What follows belongs to an exercise in optimizing a design on an open flow for small area and a short achievable clock period; a production flow would make more cautious choices.
At most, simulation tests tie the RTL to the original design; equivalence was not proved.
Some runs may be left out. An edit can pass the tests and still lose a function that they never use.
For runs 2 to 10, only the layout was checked, not whether the RTL still works.

==> flow/design.v <==
`timescale 1ns / 1ps
module FP16_mcl(
    input [15:0] data1,
    input [15:0] data2,
    input rst,
    input input_valid,
    input clk,
    output reg [15:0] datanew,
    output reg output_update
    );
    reg sign_1;           
    reg sign_2;
    reg [6:0]exp1;
    reg [6:0]exp2;
    reg [11:0]rm1;
    reg [11:0]rm2;
    reg overflow1;
    reg check_over;
    reg cal_over;        
    reg overflow2;
    reg [21:0]rmcache;
    reg [6:0]expcache;
    reg sign;
    reg carry1_over;     
    reg overflow3;
    reg [21:0]rmcache2;
    reg [6:0]expcache2;
    reg sign2;
    reg round_over;       
    reg overflow4;
    reg sign3;
    reg [6:0]expcache3;
    reg [11:0]rmcache3;
    reg carry2_over;     
    reg overflow5;
    reg [11:0]rmcache4;
    reg [6:0]expcache4;
    reg sign4;    
    always@(posedge clk or posedge rst) begin
        if(rst) begin
            sign_1 <= 1'b0;
            sign_2 <= 1'b0;
            exp1 <= 7'd0;
            exp2 <= 7'd0;
            rm1 <= 12'd0;
            rm2 <= 12'd0;
            overflow1 <= 1'b0;
            check_over <= 1'b0;
        end
        else if(input_valid)    begin
            check_over <= 1'b1;
            sign_1 <= data1[15];
            sign_2 <= data2[15];
            exp1 <= {2'b00,data1[14:10]};
            exp2 <= {2'b00,data2[14:10]};
            if((&data1[14:10]) || (&data2[14:10]))  begin    
                overflow1 <= 1'b1;
                rm1 <= rm1;
                rm2 <= rm2;
            end
            else if((~(|data1[14:0])) || (~(|data2[14:0]))) begin    
                overflow1 <= 1'b0;
                rm1 <= 12'd0;
                rm2 <= rm2;
                exp1 <= 7'd0;
                exp2 <= 7'd0;
            end
            else    begin
                overflow1 <= 1'b0;
                rm1 <= {2'b01,data1[9:0]};
                rm2 <= {2'b01,data2[9:0]};
            end
        end
        else begin
            sign_1 <= sign_1;
            sign_2 <= sign_2;
            exp1 <= exp1;
            exp2 <= exp2;
            rm1 <= rm1;
            rm2 <= rm2;
            overflow1 <= overflow1;
            check_over <= 1'b0;
        end
    end
    always@(posedge clk or posedge rst) begin
        if(rst) begin
            cal_over <= 1'b0;
            overflow2 <= 1'b0;
            rmcache <= 22'd0;
            expcache <= 7'd0;
            sign <= 1'b0;
        end
        else if(check_over) begin
            cal_over <= 1'b1;
            overflow2 <= overflow1;
            sign <= sign_1 ^ sign_2;
            if(overflow1)   begin
                rmcache <= rmcache;
                expcache <= expcache;
            end
            else    begin
                rmcache <= rm1 * rm2;
                expcache <= exp1 + exp2 - 7'd15;
            end
        end
        else    begin
            cal_over <= 1'b0;
            overflow2 <= overflow2;
            rmcache <= rmcache;
            expcache <= expcache;
            sign <= sign;
        end
    end
    always @(posedge clk or posedge rst)    begin
        if(rst) begin
            carry1_over <= 1'b0;
            overflow3 <= 1'b0;
            sign2 <= 1'b0;
            expcache2 <= 7'd0;
            rmcache2 <= 22'd0;
        end
        else if(cal_over)   begin
            carry1_over <=1'b1;
            sign2 <= sign;
            if(overflow2)   begin
                overflow3 <= overflow2;
                rmcache2 <= rmcache2;
                expcache2 <= expcache2;
            end
            else    begin
                if(rmcache[21]) begin
                    rmcache2 <= {1'b0, rmcache[21:2], rmcache[1] | rmcache[0]};
                    if(expcache == 7'd30)   begin
                        overflow3 <= 1'b1;
                        expcache2 <= expcache2;
                    end   
                    else begin
                        overflow3 <= overflow2 ;
                        expcache2 <= expcache + 7'd1;
                    end
                end
                else    begin
                    rmcache2 <= rmcache;
                    expcache2 <= expcache;
                    overflow3 <= overflow2;
                end
            end
        end
        else    begin
            carry1_over <= 1'b0;
            overflow3 <= overflow2;
            rmcache2 <= rmcache2;
            sign2 <= sign2;
            expcache2 <= expcache2;
        end
    end
    always@(posedge clk or posedge rst) begin
        if(rst) begin
            round_over <= 1'b0;
            overflow4 <= 1'b0;
            sign3 <= 1'b0;
            expcache3 <= 7'd0;
            rmcache3 <= 12'd0;
        end
        else if(carry1_over)    begin
            round_over <= 1'b1;
            overflow4 <= overflow3;
            sign3 <= sign2;
            if(overflow3)   begin
                expcache3 <= expcache3;
                rmcache3 <= rmcache3;
            end
            else    begin
                expcache3 <= expcache2;
                if(rmcache2[9] && (rmcache2[10] || (|rmcache2[8:0])))
                    rmcache3 <= rmcache2[21:10] + 12'd1;
                else
                    rmcache3 <= rmcache2[21:10];
            end
        end
        else    begin
            round_over <= 1'b0;
            overflow4 <= overflow4;
            sign3 <= sign3;
            expcache3 <= expcache3;
            rmcache3 <= rmcache3;
        end
    end
    always@(posedge clk or posedge rst) begin
        if(rst) begin
            carry2_over <= 1'b0;
            overflow5 <= 1'b0;
            sign4 <= 1'b0;
            expcache4 <= 7'd0;
            rmcache4 <= 12'd0;
        end
        else if(round_over)   begin
            carry2_over <=1'b1;
            sign4 <= sign3;
            if(overflow4)   begin
                overflow5 <= overflow4;
                rmcache4 <= rmcache4;
                expcache4 <= expcache4;
            end
            else    begin
                if(rmcache3[11]) begin
                    rmcache4 <= rmcache3 >> 1;
                    if((expcache3 >= 7'd30) && ~expcache3[6])  begin
                        overflow5 <= 1'b1;
                        expcache4 <= expcache4;
                    end
                    else begin
                        overflow5 <= overflow4;
                        expcache4 <= expcache3 + 7'd1;
                    end
                end
                else    begin
                    rmcache4 <= rmcache3;
                    expcache4 <= expcache3;
                    overflow5 <= overflow4;
                end
            end
        end
        else    begin
            carry2_over <= 1'b0;
            overflow5 <= overflow5;
            rmcache4 <= rmcache4;
            sign4 <= sign4;
            expcache4 <= expcache4;
        end
    end
    always@(posedge clk or posedge rst) begin
        if(rst) begin
            datanew <= 16'd0;
            output_update <= 1'b0;
        end
        else if(carry2_over)    begin
            output_update <= 1'b1;
            if(((expcache4 > 7'd30) && ~expcache4[6]) || overflow5)
                datanew <= {sign4,15'h7fff};
            else if(expcache4[6] || ~(|expcache4))
                datanew <= 16'h0000;
            else
                datanew <= {sign4,expcache4[4:0],rmcache4[9:0]};
        end
        else begin
            datanew <= datanew;
            output_update <= 1'b0;
        end
    end
endmodule
==> flow/run.sh <==
#!/bin/bash
# synth_recipe.tcl (not shown) runs the flow's synth.tcl, then flattens the netlist and writes it again
# the make line also repeats each setting of config.mk as NAME=value (left out here)
make -C /OpenROAD-flow-scripts/flow DESIGN_CONFIG=/design/flow/config.mk WORK_HOME=/design/flow/orfs CLKGATE_MAP_FILE= SYNTH_SCRIPT=/design/flow/synth_recipe.tcl finish
==> flow/config.mk <==
export PLATFORM = sky130hd
export DESIGN_NAME = FP16_mcl
export DESIGN_NICKNAME = FP16_mcl
export VERILOG_FILES = /design/flow/design.v
export SDC_FILE = /design/flow/constraint.sdc
export NUM_CORES = 4
export LEC_CHECK = 0
export CAP_MARGIN = 20
export CORE_MARGIN = 2
export CORE_UTILIZATION = 40
export SLEW_MARGIN = 20
==> flow/constraint.sdc <==
create_clock -name core_clock -period 5.5 [get_ports {clk}]
set_input_delay 1.1000 -clock core_clock [delete_from_list [all_inputs] [get_ports {clk}]]
set_output_delay 1.1000 -clock core_clock [all_outputs]
set_load 0.01 [all_outputs]
==> out/metrics.yaml, run 1 <==
run_status: "timing/DRC/antenna clean"
max_slew_margin_pct: 27.12
num_antenna_cells: 0
clock_area_share_pct: 4.834
setup-violations-final: 0
tightestPinTransition_ns: 1.092
critical-path-top-cell-by-count: "fa_1"
globalRouteTotalUtil_pct: 16.03
num_tap_cells: 341
layout.cells.largest_class: "multi-input combinational cells"
post_synth.cell_area_avg_um2: 9.580
number_of_nets_in_the_finished_design: 1356
hold_path.startpoint: "cal_over"
yosysUniqueCellTypes: 50
critical_path_peak_fanout: 12
cp_slowest_stage_delay_ns: 0.54
synth_async_sr_flop_share_pct: 100.0
syn-num-nets: 1335
seq_cell_count: 158
postCtsResizedCells: 0
tritoncts_clock_tree: "yes"
dr_wl_met2_mm: 9.827
pre_cts_ws_ns: 0.3809
die_w_um: 169.6
maxUsedRoutingLayer: "met4"
groute.layer.met2.usage_pct: 26.03
post-route-period-util_pct: 94.34
crit_path_top_delay_cell: "dfrtp_1"
grt_setup_unrepaired: "false"
port_buffers: 51
synthTopCellsByCount: "nand2_1, dfrtp_1, inv_1"
timing.final.hold_violations: 0
routed-wl-met3_um: 496
detailed_place_hpwl_mm: 15.95
synth.yosys.seq_area_share_pct: 36.04
rr_worst_depth: 15
clock_tree.htree_level_count: 4
cap_viol_max_count: 0
drive_gt1_share_pct: 6.785
setup_crit_start_kind: "flop"
r2r_setup_slack_ns: 0.31
post_synth_instance_area_um2: 10970
min-delay-path-class: "flop to flop"
synth_top_area_share_pct: 36.04
remaining_drc_errors: 0
routedLengthMet1_mm: 10.48
post_drt_via_cell_ratio: 4.870
post_cts_hold_buffer_count: 0
clock_latency_ns: 0.42
inv_count: 127
crit_path_start: "rm1[1]"
number_of_flip_flops_under_the_largest_register_name: 22
grt_first_pass_wirelength_mm: 37.45
syn-instance-count: 1145
cts_post_setup_buffers_inserted: 0
cts-buffers-inserted: 17
clock_path_buffers: 2
die_h_um: 169.6
grt_overflow: 0
worstPathArrival_ns: 5.48
grtUsageMet3_pct: 2.892
critical_path.reg2reg.endpoint: "rmcache[18]"
synth.ff_latch_count: 158
route.antenna.remaining_nets: 0
multi_input_comb_area_um2: 6309
slew_violations: 0
cts.clk_slew.worst_paths_ns: 0.07
multi_input_area_share_pct: 51.10
synth_flop_cell: "dfrtp_1"
post_drt_wl_per_cell_um: 13.95
synth-edff-count: 0
top_register: "rmcache"
grt_pass1_vias: 7488
antenna_violations_before_repair: 0
num-multi-input-gates: 802
grt_start_max_net_pins: 98
synthTopCellsByArea: "dfrtp_1, fa_1, ha_1"
final.setup.worst_slack_ns: 0.3114
critical_path.reg2reg.startpoint: "rm1[1]"
timing_worst_setup_path_type: "flop to flop"
filler_cell_count: 2569
critPathCapture: "rmcache[18]"
yosysMostFrequentCell: "nand2_1"
nClkBuffers: 19
reg.largest.list: "rmcache x22, rmcache2 x21, datanew x16"
yosys_warnings: 1
worst-endpoint-required_ns: 5.79
final.signal_buffer_count: 60
layout-area-overhead-vs-synth_pct: 12.55
gpl.final_weighted_congestion: 0.8384
max_clock_freq_mhz: 192.7
detail_route.iter0.violations: 375
starting_density_pct: 40.70
period_needed_ns: 5.189
setup-tns-final_ns: 0
root_buf_cell: "clkbuf_16"
design.portCount: 52
gr-max-usage-layer: "met2"
critical_path.cell_chain: "and2_1 -> fa_1 -> fa_1 -> fa_1 -> fa_1 -> inv_1 -> fa_1 -> inv_1 -> ha_1 -> a21o_1 -> a31o_2 -> o2bb2ai_1 -> a211oi_1 -> xor2_1 -> o21ai_0"
buf_share_pct: 4.682
## run 1: worst min path at each step
stage | endpoint | slack [ns]
global placement | carry1_over | 0.42
floorplan | carry2_over | 0.40
global route | carry1_over | 0.45
CTS | carry1_over | 0.44
finish | carry1_over | 0.43
detailed placement | carry1_over | 0.42
## run 1: placed cells by master (no fill, tap or decap), types with 31 or more instances in the layout
| cell type | Yosys | routed |
|---|---|---|
| a21oi_1 | 51 | 51 |
| and2_1 | 69 | 69 |
| clkdlybuf4s50_1 | 0 | 51 |
| dfrtp_1 | 158 | 158 |
| fa_1 | 81 | 81 |
| ha_1 | 74 | 74 |
| inv_1 | 127 | 126 |
| mux2i_1 | 31 | 31 |
| nand2_1 | 183 | 183 |
| nor2_1 | 34 | 34 |
| o21ai_0 | 92 | 92 |
## run 1: metrics by stage
stage / hold WS (ns) / instance area [um2] / instances / util [%]
2_1_floorplan: 0.4030 / 10970 / 1145 / -
3_3_place_gp: 0.4238 / 11750 / 1488 / 43.58
3_5_place_dp: 0.4222 / 11750 / 1488 / 43.58
4_1_cts: 0.4366 / 12340 / 1520 / 45.79
5_1_grt: 0.4528 / 12350 / 1520 / 45.81
6_report: 0.4327 / 12350 / 1520 / 45.81
## run 1: critical path: cells and delay by family, from the launching register on
| kind | cells | cell delay [ns] |
|---|---|---|
| and+or+nand+nor | 1 | 0.24 |
| buffers and inverters | 2 | 0.09 |
| adders and majority gates | 6 | 2.99 |
| xor gates and xnor gates | 1 | 0.18 |
| AOI/OAI and AO/OA | 5 | 1.00 |
| DFF | 1 | 0.54 |
## run 1: kinds of logic after synthesis
group	count (synthesis)	synth area share, %
adder cells (fa/ha/maj)	155	23.22
buffers and inverters	185	6.479
AO/OA/AOI/OAI	198	10.59
XOR/XNOR	39	3.114
AND/OR/NAND/NOR	355	15.26
multiplexers	55	5.293
flip-flops	158	36.04
Run 1, top view of the die:
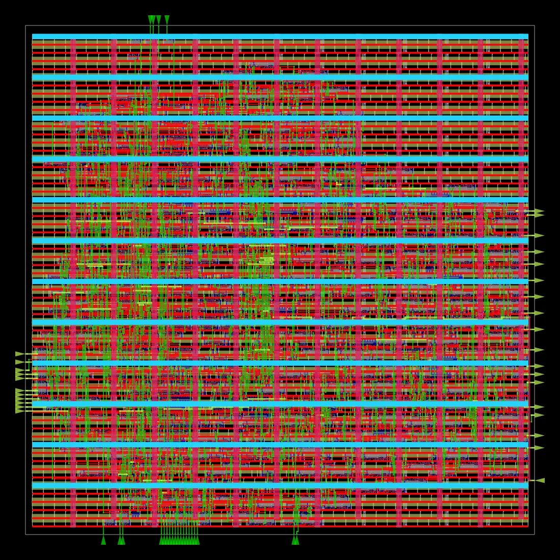
row count: 60
area of the die: 28760 um2
Final Instance Count excl. Fillers: 1520

Run 1, M1 wires:
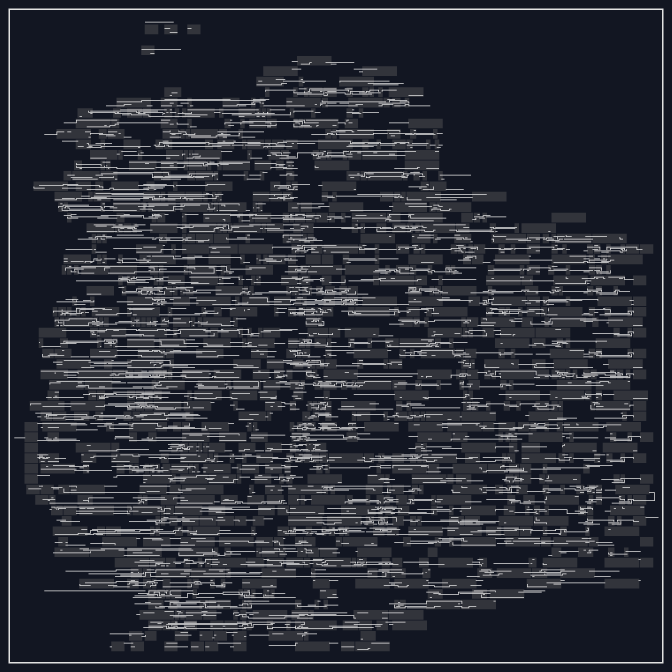
The wires run mostly horizontal. The longest straight run is 51.1 um. The layer carries 10500 um of wire. The layer holds 49% of the routed length.
aggregate routed wire length: 21.21 mm
via count: 7403

Run 1, register map, names as in the netlist:
The bar under the picture is 50 um long.
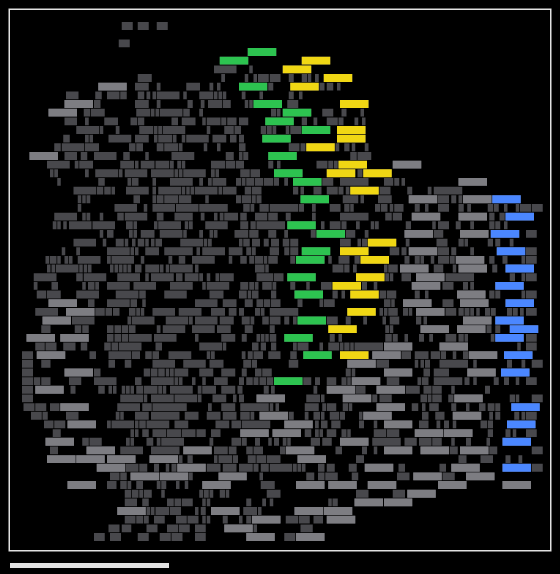
Key: yellow = rmcache2 [placed flops 21]; blue = datanew [placed flops 16]; green = rmcache [placed flops 22]
Another 99 sequential cells are not coloured.
area used by sequential logic in the layout: 3954 um2
final core area utilization: 45.81%
flip-flop and latch share of the layout cell area: 32.03%

Run 1, cells coloured by class:
The bar under the picture is 50 um long. Fill, decap, tap and diode cells in grey.
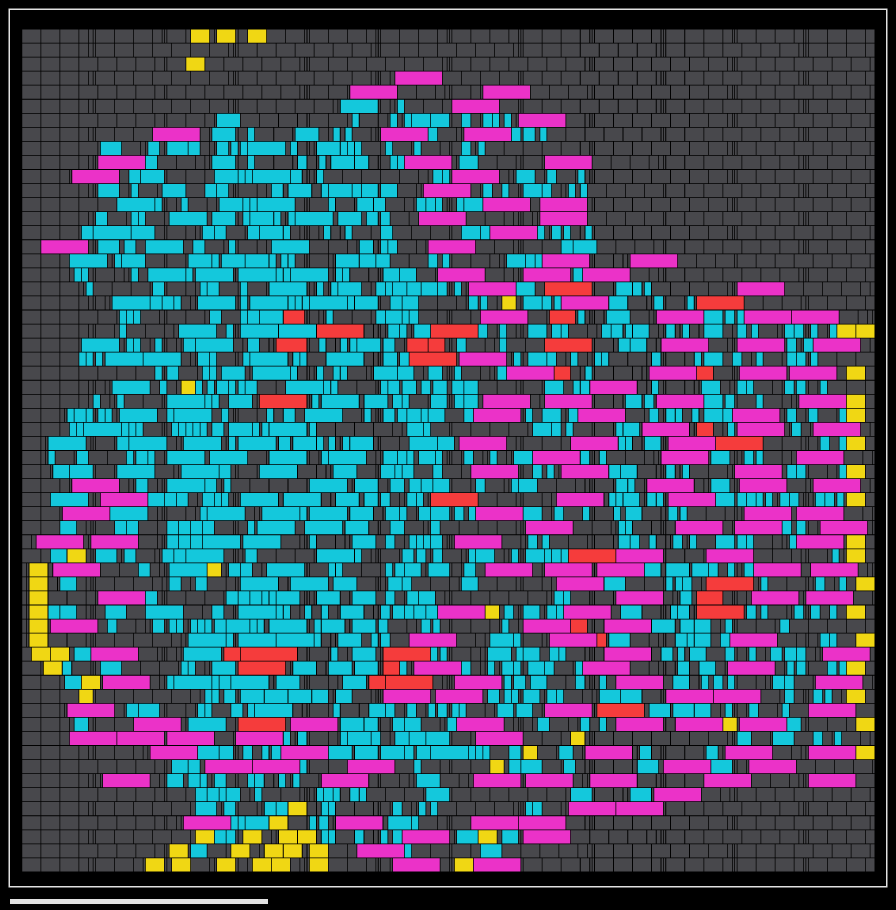
Key: magenta = flip-flops [cells 158, share of their area 33%]; red = clock drivers and dummy loads [cells 32, share of their area 5.0%]; cyan = all other logic [cells 929, share of their area 57%]; yellow = other buffers and delay cells [cells 60, share of their area 4.8%]
floorplan core area: 26950 um2
post-route standard cell area excluding fillers: 12350 um2

## Run 2: what changed since run 1
==> flow/design.v (replaced) <==
module FP16_mcl(
    input [15:0] data1,
    input [15:0] data2,
    input rst,
    input input_valid,
    input clk,
    output reg [15:0] datanew,
    output reg output_update
    );
    wire        s    = data1[15] ^ data2[15];
    wire        inf  = (&data1[14:10]) | (&data2[14:10]);
    wire        zero = ~(|data1[14:0]) | ~(|data2[14:0]);
    wire [5:0]  esum = data1[14:10] + data2[14:10];
    wire [21:0] p    = {1'b1, data1[9:0]} * {1'b1, data2[9:0]};
    wire        h    = p[21];
    wire [10:0] sig  = h ? p[21:11] : p[20:10];
    wire        rb   = h ? p[10] : p[9];
    wire        st   = h ? (|p[9:0]) : (|p[8:0]);
    wire        up   = rb & (sig[0] | st);
    wire [11:0] sr   = {1'b0, sig} + {11'd0, up};
    wire [6:0]  ef   = {1'b0, esum} + {6'd0, h} + {6'd0, sr[11]};
    wire        sat  = inf | (ef >= 7'd46);
    wire        flz  = zero | (ef <= 7'd15);
    wire [4:0]  eo   = ef[4:0] + 5'd17;
    wire [15:0] res  = sat ? {s, 15'h7fff} : flz ? 16'h0000 : {s, eo, sr[9:0]};
    always @(posedge clk or posedge rst)
        if (rst) output_update <= 1'b0;
        else     output_update <= input_valid;
    always @(posedge clk)
        datanew <= res;
endmodule
Run 2, cells coloured by class:
The bar under the picture is 20 um long. Fill, decap, tap and diode cells in grey.
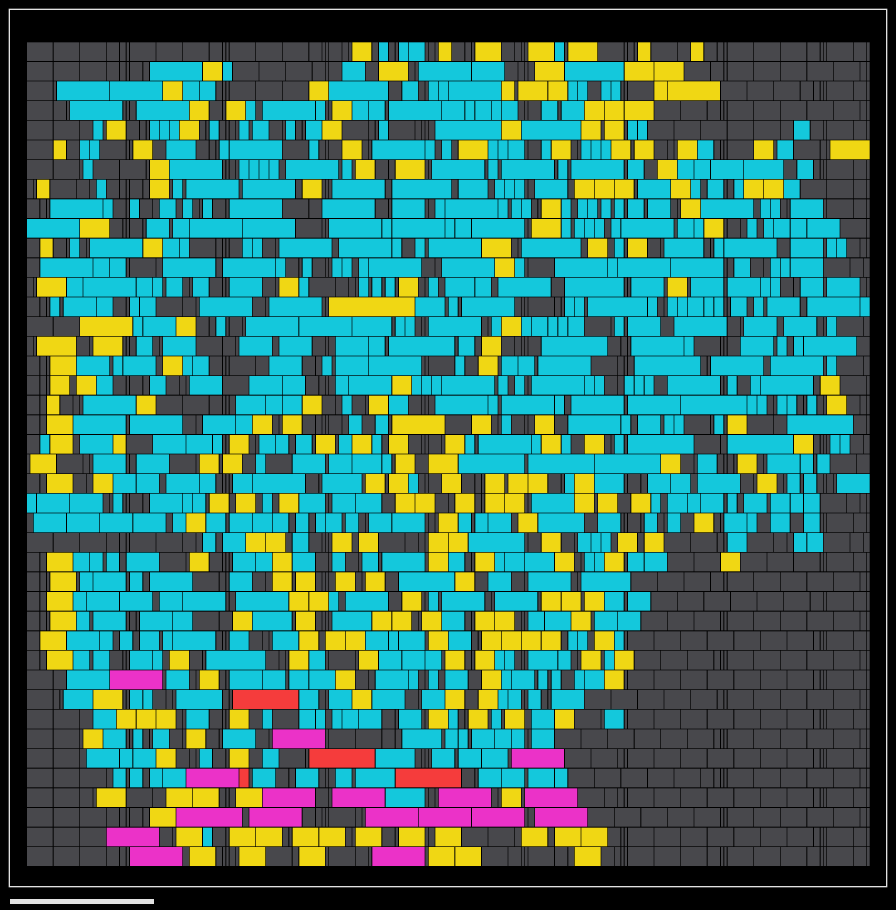
Key: magenta = flip-flops [cells 17, share of their area 4.4%]; yellow = other buffers and delay cells [cells 237, share of their area 25%]; cyan = all other logic [cells 611, share of their area 70%]; red = clock drivers and dummy loads [cells 4, share of their area 1.0%]
row count: 42
final core area utilization: 61.00%

Run 2, sizing map:
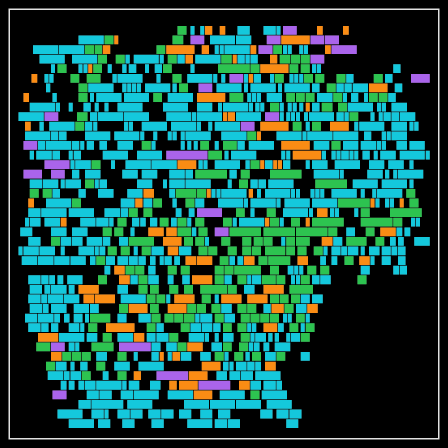
Key: green = drive 3 to 4 [cells 206, share 24%, most used buf_4]; orange = drive 2 [cells 86, share 9.9%, most used inv_2]; purple = drive 6 and up [cells 26, share 3.0%, most used buf_6]; cyan = drive 1 or less [cells 551, share 63%, most used inv_1]
post-route standard cell area excluding fillers: 8142 um2
P&R area growth vs syn: 47.75%
setup slack after layout: -2.659 ns

==> run 2 against run 1 <==
Now fails the layout checks on negative setup slack; design area fell by 34%; global-route usage rose by 5.3 points; first-iteration DRC count fell by 41%; critical path depth rose by 19; highest routed layer unchanged.
==> out/metrics.yaml, run 2 <==
run_status: "finished with violations"  # was timing/DRC/antenna clean
so_faults: "negative setup slack"
routedLengthMet1_mm: 6.648  # was 10.48 mm
worst-endpoint-required_ns: 5.67  # was 5.79 ns
post-route-period-util_pct: 148.3  # was 94.34%
yosys_warnings: 1  # unchanged
layoutNonFillerInstCount: 1045  # was 1520
synth.ff_latch_count: 17  # was 158
post_drt_wl_per_cell_um: 14.68  # was 13.95 um
port_buffers: 51  # unchanged
synthTopCellsByArea: "fa_1, ha_1, inv_1"  # was dfrtp_1, fa_1, ha_1
grt_start_max_net_pins: 16  # was 98
cap_viol_max_count: 0  # unchanged
gpl.final_weighted_congestion: 0.8894  # was 0.8384
die_w_um: 121.4  # was 169.6 um
post_synth_instance_area_um2: 5510  # was 10970 um2
period_needed_ns: 8.159  # was 5.189 ns
grt_first_pass_wirelength_mm: 25.46  # was 37.45 mm
setup-violations-final: 16  # was 0
synth_flop_cell: "dfxtp_1"  # was dfrtp_1
top_register: "datanew"  # was rmcache
grt_overflow: 0  # unchanged
dr_wl_met2_mm: 8.027  # was 9.827 mm
final.setup.worst_slack_ns: -2.659  # was 0.3114 ns
core_area_um2: 13350  # was 26950 um2
remaining_drc_errors: 0  # unchanged
crit_path_top_delay_cell: "fa_2"  # was dfrtp_1
routed-wl-met3_um: 530  # was 496 um
timing_worst_setup_path_type: "primary input to flop"  # was flop to flop
clock_path_buffers: 2  # unchanged
holdWs_ns: 0.9796  # was 0.4327 ns
synth_async_sr_flop_share_pct: 5.882  # was 100.0%
grt_pass1_vias: 5571  # was 7488
post_cts_hold_buffer_count: 0  # unchanged
reg.largest.list: "datanew x16, output_update x1"  # was rmcache x22, rmcache2 x21, datanew x16
grt_setup_unrepaired: "true"  # was false
synthTopCellsByCount: "inv_1, fa_1, nand2_1"  # was nand2_1, dfrtp_1, inv_1
cp_slowest_stage_delay_ns: 0.54  # about the same
final_cell_mix: "buf_4, inv_1, fa_1"  # was nand2_1, dfrtp_1, inv_1
design.portCount: 52  # unchanged
number_of_nets_in_the_finished_design: 1058  # was 1356
globalRouteTotalUtil_pct: 21.37  # was 16.03%
clock_tree.htree_level_count: 1  # was 4
slew_violations: 0  # unchanged
detailed_place_hpwl_mm: 12.39  # was 15.95 mm
Run 2, M1 wires:
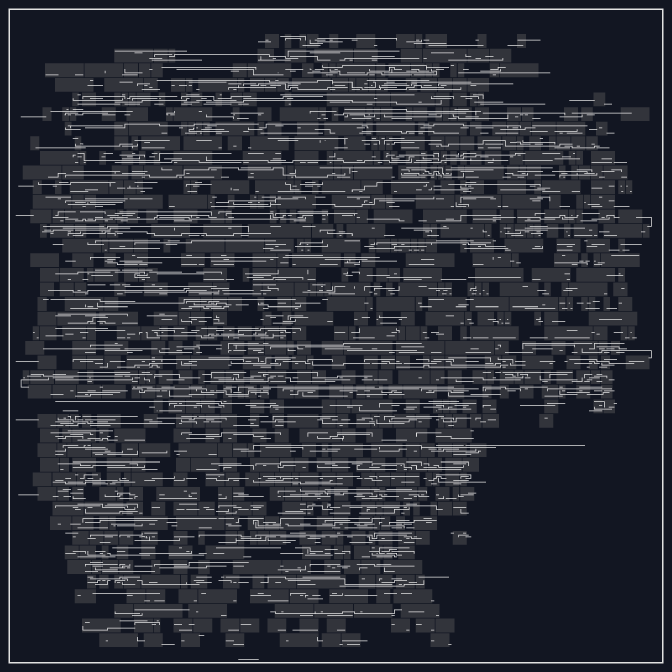
984 nets have wire on it. The longest straight run is 31.3 um.
via count: 5203
grt met1 use: 27.96%
aggregate routed wire length: 15.34 mm

[run 2: final timing paths]
kind | from | endpoint | depth (start not counted)
hold / removal | rst | output_update | 2
min in group core_clock | input_valid | output_update | 1
max in group asynchronous | rst | output_update | 2
setup / recovery | data2[4] | datanew[5] | 34
[run 2: layer usage]
layer,vias up,track usage (%)
met3,14,1.974
met5,-,0
met4,0,2.299
li1,2513,-
met1,2594,27.96
met2,82,39.40
[run 2: cell type report]
cell class              count  area (um2)
clock buffers               4       78.83
fillers                  1170        5206
inverters                 124       467.9
multi-input cells         487        5050
flip-flops and latches     17       345.3
well taps                 176       220.2
repair buffers            237        1979
[run 2: timing repair]
item	4_1_cts	5_1_grt
gates cloned	3	0
buffers inserted	34	5
gates resized for setup	121	61
hold endpoints to repair	0	0
setup endpoints to repair	16	16
pin swaps	56	53
[run 2: per-stage QoR]
stage | setup slack [ns] | util [%] | setup TNS, ns | cell area [um2]
floorplan | -2.824 | - | -43.36 | 5838
global placement | -3.421 | 55.76 | -53.15 | 7443
detailed placement | -3.509 | 55.76 | -53.48 | 7443
CTS | -2.605 | 60.32 | -40.81 | 8051
global route | -2.972 | 61.00 | -47.07 | 8142
finish | -2.659 | 61.00 | -41.58 | 8142
[run 2: worst max-delay path: cells and delay by family]
kind | cells | cell delay (ns)
AND/OR/NAND/NOR | 4 | 0.62
AO/OA/AOI/OAI | 10 | 1.82
adder cells (fa/ha/maj) | 9 | 3.53
buffers and inverters | 10 | 1.03
XOR/XNOR | 1 | 0.19
[run 2: logic make-up (layout without fill, tap and decap cells)]
logic type,Yosys count,count (layout),share of synthesized area [%]
xor gates and xnor gates,39,39,6.608
and+or+nand+nor,197,197,18.07
DFF,17,17,6.267
buffers and inverters,152,365,10.42
muxes,5,5,0.9310
adders and majority gates,153,153,45.91
AOI/OAI and AO/OA,93,93,11.79
## Run 3: what changed since run 2
==> flow/design.v (replaced) <==
module FP16_mcl(
    input [15:0] data1,
    input [15:0] data2,
    input rst,
    input input_valid,
    input clk,
    output reg [15:0] datanew,
    output reg output_update
    );
    reg        v1;
    reg        s1, inf1, zero1;
    reg [5:0]  esum1;
    reg [21:0] p;
    always @(posedge clk or posedge rst)
        if (rst) begin
            v1 <= 1'b0;
            output_update <= 1'b0;
        end else begin
            v1 <= input_valid;
            output_update <= v1;
        end
    always @(posedge clk) begin
        s1    <= data1[15] ^ data2[15];
        inf1  <= (&data1[14:10]) | (&data2[14:10]);
        zero1 <= ~(|data1[14:0]) | ~(|data2[14:0]);
        esum1 <= data1[14:10] + data2[14:10];
        p     <= {1'b1, data1[9:0]} * {1'b1, data2[9:0]};
    end
    wire        h    = p[21];
    wire [10:0] sig  = h ? p[21:11] : p[20:10];
    wire        rb   = h ? p[10] : p[9];
    wire        st   = h ? (|p[9:0]) : (|p[8:0]);
    wire        up   = rb & (sig[0] | st);
    wire [11:0] sr   = {1'b0, sig} + {11'd0, up};
    wire [6:0]  ef   = {1'b0, esum1} + {6'd0, h} + {6'd0, sr[11]};
    wire        sat  = inf1 | (ef >= 7'd46);
    wire        flz  = zero1 | (ef <= 7'd15);
    wire [4:0]  eo   = ef[4:0] + 5'd17;
    wire [15:0] res  = sat ? {s1, 15'h7fff} : flz ? 16'h0000 : {s1, eo, sr[9:0]};
    always @(posedge clk)
        datanew <= res;
endmodule
Run 3, register map, names as in the netlist:
The bar under the picture is 50 um long.
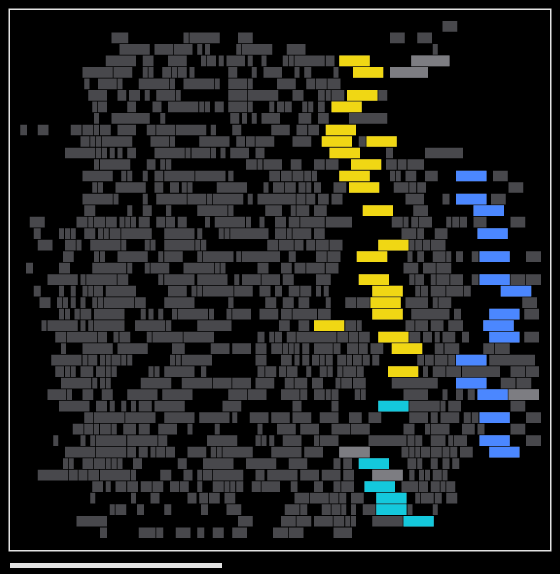
Key: blue = datanew [placed flops 16]; cyan = esum1 [placed flops 6]; yellow = p [placed flops 22]
area used by sequential logic in the layout: 991.0 um2
flip-flop and latch share of the layout cell area: 12.96%
final core area utilization: 50.66%

Run 3, the metal 3 layer:
The bar under the picture is 50 um long.
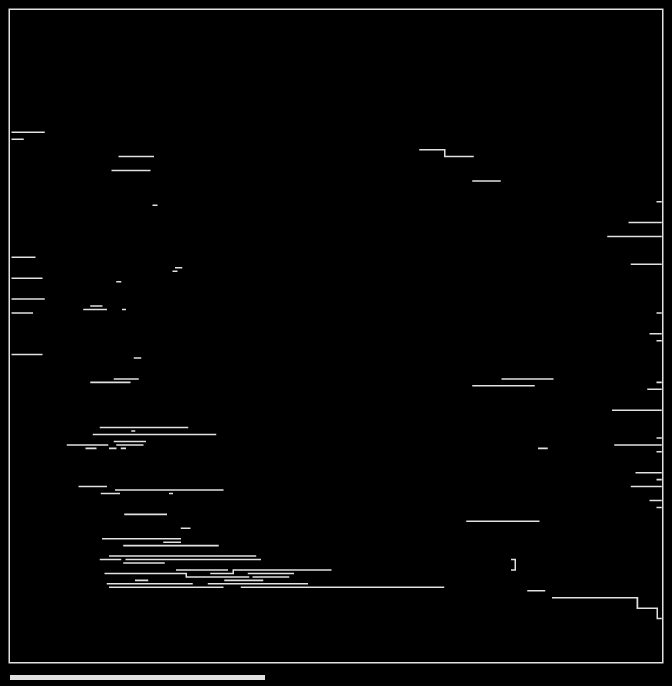
The layer holds 4.3% of the routed length. The wires run mostly horizontal. 58 nets have wire on it. The layer carries 614 um of wire. The longest straight run is 39.6 um.
via count: 4913
aggregate routed wire length: 14.17 mm
GR met3 Demand/Resource: 2.638%

==> run 3 against run 2 <==
The run now finishes clean; critical path depth shrank 16; setup slack gained 2.8 ns; area after synthesis grew 11%; synthesized cell count grew 7.3%; final cell count shrank 4.1%; die area grew 11%; non-clock buffer count shrank 105.
==> out/metrics.yaml, run 3 <==
run_status: "timing/DRC/antenna clean"  # was finished with violations
grt_pass1_vias: 5196  # was 5571
critical-path-top-cell-by-count: "fa_1"
yosys_warnings: 1  # unchanged
post_drt_wl_per_cell_um: 14.14  # was 14.68 um
worstPathArrival_ns: 5.56  # was 8.32 ns
routed-wl-met3_um: 613  # was 530 um
period_needed_ns: 5.376  # was 8.159 ns
yosysUniqueCellTypes: 50  # was 62
syn-num-nets: 889  # was 844
crit_path_start: "data2[8]"  # was data2[4]
crit_path_top_delay_cell: "fa_1"  # was fa_2
starting_density_pct: 40.52  # was 41.28%
critPathCapture: "p[18]"  # was datanew[5]
reg.largest.list: "p x22, datanew x16, esum1 x6"  # was datanew x16, output_update x1
final_common_cell: "inv_1"  # was buf_4
synth-edff-count: 0  # unchanged
synth_top_area_share_pct: 26.85  # was 29.79%
min-delay-path-class: "flop to flop"  # was primary input to asynchronous set/reset pin
dr_wl_met2_mm: 6.867  # was 8.027 mm
number_of_flip_flops_under_the_largest_register_name: 22  # was 16
yosysMostFrequentCell: "inv_1"  # unchanged
synth.yosys.seq_area_share_pct: 16.21  # was 6.267%
grt_first_pass_wirelength_mm: 24.32  # was 25.46 mm
grt_start_max_net_pins: 17  # was 16
die_w_um: 127.6  # was 121.4 um
maxUsedRoutingLayer: "met4"  # unchanged
routedLengthMet1_mm: 6.219  # was 6.648 mm
filler_cell_count: 1409  # was 1170
top_register: "p"  # was datanew
clock_path_buffers: 2  # unchanged
setup-violations-final: 0  # was 16
max_clock_freq_mhz: 186.0  # was 122.6 MHz
clock_tree.htree_level_count: 2  # was 1
remaining_drc_errors: 0  # unchanged
tritoncts_clock_tree: "yes"  # unchanged
cp_slowest_stage_delay_ns: 0.55  # was 0.54 ns
antenna_violations_before_repair: 0  # unchanged
layout-area-overhead-vs-synth_pct: 25.01  # was 47.75%
Run 3, M1 wires:
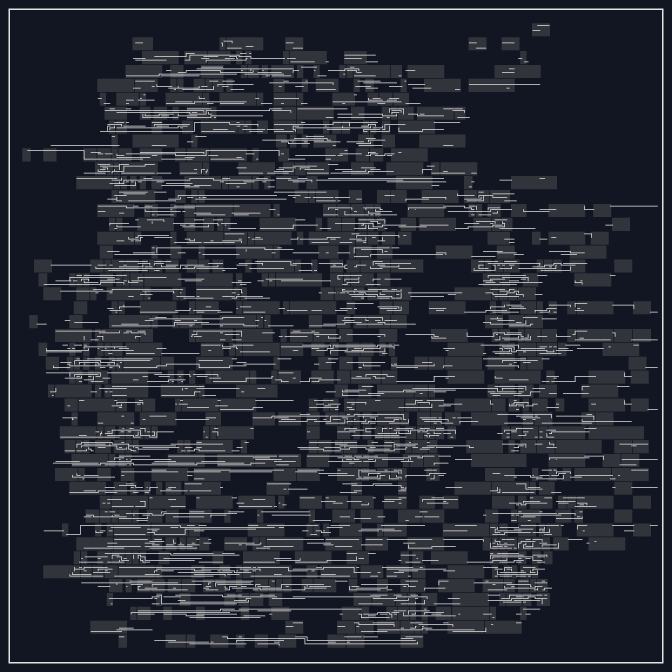
The layer holds 44% of the routed length. The longest straight run is 25.8 um. The layer carries 6220 um of wire.
grt met1 use: 23.17%

## run 3: logic make-up after synthesis
logic type	count (synthesis)	synth area share, %
AND/OR/NAND/NOR	193	15.49
multiplexers	13	2.190
adder cells (fa/ha/maj)	150	40.76
AO/OA/AOI/OAI	89	9.024
flip-flops	49	16.21
buffers and inverters	173	10.91
XOR/XNOR	37	5.423
## run 3: per-stage QoR
stage	cells	TNS (ns)
final	1002	0
after global routing	1002	-0.01280
after CTS	1000	0
after detailed placement	992	-7.204
after global placement	992	-6.445
after floorplan	704	-0.01416
## run 3: cell type report
| cell class | instances | area, um2 | share of cell area [%] |
|---|---|---|---|
| multi-input cells | 482 | 4598 | 60.16 |
| repair buffers | 132 | 1086 | 14.21 |
| flip-flops and latches | 49 | 991.0 | 12.96 |
| inverters | 143 | 539.3 | 7.055 |
| well taps | 188 | 235.2 | 3.077 |
| clock buffers | 5 | 125.1 | 1.637 |
| clock inverters | 3 | 68.82 | 0.9003 |
## run 3: worst min-delay path by stage
stage | endpoint | startpoint | cells past startpoint
3_5_place_dp | output_update | v1 | 0
2_1_floorplan | output_update | v1 | 0
5_1_grt | output_update | v1 | 0
3_3_place_gp | output_update | v1 | 0
4_1_cts | output_update | v1 | 0
6_report | output_update | v1 | 0
## run 3: metal layers
| metal | up-vias | global-route usage, % |
|---|---|---|
| met4 | 0 | 7.046 |
| li1 | 2435 | - |
| met2 | 113 | 31.90 |
| met5 | - | 0 |
| met3 | 32 | 2.638 |
| met1 | 2333 | 23.17 |
## run 3: what timing repair did
item / in CTS / in global routing
endpoints found under the setup margin: 12 / 12
pin swaps: 3 / 15
gates cloned: 0 / 1
resized for setup: 43 / 58
setup buffers: 0 / 2
## run 3: worst max-delay path, delay by kind of cell
kind                     cells  cell delay [ns]
AND/OR/NAND/NOR              1             0.17
buffers and inverters        5             0.34
adder cells (fa/ha/maj)      6             2.75
AO/OA/AOI/OAI                6             1.20
## Run 4: what changed since run 3
--- a/flow/config.mk
+++ b/flow/config.mk
@@ -8,4 +8,5 @@
 export CAP_MARGIN = 20
 export CORE_MARGIN = 2
 export CORE_UTILIZATION = 40
+export GPL_TIMING_DRIVEN = 0
 export SLEW_MARGIN = 20
Run 4, register map, names as in the netlist:
The bar under the picture is 50 um long.
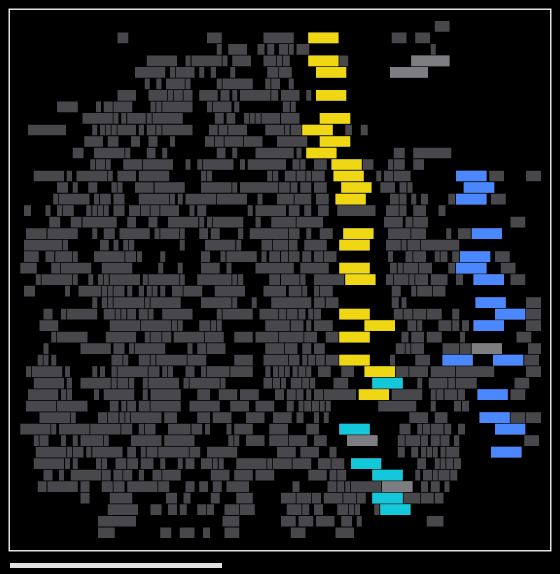
Key: yellow = p [placed flops 22]; cyan = esum1 [placed flops 6]; blue = datanew [placed flops 16]
flip-flop and latch share of the layout cell area: 12.83%
final core area utilization: 51.20%

Run 4, top view of the die:
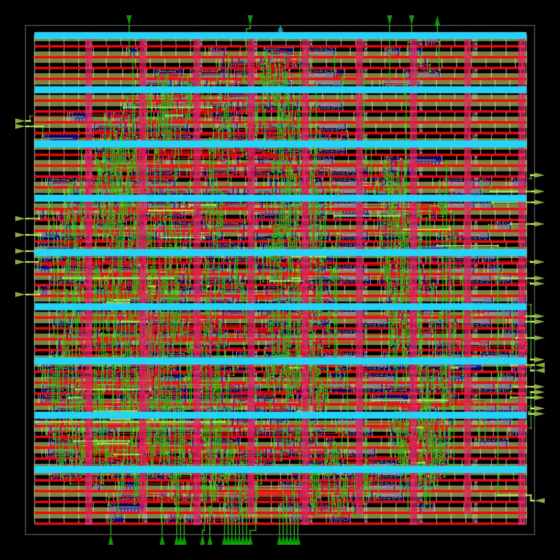
Final Instance Count excl. Fillers: 986
I/O pin cnt: 52

==> run 4 against run 3 <==
Fmax up 0.24%; largest cell class unchanged; critical path depth increased by 2; final cell count decreased by 1.6%; still clean; via count down 0.22%; design area rose by 1.1%; critical path type unchanged; die area stayed put.
==> out/metrics.yaml, run 4 <==
num_antenna_cells: 0  # unchanged
clock_tree.htree_level_count: 2  # unchanged
syn-num-nets: 889  # unchanged
post_drt_wl_per_cell_um: 14.29  # was 14.14 um
setup-violations-final: 0  # unchanged
syn-instance-count: 704  # unchanged
die_h_um: 127.6  # unchanged
detailed_place_hpwl_mm: 11.29  # was 12.18 mm
final_common_cell: "inv_1"  # unchanged
cts-buffers-inserted: 5  # unchanged
min-delay-path-class: "flop to flop"  # unchanged
grt_start_max_net_pins: 15  # was 17
port_buffers: 47  # was 51
clock_latency_ns: 0.29  # about the same
slew_violations: 0  # unchanged
synth_top_area_share_pct: 26.85  # unchanged
worst-endpoint-required_ns: 5.67  # was 5.68 ns
remaining_drc_errors: 0  # unchanged
synth.yosys.seq_area_share_pct: 16.21  # unchanged
cp_slowest_stage_delay_ns: 0.54  # was 0.55 ns
globalRouteTotalUtil_pct: 18.00  # was 18.37%
top_register: "p"  # unchanged
synthTopCellsByArea: "fa_1, dfxtp_1, ha_1"  # unchanged
post_synth.cell_area_avg_um2: 8.686  # unchanged
post_cts_hold_buffer_count: 0  # unchanged
post-route-period-util_pct: 97.52  # was 97.75%
gpl.final_weighted_congestion: 0.9139  # was 0.9158
cap_viol_max_count: 0  # unchanged
post_synth_instance_area_um2: 6115  # unchanged
critical_path.reg2reg.startpoint: "p[21]"  # unchanged
drive_gt1_share_pct: 18.30  # was 18.06%
number_of_nets_in_the_finished_design: 983  # was 998
setup_crit_start_kind: "primary input"  # unchanged
yosys_warnings: 1  # unchanged
final_cell_mix: "inv_1, fa_1, nand2_1"  # was inv_1, fa_1, buf_4
post_drt_via_cell_ratio: 4.972  # was 4.903
pre_cts_ws_ns: -1.067  # was -0.6515 ns
timing_worst_setup_path_type: "primary input to flop"  # unchanged
max_slew_margin_pct: 60.79  # was 52.13%
run_status: "timing/DRC/antenna clean"  # unchanged
period_needed_ns: 5.364  # was 5.376 ns
final.setup.worst_slack_ns: 0.1364  # was 0.1235 ns
Run 4, cells coloured by class:
The bar under the picture is 50 um long. Fill, decap, tap and diode cells in grey.
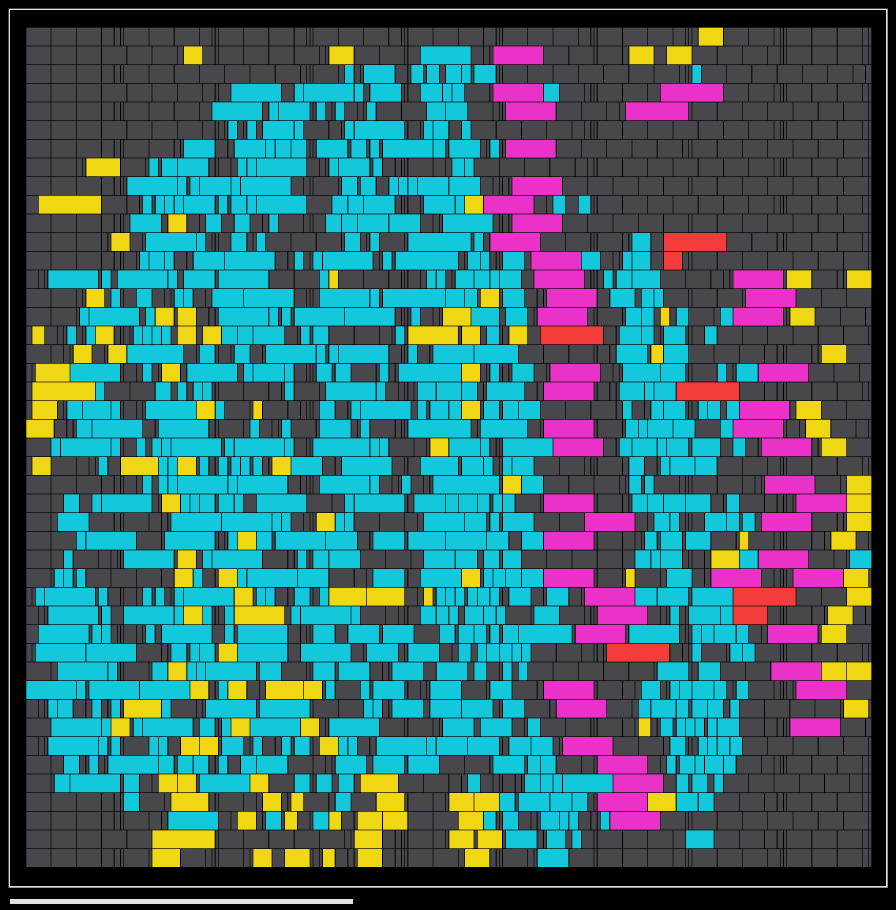
Key: red = clock drivers and dummy loads [cells 7, share of their area 2.0%]; cyan = all other logic [cells 625, share of their area 70%]; yellow = other buffers and delay cells [cells 117, share of their area 15%]; magenta = flip-flops [cells 49, share of their area 13%]
post-route standard cell area excluding fillers: 7726 um2
row count: 45
floorplan core area: 15090 um2

[run 4: cell count changes in the layout (fill, tap and decap cells not counted), sizes merged]
cell	before	now
inv	144	143
clkbuf	15	17
clkinvlp	0	1
buf	88	72
bufinv	2	0
[run 4: cell type report]
type | instances | share of cell area [%]
Clock buffer | 6 | 1.798
Sequential cell | 49 | 12.83
Multi-Input combinational cell | 482 | 61.12
Inverter | 143 | 7.012
Clock inverter | 1 | 0.09717
Tap cell | 188 | 3.045
Buffer | 22 | 3.304
Timing Repair Buffer | 95 | 10.80
[run 4: cell families (layout without fill, tap and decap cells)]
group,Yosys count,after routing,share of synthesized area (%)
AO/OA/AOI/OAI,89,89,9.024
flip-flops,49,49,16.21
adder cells (fa/ha/maj),150,150,40.76
AND/OR/NAND/NOR,193,193,15.49
buffers and inverters,173,267,10.91
multiplexers,13,13,2.190
XOR/XNOR,37,37,5.423
[run 4: worst reg2reg max path, stage by stage, from the launching register on]
cell and delay (ns):
dfxtp_1 0.45, nand2_1 0.12, a2111oi_2 0.62, nand4_1 0.22
nor2_1 0.18, fa_1 0.31, ha_1 0.37, inv_1 0.13
a31oi_1 0.18, o22ai_1 0.09, a21oi_1 0.50, clkbuf_1 0.33
o21ai_1 0.13
[run 4: final timing paths]
kind,to,slack (ns),cells past startpoint
max,p[18],0.14,20
min,output_update,0.35,0
max reg2reg,datanew[12],1.73,12
min reg2reg,output_update,0.35,0
max in group asynchronous,v1,4.44,2
min in group asynchronous,output_update,0.95,2
[run 4: through the flow]
step | cell area, um2 | instances | hold slack, ns
2_1_floorplan | 6352 | 704 | 0.3312
3_3_place_gp | 7058 | 939 | 0.3383
3_5_place_dp | 7058 | 939 | 0.3395
4_1_cts | 7522 | 975 | 0.3535
5_1_grt | 7726 | 986 | 0.3684
6_report | 7726 | 986 | 0.3494
[run 4: metal layers]
metal | part of all wire [%] | track usage, %
met2 | 50 | 32.78
met5 | 0 | 0
met1 | 45 | 22.41
met3 | 2.9 | 1.843
met4 | 2.2 | 5.624
## Run 5: what changed since run 4
--- a/flow/config.mk
+++ b/flow/config.mk
@@ -7,6 +7,7 @@
 export LEC_CHECK = 0
 export CAP_MARGIN = 20
 export CORE_MARGIN = 2
-export CORE_UTILIZATION = 40
+export CORE_UTILIZATION = 60
+export CTS_BUF_LIST = sky130_fd_sc_hd__clkbuf_4 sky130_fd_sc_hd__clkbuf_8
 export GPL_TIMING_DRIVEN = 0
 export SLEW_MARGIN = 20
Run 5, cells coloured by class:
The bar under the picture is 20 um long. Fill, decap, tap and diode cells in grey.
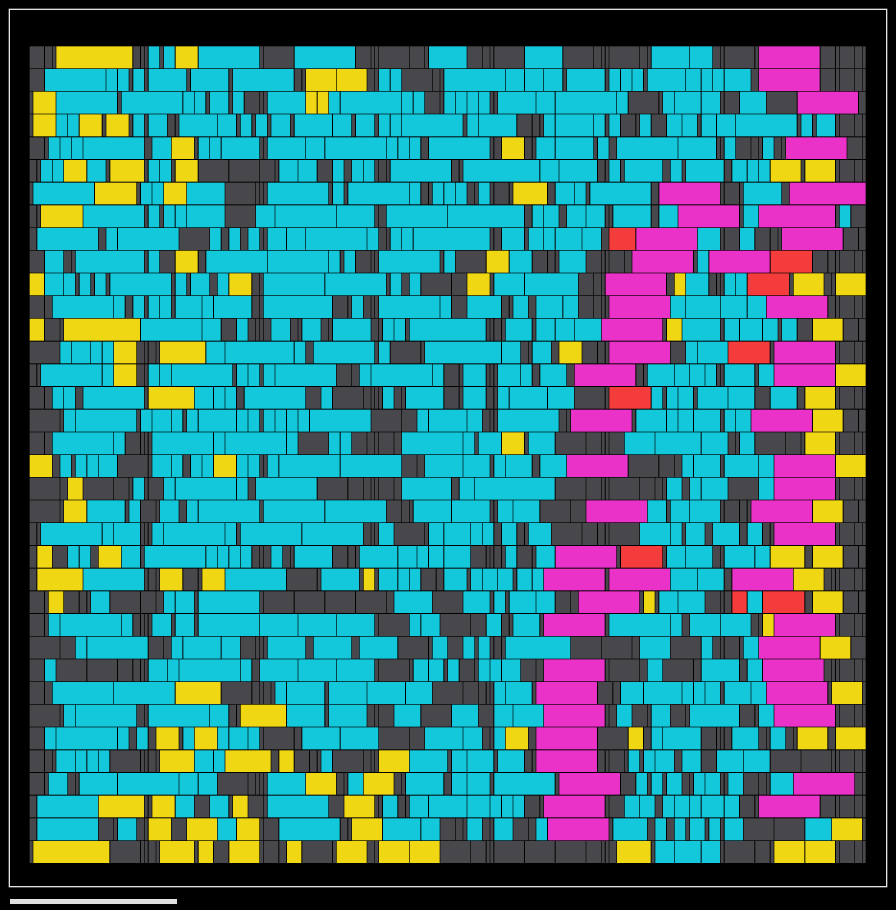
Key: red = clock drivers and dummy loads [cells 8, share of their area 1.3%]; magenta = flip-flops [cells 49, share of their area 14%]; yellow = other buffers and delay cells [cells 98, share of their area 13%]; cyan = all other logic [cells 625, share of their area 72%]
floorplan core area: 9819 um2
post-route standard cell area excluding fillers: 7353 um2
final core area utilization: 74.89%
flip-flop and latch share of the layout cell area: 13.48%
row count: 36

Run 5, M1 wires:
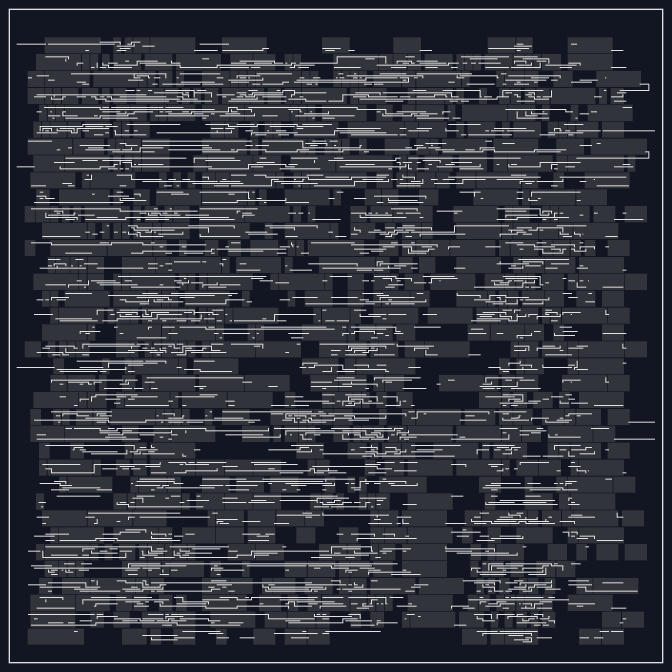
The layer holds 43% of the routed length. The longest straight run is 37.3 um. The wires run mostly horizontal. 889 nets have wire on it. The layer carries 5790 um of wire.
aggregate routed wire length: 13.54 mm
grt met1 use: 34.60%
via count: 4880

==> run 5 against run 4 <==
Clock skew is 0.0037 ns higher; synthesized cell count stayed put; non-clock buffer count is 19 lower; flip-flop and latch count stayed put; via count is 0.45% lower; sequential share of layout area is 0.65 points higher; count of clock-buffer cells in the layout stayed put; critical path type unchanged; largest cell class unchanged.
==> out/metrics.yaml, run 5 <==
syn-num-nets: 889  # unchanged
antenna_violations_before_repair: 0  # unchanged
synth.yosys.seq_area_share_pct: 16.21  # unchanged
synth_async_sr_flop_share_pct: 4.082  # unchanged
yosys_warnings: 1  # unchanged
post_synth_instance_area_um2: 6115  # unchanged
detail_route.iter0.violations: 210  # was 195
post-route-period-util_pct: 98.16  # was 97.52%
clock_path_buffers: 2  # unchanged
yosysMostFrequentCell: "inv_1"  # unchanged
synth_flop_cell: "dfxtp_1"  # unchanged
port_buffers: 47  # unchanged
yosysUniqueCellTypes: 50  # unchanged
seq_area_um2: 991.0  # unchanged
final_common_cell: "inv_1"  # unchanged
num_antenna_cells: 0  # unchanged
synth_top_area_share_pct: 26.85  # unchanged
max_slew_margin_pct: 60.36  # was 60.79%
clock_tree.htree_level_count: 2  # unchanged
top_register: "p"  # unchanged
synthTopCellsByCount: "inv_1, fa_1, nand2_1"  # unchanged
critical_path_peak_fanout: 6  # was 8
grt_first_pass_wirelength_mm: 23.53  # was 23.74 mm
run_status: "timing/DRC/antenna clean"  # unchanged
grt_setup_unrepaired: "true"
globalRouteTotalUtil_pct: 26.42  # was 18.00%
die_h_um: 105.0  # was 127.6 um
critical-path-top-cell-by-count: "fa_1"  # unchanged
placed_cell_area_um2: 6989  # was 7058 um2
die_w_um: 105.0  # was 127.6 um
number_of_nets_in_the_finished_design: 964  # was 983
cap_viol_max_count: 0  # unchanged
synth.ff_latch_count: 49  # unchanged
crit_path_top_delay_cell: "fa_1"  # unchanged
syn-instance-count: 704  # unchanged
design.die.area_um2: 11010  # was 16290 um2
grt_overflow: 0  # unchanged
slew_violations: 0  # unchanged
number_of_flip_flops_under_the_largest_register_name: 22  # unchanged
critical_path.cell_chain: "buf_2 -> clkbuf_16 -> nand2_2 -> fa_1 -> inv_1 -> fa_1 -> inv_1 -> fa_1 -> inv_1 -> fa_1 -> inv_1 -> fa_1 -> inv_2 -> ha_4 -> and3_4 -> a221o_1 -> a31o_4 -> a2bb2oi_4 -> a41oi_2 -> o31ai_2"  # was buf_6 -> clkbuf_16 -> nand2_4 -> fa_1 -> inv_2 -> fa_1 -> inv_2 -> fa_1 -> inv_2 -> fa_1 -> inv_1 -> fa_1 -> inv_2 -> ha_4 -> and3_4 -> a221o_1 -> a31o_4 -> a2bb2oi_4 -> a41oi_2 -> o31ai_2
remaining_drc_errors: 0  # unchanged
cts-buffers-inserted: 5  # unchanged
final_cell_mix: "inv_1, fa_1, nand2_1"  # unchanged
min-delay-path-class: "flop to flop"  # unchanged
root_buf_cell: "clkbuf_8"  # was clkbuf_16
starting_density_pct: 62.27  # was 40.52%
clock_latency_ns: 0.29  # about the same
post_synth.cell_area_avg_um2: 8.686  # unchanged
drive_gt1_share_pct: 14.74  # was 18.30%
cp_slowest_stage_delay_ns: 0.53  # was 0.54 ns
max_clock_freq_mhz: 185.2  # was 186.4 MHz
synthTopCellsByArea: "fa_1, dfxtp_1, ha_1"  # unchanged
post_cts_hold_buffer_count: 0  # unchanged
layout-area-overhead-vs-synth_pct: 20.26  # was 26.36%
grt_start_max_net_pins: 16  # was 15
tritoncts_clock_tree: "yes"  # unchanged
grt_pass1_vias: 4971  # was 5086
cts.clk_slew.worst_paths_ns: 0.08  # was 0.06 ns
period_needed_ns: 5.399  # was 5.364 ns
worst-endpoint-required_ns: 5.68  # was 5.67 ns
reg.largest.list: "p x22, datanew x16, esum1 x6"  # unchanged
setup-violations-final: 0  # unchanged
multi_input_comb_area_um2: 4652  # was 4722 um2
synth-edff-count: 0  # unchanged
timing_worst_setup_path_type: "primary input to flop"  # unchanged
timing.final.hold_violations: 0  # unchanged
post_drt_via_cell_ratio: 5.345  # was 4.972
design.portCount: 52  # unchanged
gpl.final_weighted_congestion: 0.9011  # was 0.9139
worstPathArrival_ns: 5.58  # was 5.53 ns
detailed_place_hpwl_mm: 11.12  # was 11.29 mm
route.antenna.remaining_nets: 0  # unchanged
post_drt_wl_per_cell_um: 14.83  # was 14.29 um
setup_crit_start_kind: "primary input"  # unchanged
Run 5, register map, names as in the netlist:
The bar under the picture is 20 um long.
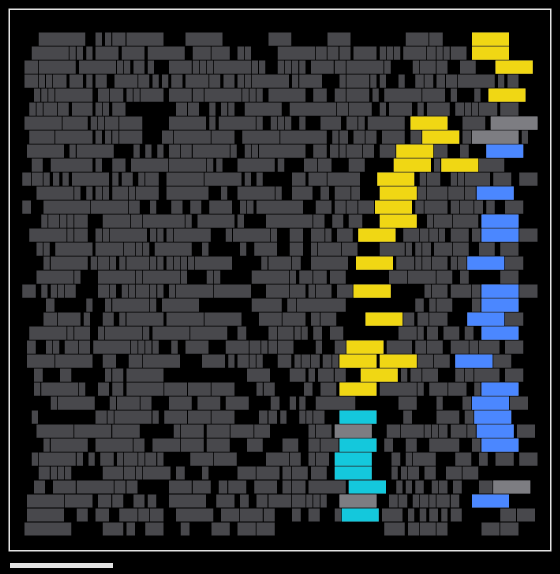
Key: cyan = esum1 [placed flops 6]; blue = datanew [placed flops 16]; yellow = p [placed flops 22]
Another 5 sequential cells are not coloured.

==> run 5: final cells by class <==
cell class	instances	area share [%]
timing repair buffer	76	8.882
sequential	49	13.48
multi-input combinational	482	63.26
clock inverter	2	0.1872
buffer	22	3.471
tap	133	2.263
inverter	143	7.334
clock buffer	6	1.123
==> run 5: critical path: cells and delay by family <==
kind | cells | cell delay (ns)
AND/OR/NAND/NOR | 2 | 0.24
AO/OA/AOI/OAI | 5 | 0.97
buffers and inverters | 7 | 0.57
adder cells (fa/ha/maj) | 6 | 2.70
==> run 5: final timing paths <==
| kind | to | slack, ns | startpoint | cells past startpoint |
|---|---|---|---|---|
| worst max-delay path | p[18] | 0.10 | data2[4] | 20 |
| worst min-delay path | output_update | 0.37 | v1 | 0 |
| worst max register to register | datanew[4] | 1.77 | p[21] | 12 |
| worst min register to register | output_update | 0.37 | v1 | 0 |
| max in group asynchronous | v1 | 4.45 | rst | 2 |
| min in group asynchronous | output_update | 0.95 | rst | 2 |
==> run 5: per-layer routing <==
metal  vias to the layer above  track usage, %  share of wire [%]
li1                       2365               -                  -
met1                      2333           34.60                 43
met2                       156           45.69                 49
met3                        26           2.994                5.2
met4                         0           8.667                2.6
met5                         -               0                  0
==> run 5: repair_timing <==
item | CTS | global route
endpoints found under the setup margin | 13 | 9
gates resized for setup | 61 | 59
cloned | 1 | 1
pin swaps | 8 | 23
buffers inserted | 14 | 13
==> run 5: cell families (layout without fill, tap and decap cells) <==
kind of cell,count (synthesis),count (layout),synth area share (%)
AOI/OAI and AO/OA,89,89,9.024
buffers and inverters,173,249,10.91
muxes,13,13,2.190
DFF,49,49,16.21
and+or+nand+nor,193,193,15.49
adders and majority gates,150,150,40.76
xor gates and xnor gates,37,37,5.423
==> run 5: metrics by stage <==
step           std cells  setup slack [ns]  util (%)  setup TNS (ns)  hold WS (ns)
2_1_floorplan        704          -0.01416         -        -0.01416        0.3312
3_3_place_gp         884            -1.000     71.18          -9.066        0.3438
3_5_place_dp         884            -1.041     71.18          -9.942        0.3394
4_1_cts              904          -0.03155     73.88        -0.03155        0.3722
5_1_grt              913          -0.03751     74.89        -0.06411        0.3765
6_report             913            0.1012     74.89               0        0.3701
## Run 6: what changed since run 5
--- a/flow/design.v
+++ b/flow/design.v
@@ -10,7 +10,7 @@
     reg        v1;
     reg        s1, inf1, zero1;
     reg [5:0]  esum1;
-    reg [21:0] p;
+    reg [9:0]  f1, f2;
     always @(posedge clk or posedge rst)
         if (rst) begin
             v1 <= 1'b0;
@@ -24,8 +24,10 @@
         inf1  <= (&data1[14:10]) | (&data2[14:10]);
         zero1 <= ~(|data1[14:0]) | ~(|data2[14:0]);
         esum1 <= data1[14:10] + data2[14:10];
-        p     <= {1'b1, data1[9:0]} * {1'b1, data2[9:0]};
+        f1    <= data1[9:0];
+        f2    <= data2[9:0];
     end
+    wire [21:0] p    = {1'b1, f1} * {1'b1, f2};
     wire        h    = p[21];
     wire [10:0] sig  = h ? p[21:11] : p[20:10];
     wire        rb   = h ? p[10] : p[9];
--- a/flow/config.mk
+++ b/flow/config.mk
@@ -7,7 +7,5 @@
 export LEC_CHECK = 0
 export CAP_MARGIN = 20
 export CORE_MARGIN = 2
-export CORE_UTILIZATION = 60
-export CTS_BUF_LIST = sky130_fd_sc_hd__clkbuf_4 sky130_fd_sc_hd__clkbuf_8
-export GPL_TIMING_DRIVEN = 0
+export CORE_UTILIZATION = 40
 export SLEW_MARGIN = 20
Run 6, CTS result over the die:
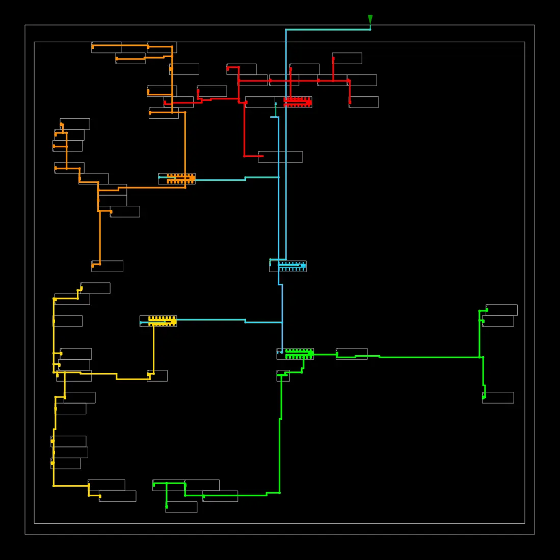
root buf cell: clkbuf_16
CTS Sinks: 47

Run 6, M1 wires:
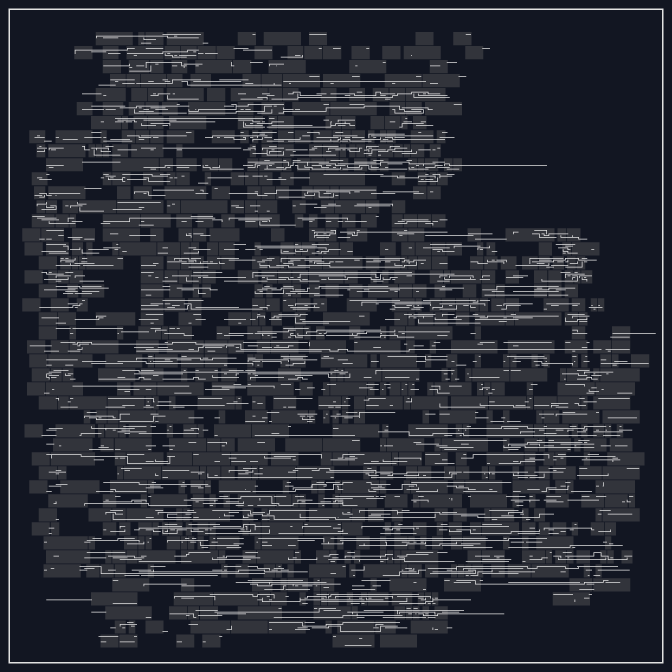
The longest straight run is 40.5 um. 968 nets have wire on it. The layer carries 6280 um of wire. The layer holds 41% of the routed length.
grt met1 use: 24.43%
via count: 5239
aggregate routed wire length: 15.16 mm

==> run 6 against run 5 <==
Flip-flop and latch count shrank 2; critical path type is now flop to flop; now fails the layout checks on negative setup slack; register-to-register slack lost 3.3 ns; setup slack lost 1.6 ns; utilization shrank 16 points.
==> out/metrics.yaml, run 6 <==
core_area_um2: 14590  # was 9819 um2
grt_start_max_net_pins: 17  # was 16
run_status: "finished with violations"  # was timing/DRC/antenna clean
yosysUniqueCellTypes: 57  # was 50
clock_latency_ns: 0.30  # was 0.29 ns
synthTopCellsByCount: "inv_1, fa_1, nand2_1"  # unchanged
starting_density_pct: 41.22  # was 62.27%
top_register: "datanew"  # was p
number_of_flip_flops_under_the_largest_register_name: 16  # was 22
syn-num-nets: 868  # was 889
critical_path.reg2reg.startpoint: "f1[5]"  # was p[21]
crit_path_top_delay_cell: "fa_1"  # unchanged
reg.largest.list: "datanew x16, f1 x10, f2 x10"  # was p x22, datanew x16, esum1 x6
synthTopCellsByArea: "fa_1, dfxtp_1, ha_1"  # unchanged
synth.ff_latch_count: 47  # was 49
cts-buffers-inserted: 5  # unchanged
detailed_place_hpwl_mm: 12.68  # was 11.12 mm
post_drt_via_cell_ratio: 4.966  # was 5.345
clock_tree.htree_level_count: 2  # unchanged
cts.clk_slew.worst_paths_ns: 0.07  # was 0.08 ns
min-delay-path-class: "flop to flop"  # unchanged
yosys_warnings: 1  # unchanged
timing.final.hold_violations: 0  # unchanged
cap_viol_max_count: 0  # unchanged
final_common_cell: "buf_4"  # was inv_1
grt_overflow: 0  # unchanged
max_clock_freq_mhz: 143.0  # was 185.2 MHz
synth_top_area_share_pct: 27.30  # was 26.85%
filler_cell_count: 1277  # was 745
tritoncts_clock_tree: "yes"  # unchanged
timing_worst_setup_path_type: "flop to flop"  # was primary input to flop
post_drt_wl_per_cell_um: 14.37  # was 14.83 um
cp_slowest_stage_delay_ns: 0.55  # was 0.53 ns
period_needed_ns: 6.992  # was 5.399 ns
max_slew_margin_pct: 46.83  # was 60.36%
setup-tns-final_ns: -22.11  # was 0 ns
crit_path_start: "f1[5]"  # was data2[4]
post_synth.cell_area_avg_um2: 8.804  # was 8.686 um2
grt_setup_unrepaired: "true"  # unchanged
clock_path_buffers: 2  # unchanged
synth_flop_cell: "dfxtp_1"  # unchanged
tightestPinTransition_ns: 0.7903  # was 0.5892 ns
syn-instance-count: 683  # was 704
post-route-period-util_pct: 127.1  # was 98.16%
setup-violations-final: 16  # was 0
post_synth_instance_area_um2: 6013  # was 6115 um2
layout-area-overhead-vs-synth_pct: 42.80  # was 20.26%
yosysMostFrequentCell: "inv_1"  # unchanged
grt_first_pass_wirelength_mm: 26.32  # was 23.53 mm
gpl.final_weighted_congestion: 0.9435  # was 0.9011
synth-edff-count: 0  # unchanged
final_core_utilization_pct: 58.86  # was 74.89%
route.antenna.remaining_nets: 0  # unchanged
detail_route.iter0.violations: 168  # was 210
final.setup.worst_slack_ns: -1.492  # was 0.1012 ns
synth_async_sr_flop_share_pct: 4.255  # was 4.082%
final_cell_mix: "buf_4, inv_1, fa_1"  # was inv_1, fa_1, nand2_1
drive_gt1_share_pct: 32.49  # was 14.74%
grt_pass1_vias: 5789  # was 4971
critical_path_peak_fanout: 8  # was 6
so_faults: "negative setup slack"
remaining_drc_errors: 0  # unchanged
num_antenna_cells: 0  # unchanged
r2r_setup_slack_ns: -1.49  # was 1.77 ns
worst-endpoint-required_ns: 5.71  # was 5.68 ns
postCtsResizedCells: 50  # was 61
setup_crit_start_kind: "flop"  # was primary input
globalRouteTotalUtil_pct: 20.31  # was 26.42%
critical-path-top-cell-by-count: "fa_1"  # unchanged
drt_pass1_iterations: 4  # was 5
synth.yosys.seq_area_share_pct: 15.81  # was 16.21%
antenna_violations_before_repair: 0  # unchanged
cts_post_setup_buffers_inserted: 15  # was 14
slew_violations: 0  # unchanged
worst_setup_path_end_kind: "flop"  # unchanged
post_cts_hold_buffer_count: 0  # unchanged
design.portCount: 52  # unchanged
port_buffers: 51  # was 47
holdWs_ns: 0.3564  # was 0.3701 ns
worstPathArrival_ns: 7.20  # was 5.58 ns
hold_path.startpoint: "v1"  # unchanged
number_of_nets_in_the_finished_design: 1055  # was 964
Run 6, top view of the die:
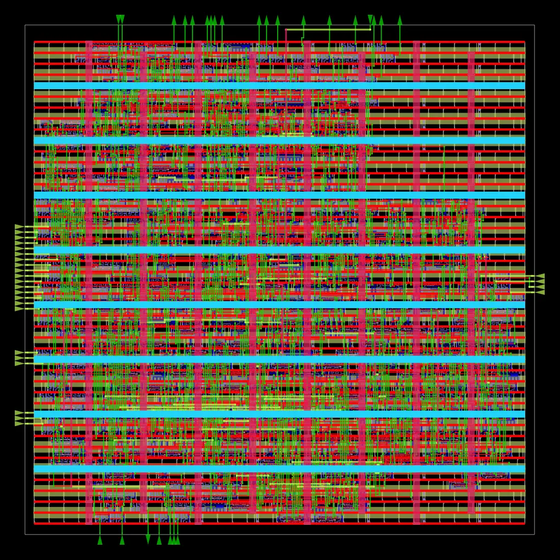
Chip Width: 126.6 um
post-route standard cell area excluding fillers: 8587 um2
Final Instance Count excl. Fillers: 1055
area of the die: 16030 um2
row count: 44

-- run 6: changes by cell type after synthesis, moves of 4 or more --
cell and change:
o22ai_1 -5, xnor2_1 -7, clkbuf_1 -9, mux2i_1 -7
xor2_1 +6, nor3_1 +8, a21oi_1 +4, inv_1 -12
-- run 6: metal layers --
| layer | global-route usage (%) | share of wire [%] | up-vias |
|---|---|---|---|
| met5 | 0 | 0 | - |
| met2 | 37.46 | 52 | 94 |
| met3 | 3.037 | 4.0 | 21 |
| met1 | 24.43 | 41 | 2573 |
| li1 | - | - | 2551 |
| met4 | 5.882 | 2.3 | 0 |
-- run 6: logic make-up (layout without fill, tap and decap cells) --
kind of cell,after synthesis,count (layout),synth area share [%]
simple gates,201,201,16.98
buf+inv,153,341,9.863
fa+ha+maj,150,150,41.45
compound gates,94,94,10.30
flops,47,47,15.81
xor+xnor,35,35,5.098
mux,3,3,0.4994
-- run 6: cell type report --
class,count,area [um2],share of cell area (%)
multi-input cells,483,4962,57.79
clock buffers,6,138.9,1.617
repair buffers,201,1734,20.20
well taps,184,230.2,2.681
clock inverters,2,38.79,0.4517
inverters,132,495.5,5.770
flip-flops and latches,47,987.2,11.50
-- run 6: worst paths after layout --
check                                 to  cells past startpoint
hold reg to reg            output_update                      0
max in group asynchronous             v1                      2
hold / removal             output_update                      0
setup / recovery              datanew[7]                     29
min in group asynchronous  output_update                      2
setup reg to reg              datanew[7]                     29
-- run 6: stage by stage --
step	worst slack (ns)	cells	cell area, um2
global placement	-1.638	1027	7900
finish	-1.492	1055	8587
global route	-1.778	1055	8587
CTS	-1.528	1050	8337
detailed placement	-1.773	1027	7900
floorplan	-1.432	683	6361
-- run 6: critical path, delay by kind of cell (launching register included) --
family / cells / cell delay, ns
adder cells (fa/ha/maj): 7 / 2.92
AO/OA/AOI/OAI: 8 / 1.43
AND/OR/NAND/NOR: 6 / 1.20
flip-flops: 1 / 0.33
XOR/XNOR: 1 / 0.19
buffers and inverters: 7 / 0.81
--- run 7: outline of the changes from run 6 ---
flow/design.v: 44 -> 580 lines; modules unchanged: 0
  FP16_mcl: edited, 44 -> 580 lines
Run 7, CTS result over the die:
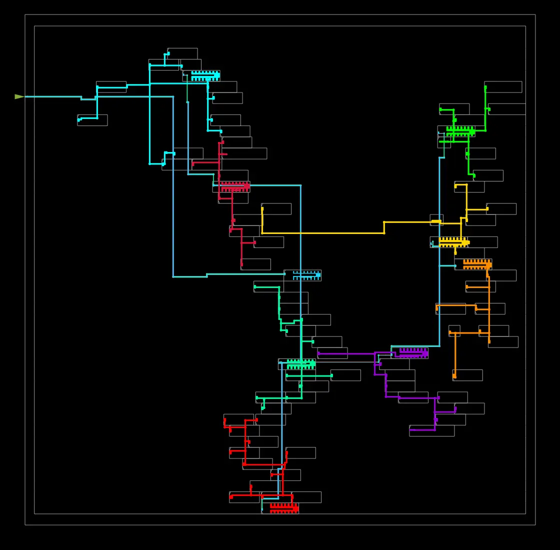
CTS Sinks: 69
TritonCTS buffer count: 9
total number of H-tree levels: 3
flip-flop and latch count: 69

Run 7, sizing map:
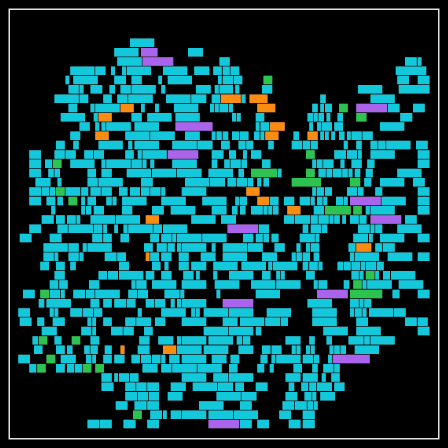
Key: cyan = drive 1 or less [cells 626, share 92%, most used dfxtp_1]; purple = drive 6 and up [cells 12, share 1.8%, most used clkbuf_16]; orange = drive 2 [cells 17, share 2.5%, most used mux2_2]; green = drive 3 to 4 [cells 24, share 3.5%, most used buf_4]
P&R area growth vs syn: 17.76%
post-route standard cell area excluding fillers: 6920 um2
setup slack after layout: 0.4194 ns
count of buffers not belonging to the clock network in the layout: 68

==> run 7 against run 6 <==
The run now finishes clean; worst hold slack about the same; die area shrank 2.2%; register-to-register slack better by 1.9 ns; utilization shrank 11 points; final cell count decreased by 18%; non-clock buffer count decreased by 133; setup slack gained 1.9 ns; first-iteration DRC count up 42%; highest routed layer unchanged.
==> out/metrics.yaml, run 7 <==
run_status: "timing/DRC/antenna clean"  # was finished with violations
detail_route.iter0.violations: 239  # was 168
setup-violations-final: 0  # was 16
holdWs_ns: 0.3565  # was 0.3564 ns
syn-instance-count: 635  # was 683
post-route-period-util_pct: 92.37  # was 127.1%
grtUsageMet3_pct: 3.209  # was 3.037%
timing_worst_setup_path_type: "flop to flop"  # unchanged
syn-num-nets: 756  # was 868
grt_pass1_vias: 4729  # was 5789
grt_first_pass_wirelength_mm: 23.72  # was 26.32 mm
detailed_place_hpwl_mm: 10.64  # was 12.68 mm
filler_cell_count: 1365  # was 1277
post_drt_via_cell_ratio: 5.448  # was 4.966
remaining_drc_errors: 0  # unchanged
yosysUniqueCellTypes: 65  # was 57
post_synth_instance_area_um2: 5877  # was 6013 um2
placed_cells: 844  # was 1027
synthTopCellsByCount: "dfxtp_1, inv_1, fa_1"  # was inv_1, fa_1, nand2_1
setup_crit_start_kind: "flop"  # unchanged
clock_path_buffers: 2  # unchanged
core_area_um2: 14420  # was 14590 um2
worst_setup_path_end_kind: "flop"  # unchanged
routedLengthMet1_mm: 6.387  # was 6.277 mm
number_of_flip_flops_under_the_largest_register_name: 16  # unchanged
via_count: 4702  # was 5239
final_common_cell: "dfxtp_1"  # was buf_4
gpl.final_weighted_congestion: 0.8388  # was 0.9435
maxUsedRoutingLayer: "met4"  # unchanged
grt_overflow: 0  # unchanged
post_drt_wl_per_cell_um: 15.83  # was 14.37 um
port_buffers: 51  # unchanged
globalRouteTotalUtil_pct: 18.34  # was 20.31%
routed-wl-met3_um: 609  # unchanged
min-delay-path-class: "flop to flop"  # unchanged
grt_setup_unrepaired: "false"  # was true
num_antenna_cells: 0  # unchanged
drt_pass1_iterations: 5  # was 4
setup-tns-final_ns: 0  # was -22.11 ns
synth_flop_cell: "dfxtp_1"  # unchanged
drive_gt1_share_pct: 7.806  # was 32.49%
route.antenna.remaining_nets: 0  # unchanged
max_clock_freq_mhz: 196.8  # was 143.0 MHz
synth.ff_latch_count: 69  # was 47
dr_wl_met2_mm: 6.404  # was 7.930 mm
clock_latency_ns: 0.34  # was 0.30 ns
period_needed_ns: 5.081  # was 6.992 ns
timing.final.hold_violations: 0  # unchanged
cts.clk_slew.worst_paths_ns: 0.05  # was 0.07 ns
max_slew_margin_pct: 51.14  # was 46.83%
Run 7, top view of the die:
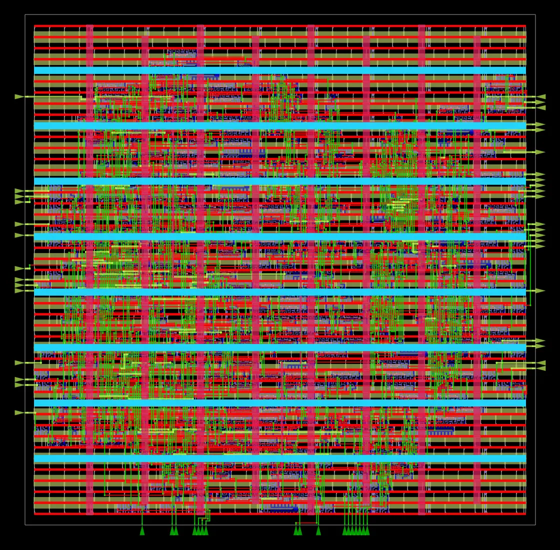
Final Instance Count excl. Fillers: 863
area of the die: 15680 um2
final core area utilization: 47.98%
aggregate routed wire length: 13.66 mm
floorplan die height: 125.2 um

-- run 7: layout make-up --
type | count | area [um2] | share of cell area, %
flip-flops and latches | 69 | 1391 | 20.10
repair buffers | 68 | 638.1 | 9.221
inverters | 55 | 206.4 | 2.983
well taps | 184 | 230.2 | 3.327
clock buffers | 10 | 239.0 | 3.453
multi-input cells | 472 | 4130 | 59.68
clock inverters | 5 | 85.08 | 1.229
-- run 7: logic make-up (layout without fill, tap and decap cells) --
group | after synthesis | count (layout) | share of synthesized area, %
mux | 23 | 23 | 4.045
flops | 69 | 69 | 23.67
buf+inv | 94 | 138 | 6.238
fa+ha+maj | 86 | 86 | 24.31
xor+xnor | 67 | 67 | 9.985
simple gates | 136 | 136 | 11.88
compound gates | 160 | 160 | 19.86
-- run 7: worst paths after layout --
| path | startpoint | to | slack [ns] | depth (start not counted) |
|---|---|---|---|---|
| max in group asynchronous | rst | vld | 4.48 | 2 |
| worst max-delay path | hs_3_2_6_r1 | datanew[14] | 0.42 | 23 |
| min in group asynchronous | rst | output_update | 0.91 | 2 |
| worst max register to register | hs_3_2_6_r1 | datanew[14] | 0.42 | 23 |
| worst min-delay path | vld | output_update | 0.36 | 0 |
| worst min register to register | vld | output_update | 0.36 | 0 |
-- run 7: critical path, cell delays in order, from the launching register on --
cell,delay (ns)
dfxtp_1,0.30
ha_1,0.28
a41o_1,0.17
a21o_1,0.17
a21o_1,0.17
a21o_1,0.17
a21oi_1,0.14
nor2b_1,0.05
o21ai_0,0.16
nand2b_1,0.10
fa_1,0.38
a21o_1,0.21
a21oi_1,0.17
xnor2_1,0.25
ha_1,0.26
nand3_1,0.15
nor2_1,0.21
nand2b_1,0.14
o31ai_4,0.34
inv_1,0.14
fa_1,0.46
nor2_1,0.18
mux2i_1,0.24
o211ai_1,0.11
-- run 7: repair_timing --
item | 4_1_cts | 5_1_grt
gates resized for setup | 0 | 1
buffers inserted | 0 | 4
setup endpoints to repair | 0 | 3
## Run 8: what changed since run 7
--- a/flow/config.mk
+++ b/flow/config.mk
@@ -5,7 +5,10 @@
 export SDC_FILE = /design/flow/constraint.sdc
 export NUM_CORES = 4
 export LEC_CHECK = 0
+export ABC_CLOCK_PERIOD_IN_PS = 3500
 export CAP_MARGIN = 20
 export CORE_MARGIN = 2
-export CORE_UTILIZATION = 40
+export CORE_UTILIZATION = 60
+export CTS_BUF_LIST = sky130_fd_sc_hd__clkbuf_4 sky130_fd_sc_hd__clkbuf_8
+export SETUP_SLACK_MARGIN = 2.0
 export SLEW_MARGIN = 20
Run 8, cells coloured by class:
The bar under the picture is 20 um long. Fill, decap, tap and diode cells in grey.
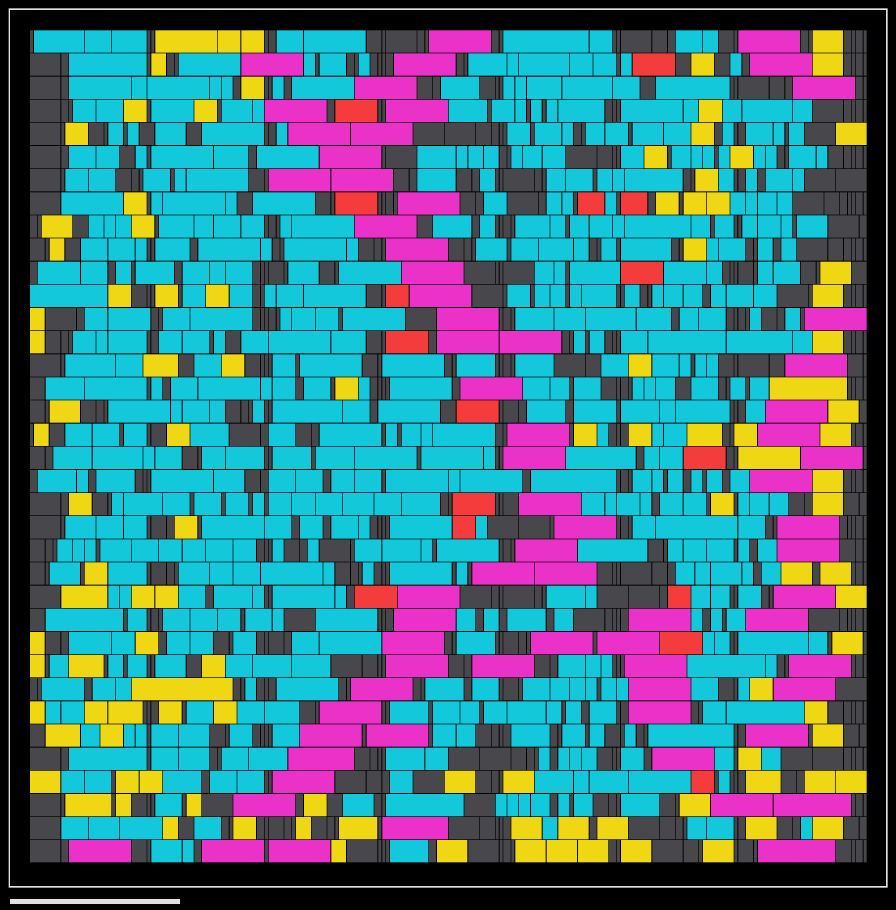
Key: cyan = all other logic [cells 527, share of their area 65%]; yellow = other buffers and delay cells [cells 107, share of their area 13%]; red = clock drivers and dummy loads [cells 16, share of their area 2.5%]; magenta = flip-flops [cells 69, share of their area 19%]
post-route standard cell area excluding fillers: 7480 um2
flip-flop and latch share of the layout cell area: 18.64%
row count: 36
final core area utilization: 77.60%

Run 8, the metal 3 layer:
The bar under the picture is 20 um long.
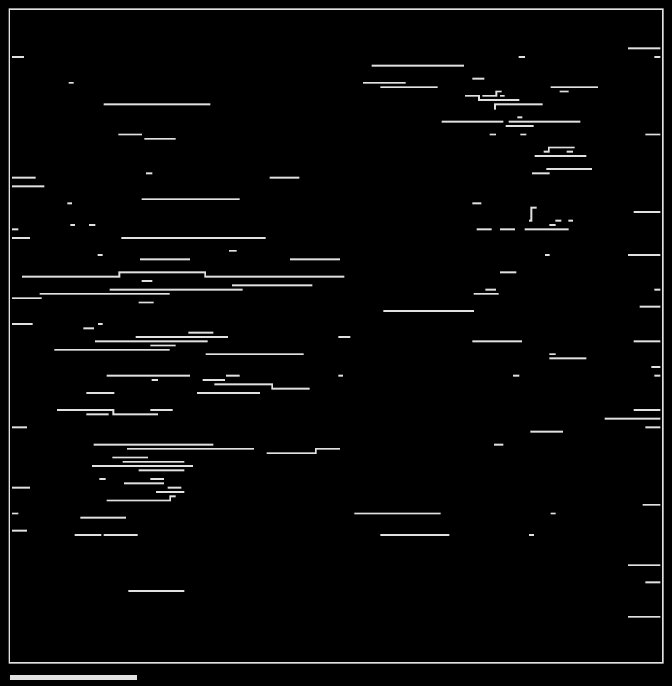
89 nets have wire on it. The longest straight run is 22.5 um. The layer holds 5.1% of the routed length.
via count: 5063
aggregate routed wire length: 14.76 mm
GR met3 Demand/Resource: 3.932%

==> run 8 against run 7 <==
Setup slack improved by 0.63 ns; via count rose by 7.7%; highest routed layer unchanged; critical endpoint is now datanew[13]; area after synthesis did not move; still clean on timing, DRC and antenna; design area rose by 8.1%.
==> out/metrics.yaml, run 8 <==
clock_tree.htree_level_count: 3  # unchanged
period_needed_ns: 4.446  # was 5.081 ns
post_synth_instance_area_um2: 5877  # unchanged
gr-max-usage-layer: "met2"  # unchanged
tritoncts_clock_tree: "yes"  # unchanged
worstPathArrival_ns: 4.71  # was 5.29 ns
timing.final.hold_violations: 0  # unchanged
yosys_warnings: 1  # unchanged
synth_async_sr_flop_share_pct: 2.899  # unchanged
antenna_violations_before_repair: 0  # unchanged
setup-violations-final: 0  # unchanged
syn-num-nets: 756  # unchanged
drt_pass1_iterations: 6  # was 5
remaining_drc_errors: 0  # unchanged
synth_top_area_share_pct: 22.82  # unchanged
final.setup.worst_slack_ns: 1.054  # was 0.4194 ns
post_drt_wl_per_cell_um: 17.32  # was 15.83 um
tightestPinTransition_ns: 0.6875  # was 0.7272 ns
yosysMostFrequentCell: "dfxtp_1"  # unchanged
detail_route.iter0.violations: 229  # was 239
globalRouteTotalUtil_pct: 28.50  # was 18.34%
gpl.final_weighted_congestion: 0.9024  # was 0.8388
crit_path_top_delay_cell: "o31ai_4"  # was fa_1
post_drt_via_cell_ratio: 5.942  # was 5.448
synth.ff_latch_count: 69  # unchanged
pre_cts_ws_ns: 0.5367  # was 0.2721 ns
synth_flop_cell: "dfxtp_1"  # unchanged
grt_setup_unrepaired: "true"  # was false
cp_slowest_stage_delay_ns: 0.40  # was 0.46 ns
port_buffers: 51  # unchanged
critical_path_peak_fanout: 3  # was 5
layout-area-overhead-vs-synth_pct: 27.27  # was 17.76%
core_area_um2: 9639  # was 14420 um2
holdPathStages: 0  # unchanged
groute.layer.met2.usage_pct: 46.55  # was 30.24%
rr_worst_depth: 23  # unchanged
run_status: "timing/DRC/antenna clean"  # unchanged
num_antenna_cells: 0  # unchanged
design.portCount: 52  # unchanged
cap_viol_max_count: 0  # unchanged
post-route-period-util_pct: 80.84  # was 92.37%
timing_worst_setup_path_type: "flop to flop"  # unchanged
die_h_um: 103.0  # was 125.2 um
Run 8, CTS result over the die:
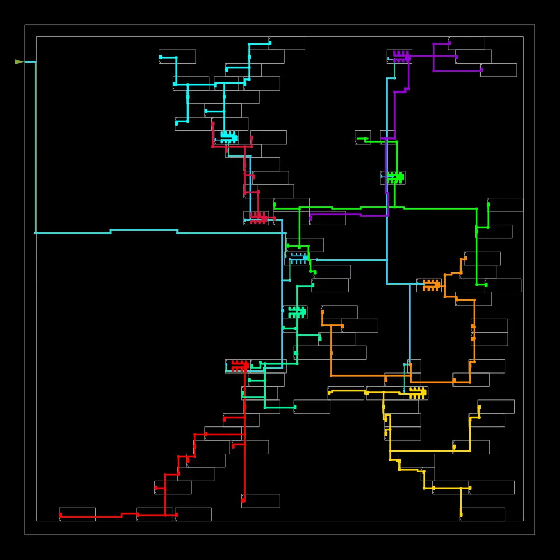
root buf cell: clkbuf_8

## run 8: cell counts after synthesis
No cell type changed its count.
## run 8: metal layers
layer	vias up	share of wire, %
li1	2381	-
met1	2432	43
met2	196	48
met3	54	5.1
met4	0	3.4
met5	-	0
## run 8: path summary, 6_finish.rpt
path	from	endpoint	slack, ns
max	neg1_r1	datanew[13]	1.05
min	vld	output_update	0.36
max reg2reg	neg1_r1	datanew[13]	1.05
min reg2reg	vld	output_update	0.36
max in group asynchronous	rst	output_update	4.50
min in group asynchronous	rst	vld	0.89
## run 8: worst register-to-register path, delay by kind of cell, from the launching register on
family	cells	cell delay, ns
xor+xnor	1	0.19
fa+ha+maj	3	0.77
flops	1	0.33
simple gates	7	0.81
buf+inv	1	0.16
compound gates	11	2.11
## run 8: cells by family (layout without fill, tap and decap cells)
group,Yosys count,in the layout,share of synthesized area (%)
compound gates,160,160,19.86
simple gates,136,136,11.88
buf+inv,94,178,6.238
fa+ha+maj,86,86,24.31
flops,69,69,23.67
xor+xnor,67,67,9.985
mux,23,23,4.045
## run 8: final cells by class
| cell class | count | area, um2 |
|---|---|---|
| Clock buffer | 12 | 152.6 |
| Inverter | 55 | 222.7 |
| Fill cell | 680 | 2160 |
| Tap cell | 133 | 166.4 |
| Clock inverter | 4 | 32.53 |
| Timing Repair Buffer | 107 | 965.9 |
| Multi-Input combinational cell | 472 | 4546 |
| Sequential cell | 69 | 1394 |
## run 8: stage by stage
stage	cells	cell area (um2)	hold slack, ns
final	852	7480	0.3629
after floorplan	635	6080	0.3312
after detailed placement	791	6595	0.3417
after global routing	852	7480	0.3733
after CTS	844	7271	0.3685
after global placement	791	6595	0.3395
## run 8: what timing repair did
| action | 4_1_cts | 5_1_grt |
|---|---|---|
| gates cloned | 1 | 1 |
| pin swaps | 32 | 28 |
| setup endpoints to repair | 43 | 35 |
| gates resized for setup | 74 | 64 |
| buffers inserted | 36 | 7 |
==> run 9: too many edits to list; what changed since run 8 <==
flow/design.v: 580 -> 865 lines; modules unchanged: 0
  FP16_mcl: edited, 580 -> 865 lines
Run 9, the metal 3 layer:
The bar under the picture is 20 um long.
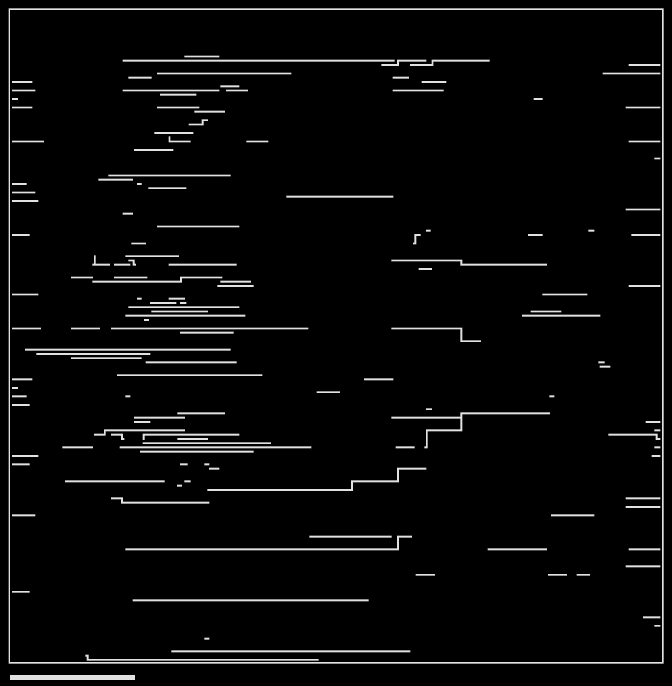
105 nets have wire on it. The layer carries 1150 um of wire.
via count: 5159
GR met3 Demand/Resource: 7.018%
aggregate routed wire length: 15.51 mm

Run 9, sizing map:
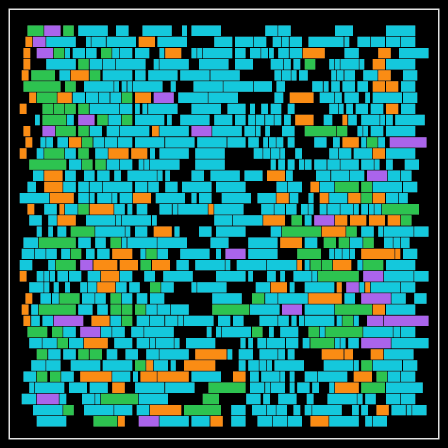
Key: purple = drive 6 and up [cells 23, share 3.1%, most used clkbuf_8]; green = drive 3 to 4 [cells 88, share 12%, most used buf_4]; cyan = drive 1 or less [cells 537, share 73%, most used dfxtp_1]; orange = drive 2 [cells 92, share 12%, most used a21oi_2]
P&R area growth vs syn: 27.98%
post-route standard cell area excluding fillers: 7731 um2
count of buffers not belonging to the clock network in the layout: 113
setup slack after layout: 1.676 ns

==> run 9 against run 8 <==
Global-route usage hardly changed; fmax is 16% higher; flip-flop and latch count stayed put; register-to-register slack better by 0.62 ns; final cell count is 2.5% higher; worst hold slack better by 0.00052 ns; die area is 2.7% higher; largest cell class unchanged; highest routed layer unchanged.
==> out/metrics.yaml, run 9 <==
grt_pass1_vias: 5067  # was 4933
route.antenna.remaining_nets: 0  # unchanged
filler_cell_count: 642  # was 680
r2r_setup_slack_ns: 1.68  # was 1.05 ns
pre_cts_ws_ns: 0.8463  # was 0.5367 ns
period_needed_ns: 3.824  # was 4.446 ns
number_of_flip_flops_under_the_largest_register_name: 16  # unchanged
multi_input_comb_area_um2: 4777  # was 4546 um2
synthTopCellsByCount: "dfxtp_1, inv_1, fa_1, ha_1, xnor2_1"  # was dfxtp_1, inv_1, fa_1
tightestPinTransition_ns: 0.7120  # was 0.6875 ns
worst_setup_path_end_kind: "flop"  # unchanged
post_synth.cell_area_avg_um2: 9.322  # was 9.255 um2
worst-endpoint-required_ns: 5.80  # was 5.76 ns
port_buffers: 51  # unchanged
post_synth_instance_area_um2: 6041  # was 5877 um2
setup-tns-final_ns: 0  # unchanged
grt_first_pass_wirelength_mm: 24.78  # was 23.64 mm
clock_latency_ns: 0.37  # was 0.35 ns
min-delay-path-class: "flop to flop"  # unchanged
layoutNonFillerInstCount: 873  # was 852
timing.final.hold_violations: 0  # unchanged
num_antenna_cells: 0  # unchanged
post_drt_wl_per_cell_um: 17.77  # was 17.32 um
holdWs_ns: 0.3635  # was 0.3629 ns
slew_violations: 0  # unchanged
remaining_drc_errors: 0  # unchanged
final_cell_mix: "dfxtp_1, buf_4, inv_1, fa_1, xnor2_1"  # was dfxtp_1, inv_1, buf_4
design.die.area_um2: 10890  # was 10600 um2
final_core_utilization_pct: 79.10  # was 77.60%
grt_setup_unrepaired: "true"  # unchanged
cts.clk_slew.worst_paths_ns: 0.07  # was 0.08 ns
gpl.final_weighted_congestion: 0.8854  # was 0.9024
globalRouteTotalUtil_pct: 28.47  # was 28.50%
detailed_place_hpwl_mm: 10.69  # was 10.17 mm
synth-edff-count: 0  # unchanged
placed_cell_area_um2: 6798  # was 6595 um2
numClockSinks: 69  # unchanged
seq_area_um2: 1398  # was 1394 um2
detail_route.iter0.violations: 235  # was 229
top_register: "datanew"  # unchanged
row_count: 36  # unchanged
grt_start_max_net_pins: 23  # was 20
yosysUniqueCellTypes: 64  # was 65
synth_async_sr_flop_share_pct: 2.899  # unchanged
clock_tree.htree_level_count: 3  # unchanged
worstPathArrival_ns: 4.12  # was 4.71 ns
max_clock_freq_mhz: 261.5  # was 224.9 MHz
number_of_nets_in_the_finished_design: 863  # was 835
setup_crit_start_kind: "flop"  # unchanged
design.portCount: 52  # unchanged
run_status: "timing/DRC/antenna clean"  # unchanged
tritoncts_clock_tree: "yes"  # unchanged
post_drt_via_cell_ratio: 5.910  # was 5.942
synth.yosys.seq_area_share_pct: 23.03  # was 23.67%
setup-violations-final: 0  # unchanged
drive_gt1_share_pct: 27.43  # was 23.50%
post-route-period-util_pct: 69.52  # was 80.84%
Run 9, CTS result over the die:
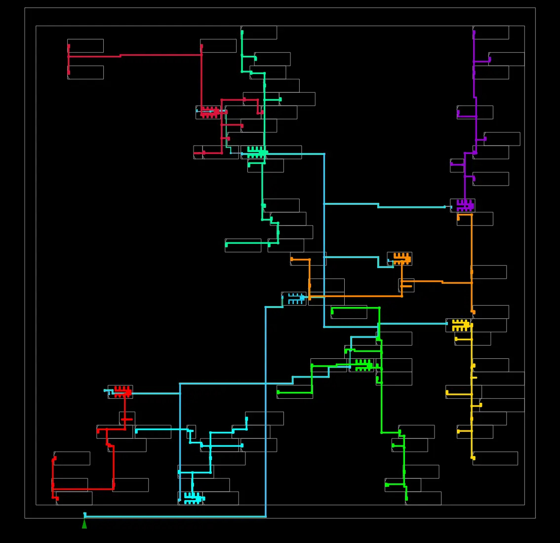

-- run 9: final timing paths --
check,start,to,cells past startpoint
max in group asynchronous,rst,output_update,2
hold / removal,vld,output_update,0
setup reg to reg,fs_3_7_30_r1,datanew[14],20
min in group asynchronous,rst,vld,2
setup / recovery,fs_3_7_30_r1,datanew[14],20
hold reg to reg,vld,output_update,0
-- run 9: layout make-up --
class                      instances  area share [%]
clock inverter                     6          0.8416
inverter                          55           2.929
multi-input combinational        488           61.79
timing repair buffer             113           12.61
tap                              133           2.152
sequential                        69           18.08
clock buffer                       9           1.602
-- run 9: cells by family after synthesis --
kind of cell	synth area share, %
adder cells (fa/ha/maj)	24.77
XOR/XNOR	11.12
AO/OA/AOI/OAI	18.43
multiplexers	4.971
AND/OR/NAND/NOR	11.66
buffers and inverters	6.006
flip-flops	23.03
-- run 9: what timing repair did --
item / CTS / global route
hold endpoints to repair: 0 / 0
pin swaps: 24 / 36
gates cloned: 2 / 1
buffers inserted: 36 / 14
resized for setup: 70 / 71
endpoints found under the setup margin: 41 / 33
hold buffers: 0 / 0
-- run 9: critical path: stages (launching register included) --
cell	delay [ns]
dfxtp_2	0.33
ha_4	0.25
and4_4	0.20
and2_4	0.13
a221o_2	0.38
inv_2	0.10
fa_2	0.26
xor2_4	0.18
inv_2	0.07
ha_4	0.17
nand2_2	0.05
mux2i_1	0.07
and4_1	0.22
a41o_4	0.29
inv_6	0.08
ha_4	0.13
inv_2	0.04
fa_2	0.41
nor3b_2	0.24
a21oi_2	0.05
nand3_1	0.10
-- run 9: layer usage --
metal,global-route usage (%),vias to the layer above,wire length (um)
met4,10.04,0,469
met5,0,-,0
met2,49.11,218,7690
li1,-,2437,-
met3,7.018,43,1147
met1,34.49,2461,6206
## Run 10: what changed since run 9
--- a/flow/design.v
+++ b/flow/design.v
@@ -47,6 +47,8 @@
     wire G43;
     wire G44;
     wire G45;
+    wire G46;
+    wire G47;
     wire G5;
     wire G6;
     wire G7;
@@ -76,9 +78,6 @@
     wire P29;
     wire P3;
     wire P30;
-    wire P31;
-    wire P32;
-    wire P33;
     wire P4;
     wire P5;
     wire P6;
@@ -274,6 +273,27 @@
     wire hc_2_5_5;
     wire hc_3_2_6;
     wire hc_3_3_7;
+    wire hrc12;
+    wire hrc13;
+    wire hrc14;
+    wire hrc15;
+    wire hrc16;
+    wire hrc17;
+    wire hrc18;
+    wire hrc19;
+    wire hrc20;
+    wire hrc21;
+    wire hrs11;
+    wire hrs12;
+    wire hrs13;
+    wire hrs14;
+    wire hrs15;
+    wire hrs16;
+    wire hrs17;
+    wire hrs18;
+    wire hrs19;
+    wire hrs20;
+    wire hrs21;
     wire hs_1_6_0;
     wire hs_1_7_1;
     wire hs_1_8_2;
@@ -282,6 +302,8 @@
     wire hs_2_5_5;
     wire hs_3_2_6;
     wire hs_3_3_7;
+    wire l10;
+    wire l9;
     wire n_bm5_11_c21;
     wire n_bm5_2_c12;
     wire n_bm5_2_c13;
@@ -324,25 +346,57 @@
     wire p7;
     wire p8;
     wire p9;
-    wire ps10;
-    wire ps11;
-    wire ps12;
-    wire ps13;
-    wire ps14;
-    wire ps15;
-    wire ps16;
-    wire ps17;
-    wire ps18;
-    wire ps19;
-    wire ps20;
-    wire ps21;
-    wire ps9;
+    wire q0_10;
+    wire q0_11;
+    wire q0_12;
+    wire q0_13;
+    wire q0_14;
+    wire q0_15;
+    wire q0_16;
+    wire q0_17;
+    wire q0_18;
+    wire q0_19;
+    wire q0_20;
+    wire q0_21;
+    wire q0_c12;
+    wire q1_11;
+    wire q1_12;
+    wire q1_13;
+    wire q1_14;
+    wire q1_15;
+    wire q1_16;
+    wire q1_17;
+    wire q1_18;
+    wire q1_19;
+    wire q1_20;
+    wire q1_c12;
+    wire r0;
     wire sg0;
     wire two0;
     wire two1;
     wire two2;
     wire two3;
     wire two4;
+    wire ug12;
+    wire ug13;
+    wire ug14;
+    wire ug15;
+    wire ug16;
+    wire ug17;
+    wire ug18;
+    wire ug19;
+    wire ug20;
+    wire ug21;
+    wire up12;
+    wire up13;
+    wire up14;
+    wire up15;
+    wire up16;
+    wire up17;
+    wire up18;
+    wire up19;
+    wire up20;
+    wire up21;
     wire z9_0;
     reg bp0_0_r1;
     reg neg0_r1;
@@ -676,123 +730,148 @@
     assign P3 = p5 & p4;
     assign G4 = g7 | (p7 & g6);
     assign P4 = p7 & p6;
-    assign G5 = g2 | (p2 & G1);
-    assign P5 = p2 & P1;
-    assign G6 = G2 | (P2 & G1);
-    assign P6 = P2 & P1;
-    assign G7 = g6 | (p6 & G3);
-    assign P7 = p6 & P3;
-    assign G8 = G4 | (P4 & G3);
-    assign P8 = P4 & P3;
-    assign G9 = g4 | (p4 & G6);
-    assign P9 = p4 & P6;
-    assign G10 = G3 | (P3 & G6);
-    assign P10 = P3 & P6;
-    assign G11 = G7 | (P7 & G6);
-    assign P11 = P7 & P6;
-    assign G12 = G8 | (P8 & G6);
-    assign P12 = P8 & P6;
-    assign G13 = g8 | (p8 & G12);
-    assign P13 = p8 & P12;
-    assign G14 = g10 | (p10 & g9);
-    assign P14 = p10 & p9;
-    assign G15 = g12 | (p12 & g11);
-    assign P15 = p12 & p11;
-    assign G16 = g14 | (p14 & g13);
-    assign P16 = p14 & p13;
-    assign G17 = g16 | (p16 & g15);
-    assign P17 = p16 & p15;
-    assign G18 = g18 | (p18 & g17);
-    assign P18 = p18 & p17;
-    assign G19 = g20 | (p20 & g19);
-    assign P19 = p20 & p19;
-    assign G20 = g11 | (p11 & G14);
-    assign P20 = p11 & P14;
-    assign G21 = G15 | (P15 & G14);
-    assign P21 = P15 & P14;
-    assign G22 = g15 | (p15 & G16);
-    assign P22 = p15 & P16;
-    assign G23 = G17 | (P17 & G16);
-    assign P23 = P17 & P16;
-    assign G24 = g19 | (p19 & G18);
-    assign P24 = p19 & P18;
-    assign G25 = G19 | (P19 & G18);
-    assign P25 = P19 & P18;
-    assign G26 = g13 | (p13 & G21);
-    assign P26 = p13 & P21;
-    assign G27 = G16 | (P16 & G21);
-    assign P27 = P16 & P21;
-    assign G28 = G22 | (P22 & G21);
-    assign P28 = P22 & P21;
-    assign G29 = G23 | (P23 & G21);
-    assign P29 = P23 & P21;
-    assign G30 = g17 | (p17 & G29);
-    assign P30 = p17 & P29;
-    assign G31 = G18 | (P18 & G29);
-    assign P31 = P18 & P29;
-    assign G32 = G24 | (P24 & G29);
-    assign P32 = P24 & P29;
-    assign G33 = G25 | (P25 & G29);
-    assign P33 = P25 & P29;
-    assign G34 = g9 | (p9 & G13);
-    assign G35 = G14 | (P14 & G13);
-    assign G36 = G20 | (P20 & G13);
-    assign G37 = G21 | (P21 & G13);
-    assign G38 = G26 | (P26 & G13);
-    assign G39 = G27 | (P27 & G13);
-    assign G40 = G28 | (P28 & G13);
-    assign G41 = G29 | (P29 & G13);
-    assign G42 = G30 | (P30 & G13);
-    assign G43 = G31 | (P31 & G13);
-    assign G44 = G32 | (P32 & G13);
-    assign G45 = G33 | (P33 & G13);
-    assign ps9 = p9 ^ G13;
-    assign ps10 = p10 ^ G34;
-    assign ps11 = p11 ^ G35;
-    assign ps12 = p12 ^ G36;
-    assign ps13 = p13 ^ G37;
-    assign ps14 = p14 ^ G38;
-    assign ps15 = p15 ^ G39;
-    assign ps16 = p16 ^ G40;
-    assign ps17 = p17 ^ G41;
-    assign ps18 = p18 ^ G42;
-    assign ps19 = p19 ^ G43;
-    assign ps20 = p20 ^ G44;
-    assign ps21 = p21 ^ G45;
-    wire [10:0] pH = {ps21, ps20, ps19, ps18, ps17, ps16, ps15, ps14, ps13, ps12, ps11};
-    wire [10:0] pL = {ps20, ps19, ps18, ps17, ps16, ps15, ps14, ps13, ps12, ps11, ps10};
-    wire h = ps21;
+    assign G5 = g9 | (p9 & g8);
+    assign P5 = p9 & p8;
+    assign G6 = g2 | (p2 & G1);
+    assign P6 = p2 & P1;
+    assign G7 = G2 | (P2 & G1);
+    assign P7 = P2 & P1;
+    assign G8 = g6 | (p6 & G3);
+    assign P8 = p6 & P3;
+    assign G9 = G4 | (P4 & G3);
+    assign P9 = P4 & P3;
+    assign G10 = g10 | (p10 & G5);
+    assign P10 = p10 & P5;
+    assign G11 = g4 | (p4 & G7);
+    assign P11 = p4 & P7;
+    assign G12 = G3 | (P3 & G7);
+    assign P12 = P3 & P7;
+    assign G13 = G8 | (P8 & G7);
+    assign P13 = P8 & P7;
+    assign G14 = G9 | (P9 & G7);
+    assign P14 = P9 & P7;
+    assign G15 = g8 | (p8 & G14);
+    assign P15 = p8 & P14;
+    assign G16 = G5 | (P5 & G14);
+    assign P16 = P5 & P14;
+    assign G17 = G10 | (P10 & G14);
+    assign P17 = P10 & P14;
+    assign l9 = p9 ^ G15;
+    assign l10 = p10 ^ G16;
+    assign hrs11 = fs_3_11_34_r1 ^ fc_3_10_33_r1;
+    assign hrc12 = fs_3_11_34_r1 & fc_3_10_33_r1;
+    assign hrs12 = fs_3_12_35_r1 ^ fc_3_11_34_r1;
+    assign hrc13 = fs_3_12_35_r1 & fc_3_11_34_r1;
+    assign hrs13 = fs_3_13_36_r1 ^ fc_3_12_35_r1;
+    assign hrc14 = fs_3_13_36_r1 & fc_3_12_35_r1;
+    assign hrs14 = fs_3_14_37_r1 ^ fc_3_13_36_r1;
+    assign hrc15 = fs_3_14_37_r1 & fc_3_13_36_r1;
+    assign hrs15 = fs_3_15_38_r1 ^ fc_3_14_37_r1;
+    assign hrc16 = fs_3_15_38_r1 & fc_3_14_37_r1;
+    assign hrs16 = fs_3_16_39_r1 ^ fc_3_15_38_r1;
+    assign hrc17 = fs_3_16_39_r1 & fc_3_15_38_r1;
+    assign hrs17 = fs_3_17_40_r1 ^ fc_3_16_39_r1;
+    assign hrc18 = fs_3_17_40_r1 & fc_3_16_39_r1;
+    assign hrs18 = fs_3_18_41_r1 ^ fc_3_17_40_r1;
+    assign hrc19 = fs_3_18_41_r1 & fc_3_17_40_r1;
+    assign hrs19 = fs_3_19_42_r1 ^ fc_3_18_41_r1;
+    assign hrc20 = fs_3_19_42_r1 & fc_3_18_41_r1;
+    assign hrs20 = fs_3_20_43_r1 ^ fc_3_19_42_r1;
+    assign hrc21 = fs_3_20_43_r1 & fc_3_19_42_r1;
+    assign hrs21 = n_bm5_11_c21_r1 ^ fc_3_20_43_r1;
+    assign ug12 = hrs12 & hrc12;
+    assign up12 = hrs12 ^ hrc12;
+    assign ug13 = hrs13 & hrc13;
+    assign up13 = hrs13 ^ hrc13;
+    assign ug14 = hrs14 & hrc14;
+    assign up14 = hrs14 ^ hrc14;
+    assign ug15 = hrs15 & hrc15;
+    assign up15 = hrs15 ^ hrc15;
+    assign ug16 = hrs16 & hrc16;
+    assign up16 = hrs16 ^ hrc16;
+    assign ug17 = hrs17 & hrc17;
+    assign up17 = hrs17 ^ hrc17;
+    assign ug18 = hrs18 & hrc18;
+    assign up18 = hrs18 ^ hrc18;
+    assign ug19 = hrs19 & hrc19;
+    assign up19 = hrs19 ^ hrc19;
+    assign ug20 = hrs20 & hrc20;
+    assign up20 = hrs20 ^ hrc20;
+    assign ug21 = hrs21 & hrc21;
+    assign up21 = hrs21 ^ hrc21;
+    assign G18 = ug13 | (up13 & ug12);
+    assign P18 = up13 & up12;
+    assign G19 = ug15 | (up15 & ug14);
+    assign P19 = up15 & up14;
+    assign G20 = ug17 | (up17 & ug16);
+    assign P20 = up17 & up16;
+    assign G21 = ug19 | (up19 & ug18);
+    assign P21 = up19 & up18;
+    assign G22 = ug14 | (up14 & G18);
+    assign P22 = up14 & P18;
+    assign G23 = G19 | (P19 & G18);
+    assign P23 = P19 & P18;
+    assign G24 = ug18 | (up18 & G20);
+    assign P24 = up18 & P20;
+    assign G25 = G21 | (P21 & G20);
+    assign P25 = P21 & P20;
+    assign G26 = ug16 | (up16 & G23);
+    assign P26 = up16 & P23;
+    assign G27 = G20 | (P20 & G23);
+    assign P27 = P20 & P23;
+    assign G28 = G24 | (P24 & G23);
+    assign P28 = P24 & P23;
+    assign G29 = G25 | (P25 & G23);
+    assign P29 = P25 & P23;
+    assign G30 = ug20 | (up20 & G29);
+    assign P30 = up20 & P29;
+    assign r0 = l10 & l9;
+    assign q0_10 = l10 ^ l9;
+    assign q0_c12 = (G17 & r0) | ((G17 ^ r0) & hrs11);
+    assign q0_11 = hrs11 ^ G17 ^ r0;
+    assign q0_12 = up12 ^ q0_c12;
+    assign G31 = ug12 | (up12 & q0_c12);
+    assign q0_13 = up13 ^ G31;
+    assign G32 = G18 | (P18 & q0_c12);
+    assign q0_14 = up14 ^ G32;
+    assign G33 = G22 | (P22 & q0_c12);
+    assign q0_15 = up15 ^ G33;
+    assign G34 = G23 | (P23 & q0_c12);
+    assign q0_16 = up16 ^ G34;
+    assign G35 = G26 | (P26 & q0_c12);
+    assign q0_17 = up17 ^ G35;
+    assign G36 = G27 | (P27 & q0_c12);
+    assign q0_18 = up18 ^ G36;
+    assign G37 = G28 | (P28 & q0_c12);
+    assign q0_19 = up19 ^ G37;
+    assign G38 = G29 | (P29 & q0_c12);
+    assign q0_20 = up20 ^ G38;
+    assign G39 = G30 | (P30 & q0_c12);
+    assign q0_21 = up21 ^ G39;
+    assign q1_c12 = (G17 & l10) | ((G17 ^ l10) & hrs11);
+    assign q1_11 = hrs11 ^ G17 ^ l10;
+    assign q1_12 = up12 ^ q1_c12;
+    assign G40 = ug12 | (up12 & q1_c12);
+    assign q1_13 = up13 ^ G40;
+    assign G41 = G18 | (P18 & q1_c12);
+    assign q1_14 = up14 ^ G41;
+    assign G42 = G22 | (P22 & q1_c12);
+    assign q1_15 = up15 ^ G42;
+    assign G43 = G23 | (P23 & q1_c12);
+    assign q1_16 = up16 ^ G43;
+    assign G44 = G26 | (P26 & q1_c12);
+    assign q1_17 = up17 ^ G44;
+    assign G45 = G27 | (P27 & q1_c12);
+    assign q1_18 = up18 ^ G45;
+    assign G46 = G28 | (P28 & q1_c12);
+    assign q1_19 = up19 ^ G46;
+    assign G47 = G29 | (P29 & q1_c12);
+    assign q1_20 = up20 ^ G47;
     wire z9 = z9_0_r1;
-    wire upH = ps10 & (ps11 | ps9 | ~z9);
-    wire upL = ps9 & (ps10 | ~z9);
-    wire [11:0] incL;
-    wire [10:0] incH;
-    assign incL[0] = ~pL[0];
-    assign incH[0] = ~pH[0];
-    assign incL[1] = pL[1] ^ (&pL[0:0]);
-    assign incH[1] = pH[1] ^ (&pH[0:0]);
-    assign incL[2] = pL[2] ^ (&pL[1:0]);
-    assign incH[2] = pH[2] ^ (&pH[1:0]);
-    assign incL[3] = pL[3] ^ (&pL[2:0]);
-    assign incH[3] = pH[3] ^ (&pH[2:0]);
-    assign incL[4] = pL[4] ^ (&pL[3:0]);
-    assign incH[4] = pH[4] ^ (&pH[3:0]);
-    assign incL[5] = pL[5] ^ (&pL[4:0]);
-    assign incH[5] = pH[5] ^ (&pH[4:0]);
-    assign incL[6] = pL[6] ^ (&pL[5:0]);
-    assign incH[6] = pH[6] ^ (&pH[5:0]);
-    assign incL[7] = pL[7] ^ (&pL[6:0]);
-    assign incH[7] = pH[7] ^ (&pH[6:0]);
-    assign incL[8] = pL[8] ^ (&pL[7:0]);
-    assign incH[8] = pH[8] ^ (&pH[7:0]);
-    assign incL[9] = pL[9] ^ (&pL[8:0]);
-    assign incH[9] = pH[9] ^ (&pH[8:0]);
-    assign incL[10] = pL[10] ^ (&pL[9:0]);
-    assign incH[10] = pH[10] ^ (&pH[9:0]);
-    assign incL[11] = &pL[10:0];
-    wire ovf = ~h & upL & incL[11];
-    wire [9:0] frac = h ? (upH ? incH[9:0] : pH[9:0]) : (upL ? incL[9:0] : pL[9:0]);
-    wire k = h | ovf;
+    wire k = q0_21;
+    wire tie0 = l9 & z9;
+    wire tie1 = l10 & ~l9 & z9;
+    wire [9:0] frac = k ? {q1_20, q1_19, q1_18, q1_17, q1_16, q1_15, q1_14, q1_13, q1_12, q1_11 & ~tie1} : {q0_19, q0_18, q0_17, q0_16, q0_15, q0_14, q0_13, q0_12, q0_11, q0_10 & ~tie0};
     wire [5:0] esr = {es0_5_r1, es0_4_r1, es0_3_r1, es0_2_r1, es0_1_r1, es0_0_r1};
     wire sat = k ? (esr >= 6'd45) : (esr >= 6'd46);
     wire flz = k ? (esr <= 6'd14) : (esr <= 6'd15);
==> flow/config.mk (replaced) <==
export PLATFORM = sky130hd
export DESIGN_NAME = FP16_mcl
export DESIGN_NICKNAME = FP16_mcl
export VERILOG_FILES = /design/flow/design.v
export SDC_FILE = /design/flow/constraint.sdc
export NUM_CORES = 4
export LEC_CHECK = 0
export ABC_CLOCK_PERIOD_IN_PS = 3000
export CAP_MARGIN = 20
export CORE_MARGIN = 2
export CORE_UTILIZATION = 60
export CTS_BUF_LIST = sky130_fd_sc_hd__clkbuf_4 sky130_fd_sc_hd__clkbuf_8
export SETUP_SLACK_MARGIN = 2.5
export SLEW_MARGIN = 20
Run 10, M1 wires:
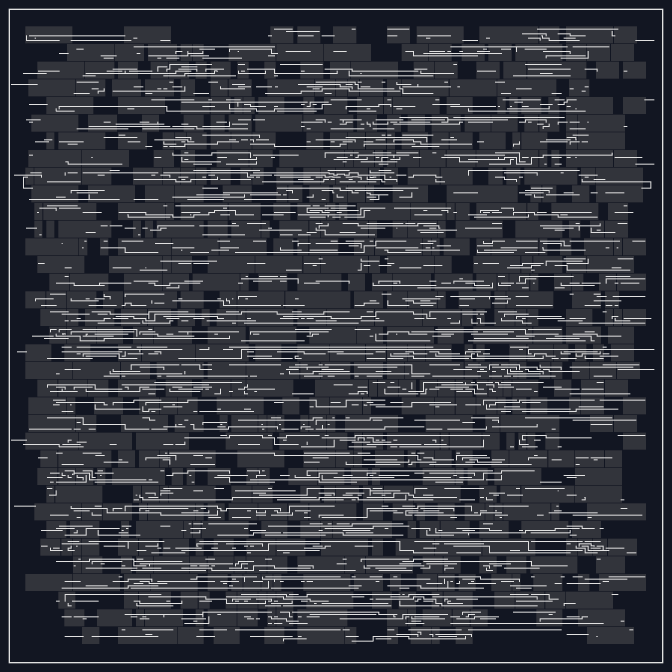
The wires run mostly horizontal. The layer holds 41% of the routed length. The layer carries 6080 um of wire.
grt met1 use: 39.65%
aggregate routed wire length: 14.83 mm
via count: 4549

Run 10, CTS result over the die:
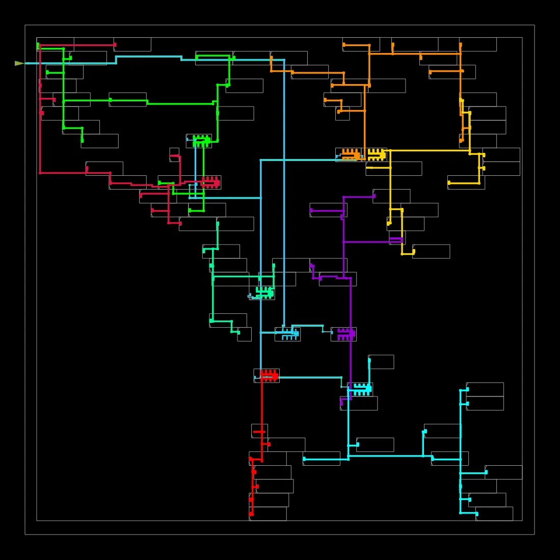

==> run 10 against run 9 <==
Routed wire length shrank 4.4%; first-iteration DRC count rose by 19%; die area decreased by 7.4%; clock skew increased by 0.0080 ns; critical endpoint is now datanew[13]; synthesized cell count fell by 12%; highest routed layer unchanged; largest cell class unchanged.
==> out/metrics.yaml, run 10 <==
routedLengthMet1_mm: 6.075  # was 6.206 mm
worst_setup_path_end_kind: "flop"  # unchanged
starting_density_pct: 61.20  # was 61.80%
routed-wl-met3_mm: 1.003  # was 1.147 mm
row_count: 35  # was 36
post-route-period-util_pct: 73.73  # was 69.52%
drt_pass1_iterations: 5  # was 4
drive_gt1_share_pct: 30.12  # was 27.43%
design.portCount: 52  # unchanged
grt_first_pass_wirelength_mm: 23.81  # was 24.78 mm
numClockSinks: 69  # unchanged
synth_flop_cell: "dfxtp_1"  # unchanged
synth.largest_area_cell: "dfxtp_1"  # unchanged
synthTopCellsByCount: "dfxtp_1, inv_1, fa_1, ha_1, xor2_1"  # was dfxtp_1, inv_1, fa_1, ha_1, xnor2_1
detail_route.iter0.violations: 279  # was 235
pre_cts_ws_ns: 0.8664  # was 0.8463 ns
maxUsedRoutingLayer: "met4"  # unchanged
min-delay-path-class: "flop to flop"  # unchanged
die_w_um: 100.4  # was 104.3 um
final.setup.worst_slack_ns: 1.445  # was 1.676 ns
synth_compound_area_share_pct: 15.15  # was 18.43%
period_needed_ns: 4.055  # was 3.824 ns
gpl.final_weighted_congestion: 0.8790  # was 0.8854
post_cts_hold_buffer_count: 0  # unchanged
timing_worst_setup_path_type: "flop to flop"  # unchanged
synth_top_area_share_pct: 24.06  # was 22.20%
synth.ff_latch_count: 69  # unchanged
run_status: "timing/DRC/antenna clean"  # unchanged
synthTopCellsByArea: "dfxtp_1, fa_1, ha_1"  # unchanged
clock_tree.htree_level_count: 3  # unchanged
largest_family_of_logic_cells_by_synthesized_area: "adder cells"  # unchanged
grtUsageMet3_pct: 5.362  # was 7.018%
final.setup_skew_ns: 0.01866  # was 0.01064 ns
synth.area.mux_share_pct: 3.255  # was 4.971%
max_slew_margin_pct: 56.66  # was 52.42%
setup_crit_start_kind: "flop"  # unchanged
final_common_cell: "dfxtp_1"  # unchanged
cts_post_setup_buffers_inserted: 34  # was 36
grt_overflow: 0  # unchanged
cap_viol_max_count: 0  # unchanged
yosysMostFrequentCell: "dfxtp_1"  # unchanged
grt_pass1_vias: 4795  # was 5067
cts-buffers-inserted: 9  # unchanged
clock_latency_ns: 0.35  # was 0.37 ns
gr-max-usage-layer: "met2"  # unchanged
port_buffers: 51  # unchanged
setup-violations-final: 0  # unchanged
holdWs_ns: 0.3575  # was 0.3635 ns
tightestPinTransition_ns: 0.6501  # was 0.7120 ns
dr_wl_met2_mm: 7.350  # was 7.690 mm
route.antenna.remaining_nets: 0  # unchanged
syn-instance-count: 571  # was 648
grt_start_max_net_pins: 25  # was 23
yosys_warnings: 1  # unchanged
globalRouteTotalUtil_pct: 30.92  # was 28.47%
synth-edff-count: 0  # unchanged
number_of_nets_in_the_finished_design: 782  # was 863
post_synth_instance_area_um2: 5574  # was 6041 um2
clock_path_buffers: 2  # unchanged
post_drt_via_cell_ratio: 5.946  # was 5.910
synth_async_sr_flop_share_pct: 2.899  # unchanged
slew_violations: 0  # unchanged
layout-area-overhead-vs-synth_pct: 30.35  # was 27.98%
setup-tns-final_ns: 0  # unchanged
die_h_um: 100.4  # was 104.3 um
number_of_flip_flops_under_the_largest_register_name: 16  # unchanged
groute.layer.met2.usage_pct: 52.76  # was 49.11%
synth-adder-area-share_pct: 28.60  # was 24.77%
worst-endpoint-required_ns: 5.73  # was 5.80 ns
synth.yosys.seq_area_share_pct: 24.96  # was 23.03%
synthSimpleGateAreaFrac_pct: 7.093  # was 11.66%
post_synth_xor_area_fraction_pct: 13.87  # was 11.12%
num_antenna_cells: 0  # unchanged
cts.clk_slew.worst_paths_ns: 0.09  # was 0.07 ns
max_clock_freq_mhz: 246.6  # was 261.5 MHz
critical_path_peak_fanout: 4  # unchanged
tritoncts_clock_tree: "yes"  # unchanged
grt_setup_unrepaired: "true"  # unchanged
final_cell_mix: "dfxtp_1, inv_1, ha_1"  # was dfxtp_1, buf_4, inv_1, fa_1, xnor2_1
worstPathArrival_ns: 4.28  # was 4.12 ns
post_drt_wl_per_cell_um: 19.39  # was 17.77 um
antenna_violations_before_repair: 0  # unchanged
root_buf_cell: "clkbuf_8"  # unchanged
postCtsResizedCells: 167  # was 70
design.die.area_um2: 10080  # was 10890 um2
detailed_place_hpwl_mm: 10.05  # was 10.69 mm
post_synth.cell_area_avg_um2: 9.762  # was 9.322 um2
timing.final.hold_violations: 0  # unchanged
syn-num-nets: 704  # was 775
top_register: "datanew"  # unchanged
remaining_drc_errors: 0  # unchanged
yosysUniqueCellTypes: 55  # was 64
Run 10, cells coloured by class:
The bar under the picture is 20 um long. Fill, decap, tap and diode cells in grey.
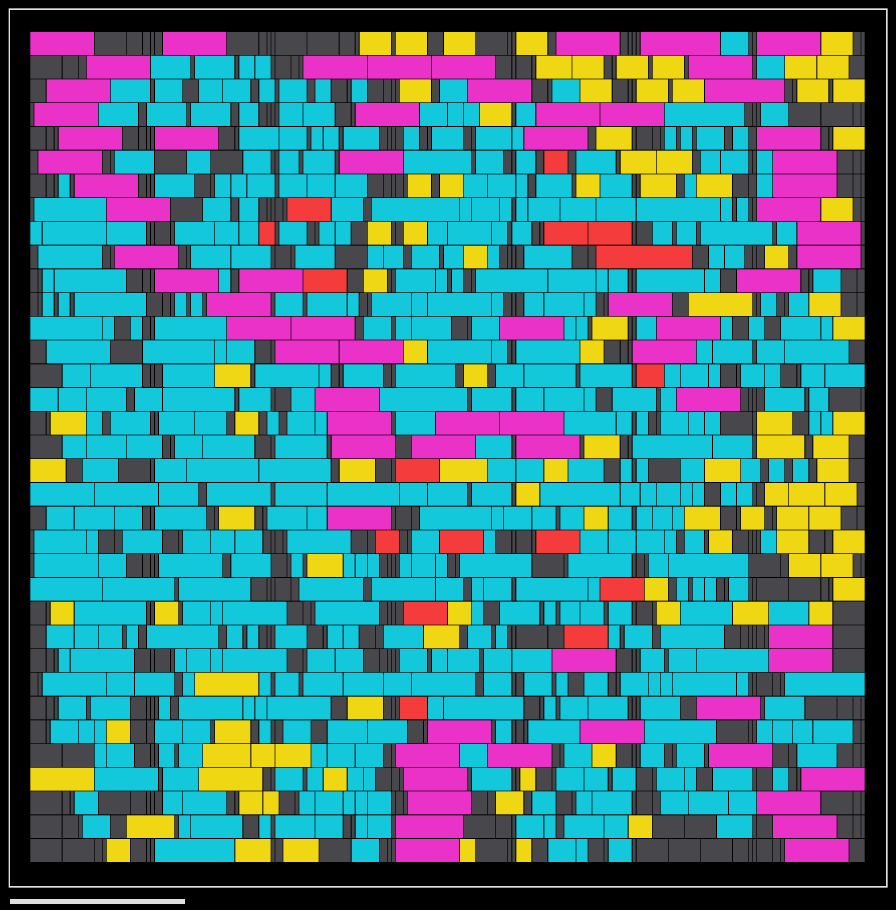
Key: cyan = all other logic [cells 468, share of their area 63%]; red = clock drivers and dummy loads [cells 16, share of their area 2.9%]; yellow = other buffers and delay cells [cells 101, share of their area 14%]; magenta = flip-flops [cells 69, share of their area 20%]
floorplan core area: 9109 um2
final core area utilization: 79.77%
post-route standard cell area excluding fillers: 7266 um2
flip-flop and latch share of the layout cell area: 19.17%

[run 10: cell types whose count changed in the layout (fill, tap and decap cells not counted), sizes merged, moves of 10 or more]
cell | before | now
nor2 | 27 | 17
xor2 | 28 | 42
nand2 | 40 | 26
mux2i | 21 | 11
a21oi | 45 | 32
[run 10: area by class of cell]
cell class / instances / area [um2]
Multi-Input combinational cell: 409 / 4287
Tap cell: 111 / 138.9
Fill cell: 592 / 1843
Inverter: 59 / 237.7
Clock buffer: 11 / 145.1
Timing Repair Buffer: 101 / 1005
Sequential cell: 69 / 1393
Clock inverter: 5 / 60.06
[run 10: critical path, stage by stage (launching register included)]
cell and delay, ns:
dfxtp_2 0.33, ha_4 0.22, a41o_1 0.22, a21oi_2 0.14
nor2_1 0.05, o22a_1 0.21, a21oi_2 0.21, xor2_2 0.16
inv_1 0.08, ha_2 0.18, inv_2 0.05, fa_2 0.23
nor2b_4 0.06, o21bai_4 0.16, a21boi_2 0.09, o41a_4 0.40
xnor2_4 0.30, inv_8 0.06, ha_4 0.17, buf_4 0.12
a21oi_1 0.15, nor2b_1 0.08, xnor2_1 0.17, o21ai_0 0.09
[run 10: worst paths after layout]
path	endpoint	depth (start not counted)	start	slack, ns
min	output_update	0	vld	0.36
min in group asynchronous	output_update	2	rst	0.90
max in group asynchronous	vld	2	rst	4.49
max reg2reg	datanew[13]	23	hs_3_2_6_r1	1.44
min reg2reg	output_update	0	vld	0.36
max	datanew[13]	23	hs_3_2_6_r1	1.44
[run 10: cells by family after synthesis]
family | count (synthesis)
buffers and inverters | 94
DFF | 69
AOI/OAI and AO/OA | 127
muxes | 17
xor gates and xnor gates | 84
adders and majority gates | 98
and+or+nand+nor | 82
[run 10: per-stage QoR]
step / cell area (um2) / cells / util, %
2_1_floorplan: 5872 / 571 / -
3_3_place_gp: 6317 / 706 / 69.35
3_5_place_dp: 6317 / 706 / 69.35
4_1_cts: 7161 / 760 / 78.61
5_1_grt: 7266 / 765 / 79.77
6_report: 7266 / 765 / 79.77

==> afterwards: timing with drivers on the ports <==
No port has a modelled driver above. Below, the same layouts with a new extraction and two added sets of constraints. Step 1: set_driving_cell puts a clkbuf_16 on clk and a buf_2 on each other input, an assumption about the parent block. Step 2 adds t to the input delays and takes it off the output delays; t is the mean of the earliest and latest rising clock arrival at the registers after step 1. Input paths then give back, and output paths get back, about the clock's delay inside the block. Three values: ideal, step 1, step 2; two values: the first two.
| run | shift t [ns] | setup slack, ns | worst setup path after step 2 | worst slew at a driven data input, ns |
|---|---|---|---|---|
| run 1 | 0.469 | 0.311 / 0.311 / 0.311 | register to register | 0.04 |
| run 2 | 0.272 | -2.659 / -2.678 / -2.950 | input to register | 0.07 |
| run 3 | 0.324 | 0.124 / 0.131 / -0.193 | input to register | 0.04 |
| run 4 | 0.320 | 0.136 / 0.133 / -0.187 | input to register | 0.06 |
| run 5 | 0.322 | 0.101 / 0.091 / -0.231 | input to register | 0.06 |
| run 6 | 0.330 | -1.492 / -1.492 / -1.492 | register to register | 0.04 |
| run 7 | 0.378 | 0.419 / 0.419 / 0.419 | register to register | 0.04 |
| run 8 | 0.378 | 1.054 / 1.054 / 1.054 | register to register | 0.05 |
| run 9 | 0.391 | 1.676 / 1.676 / 1.625 | input to register | 0.04 |
| run 10 | 0.376 | 1.445 / 1.445 / 1.445 | register to register | 0.06 |
With both steps, setup timing fails in run 3, run 4 and run 5, where it was met with ideal ports. For run 5, which loses most, drivers alone change the setup slack by -0.010 ns; drivers and shift together by -0.332 ns.
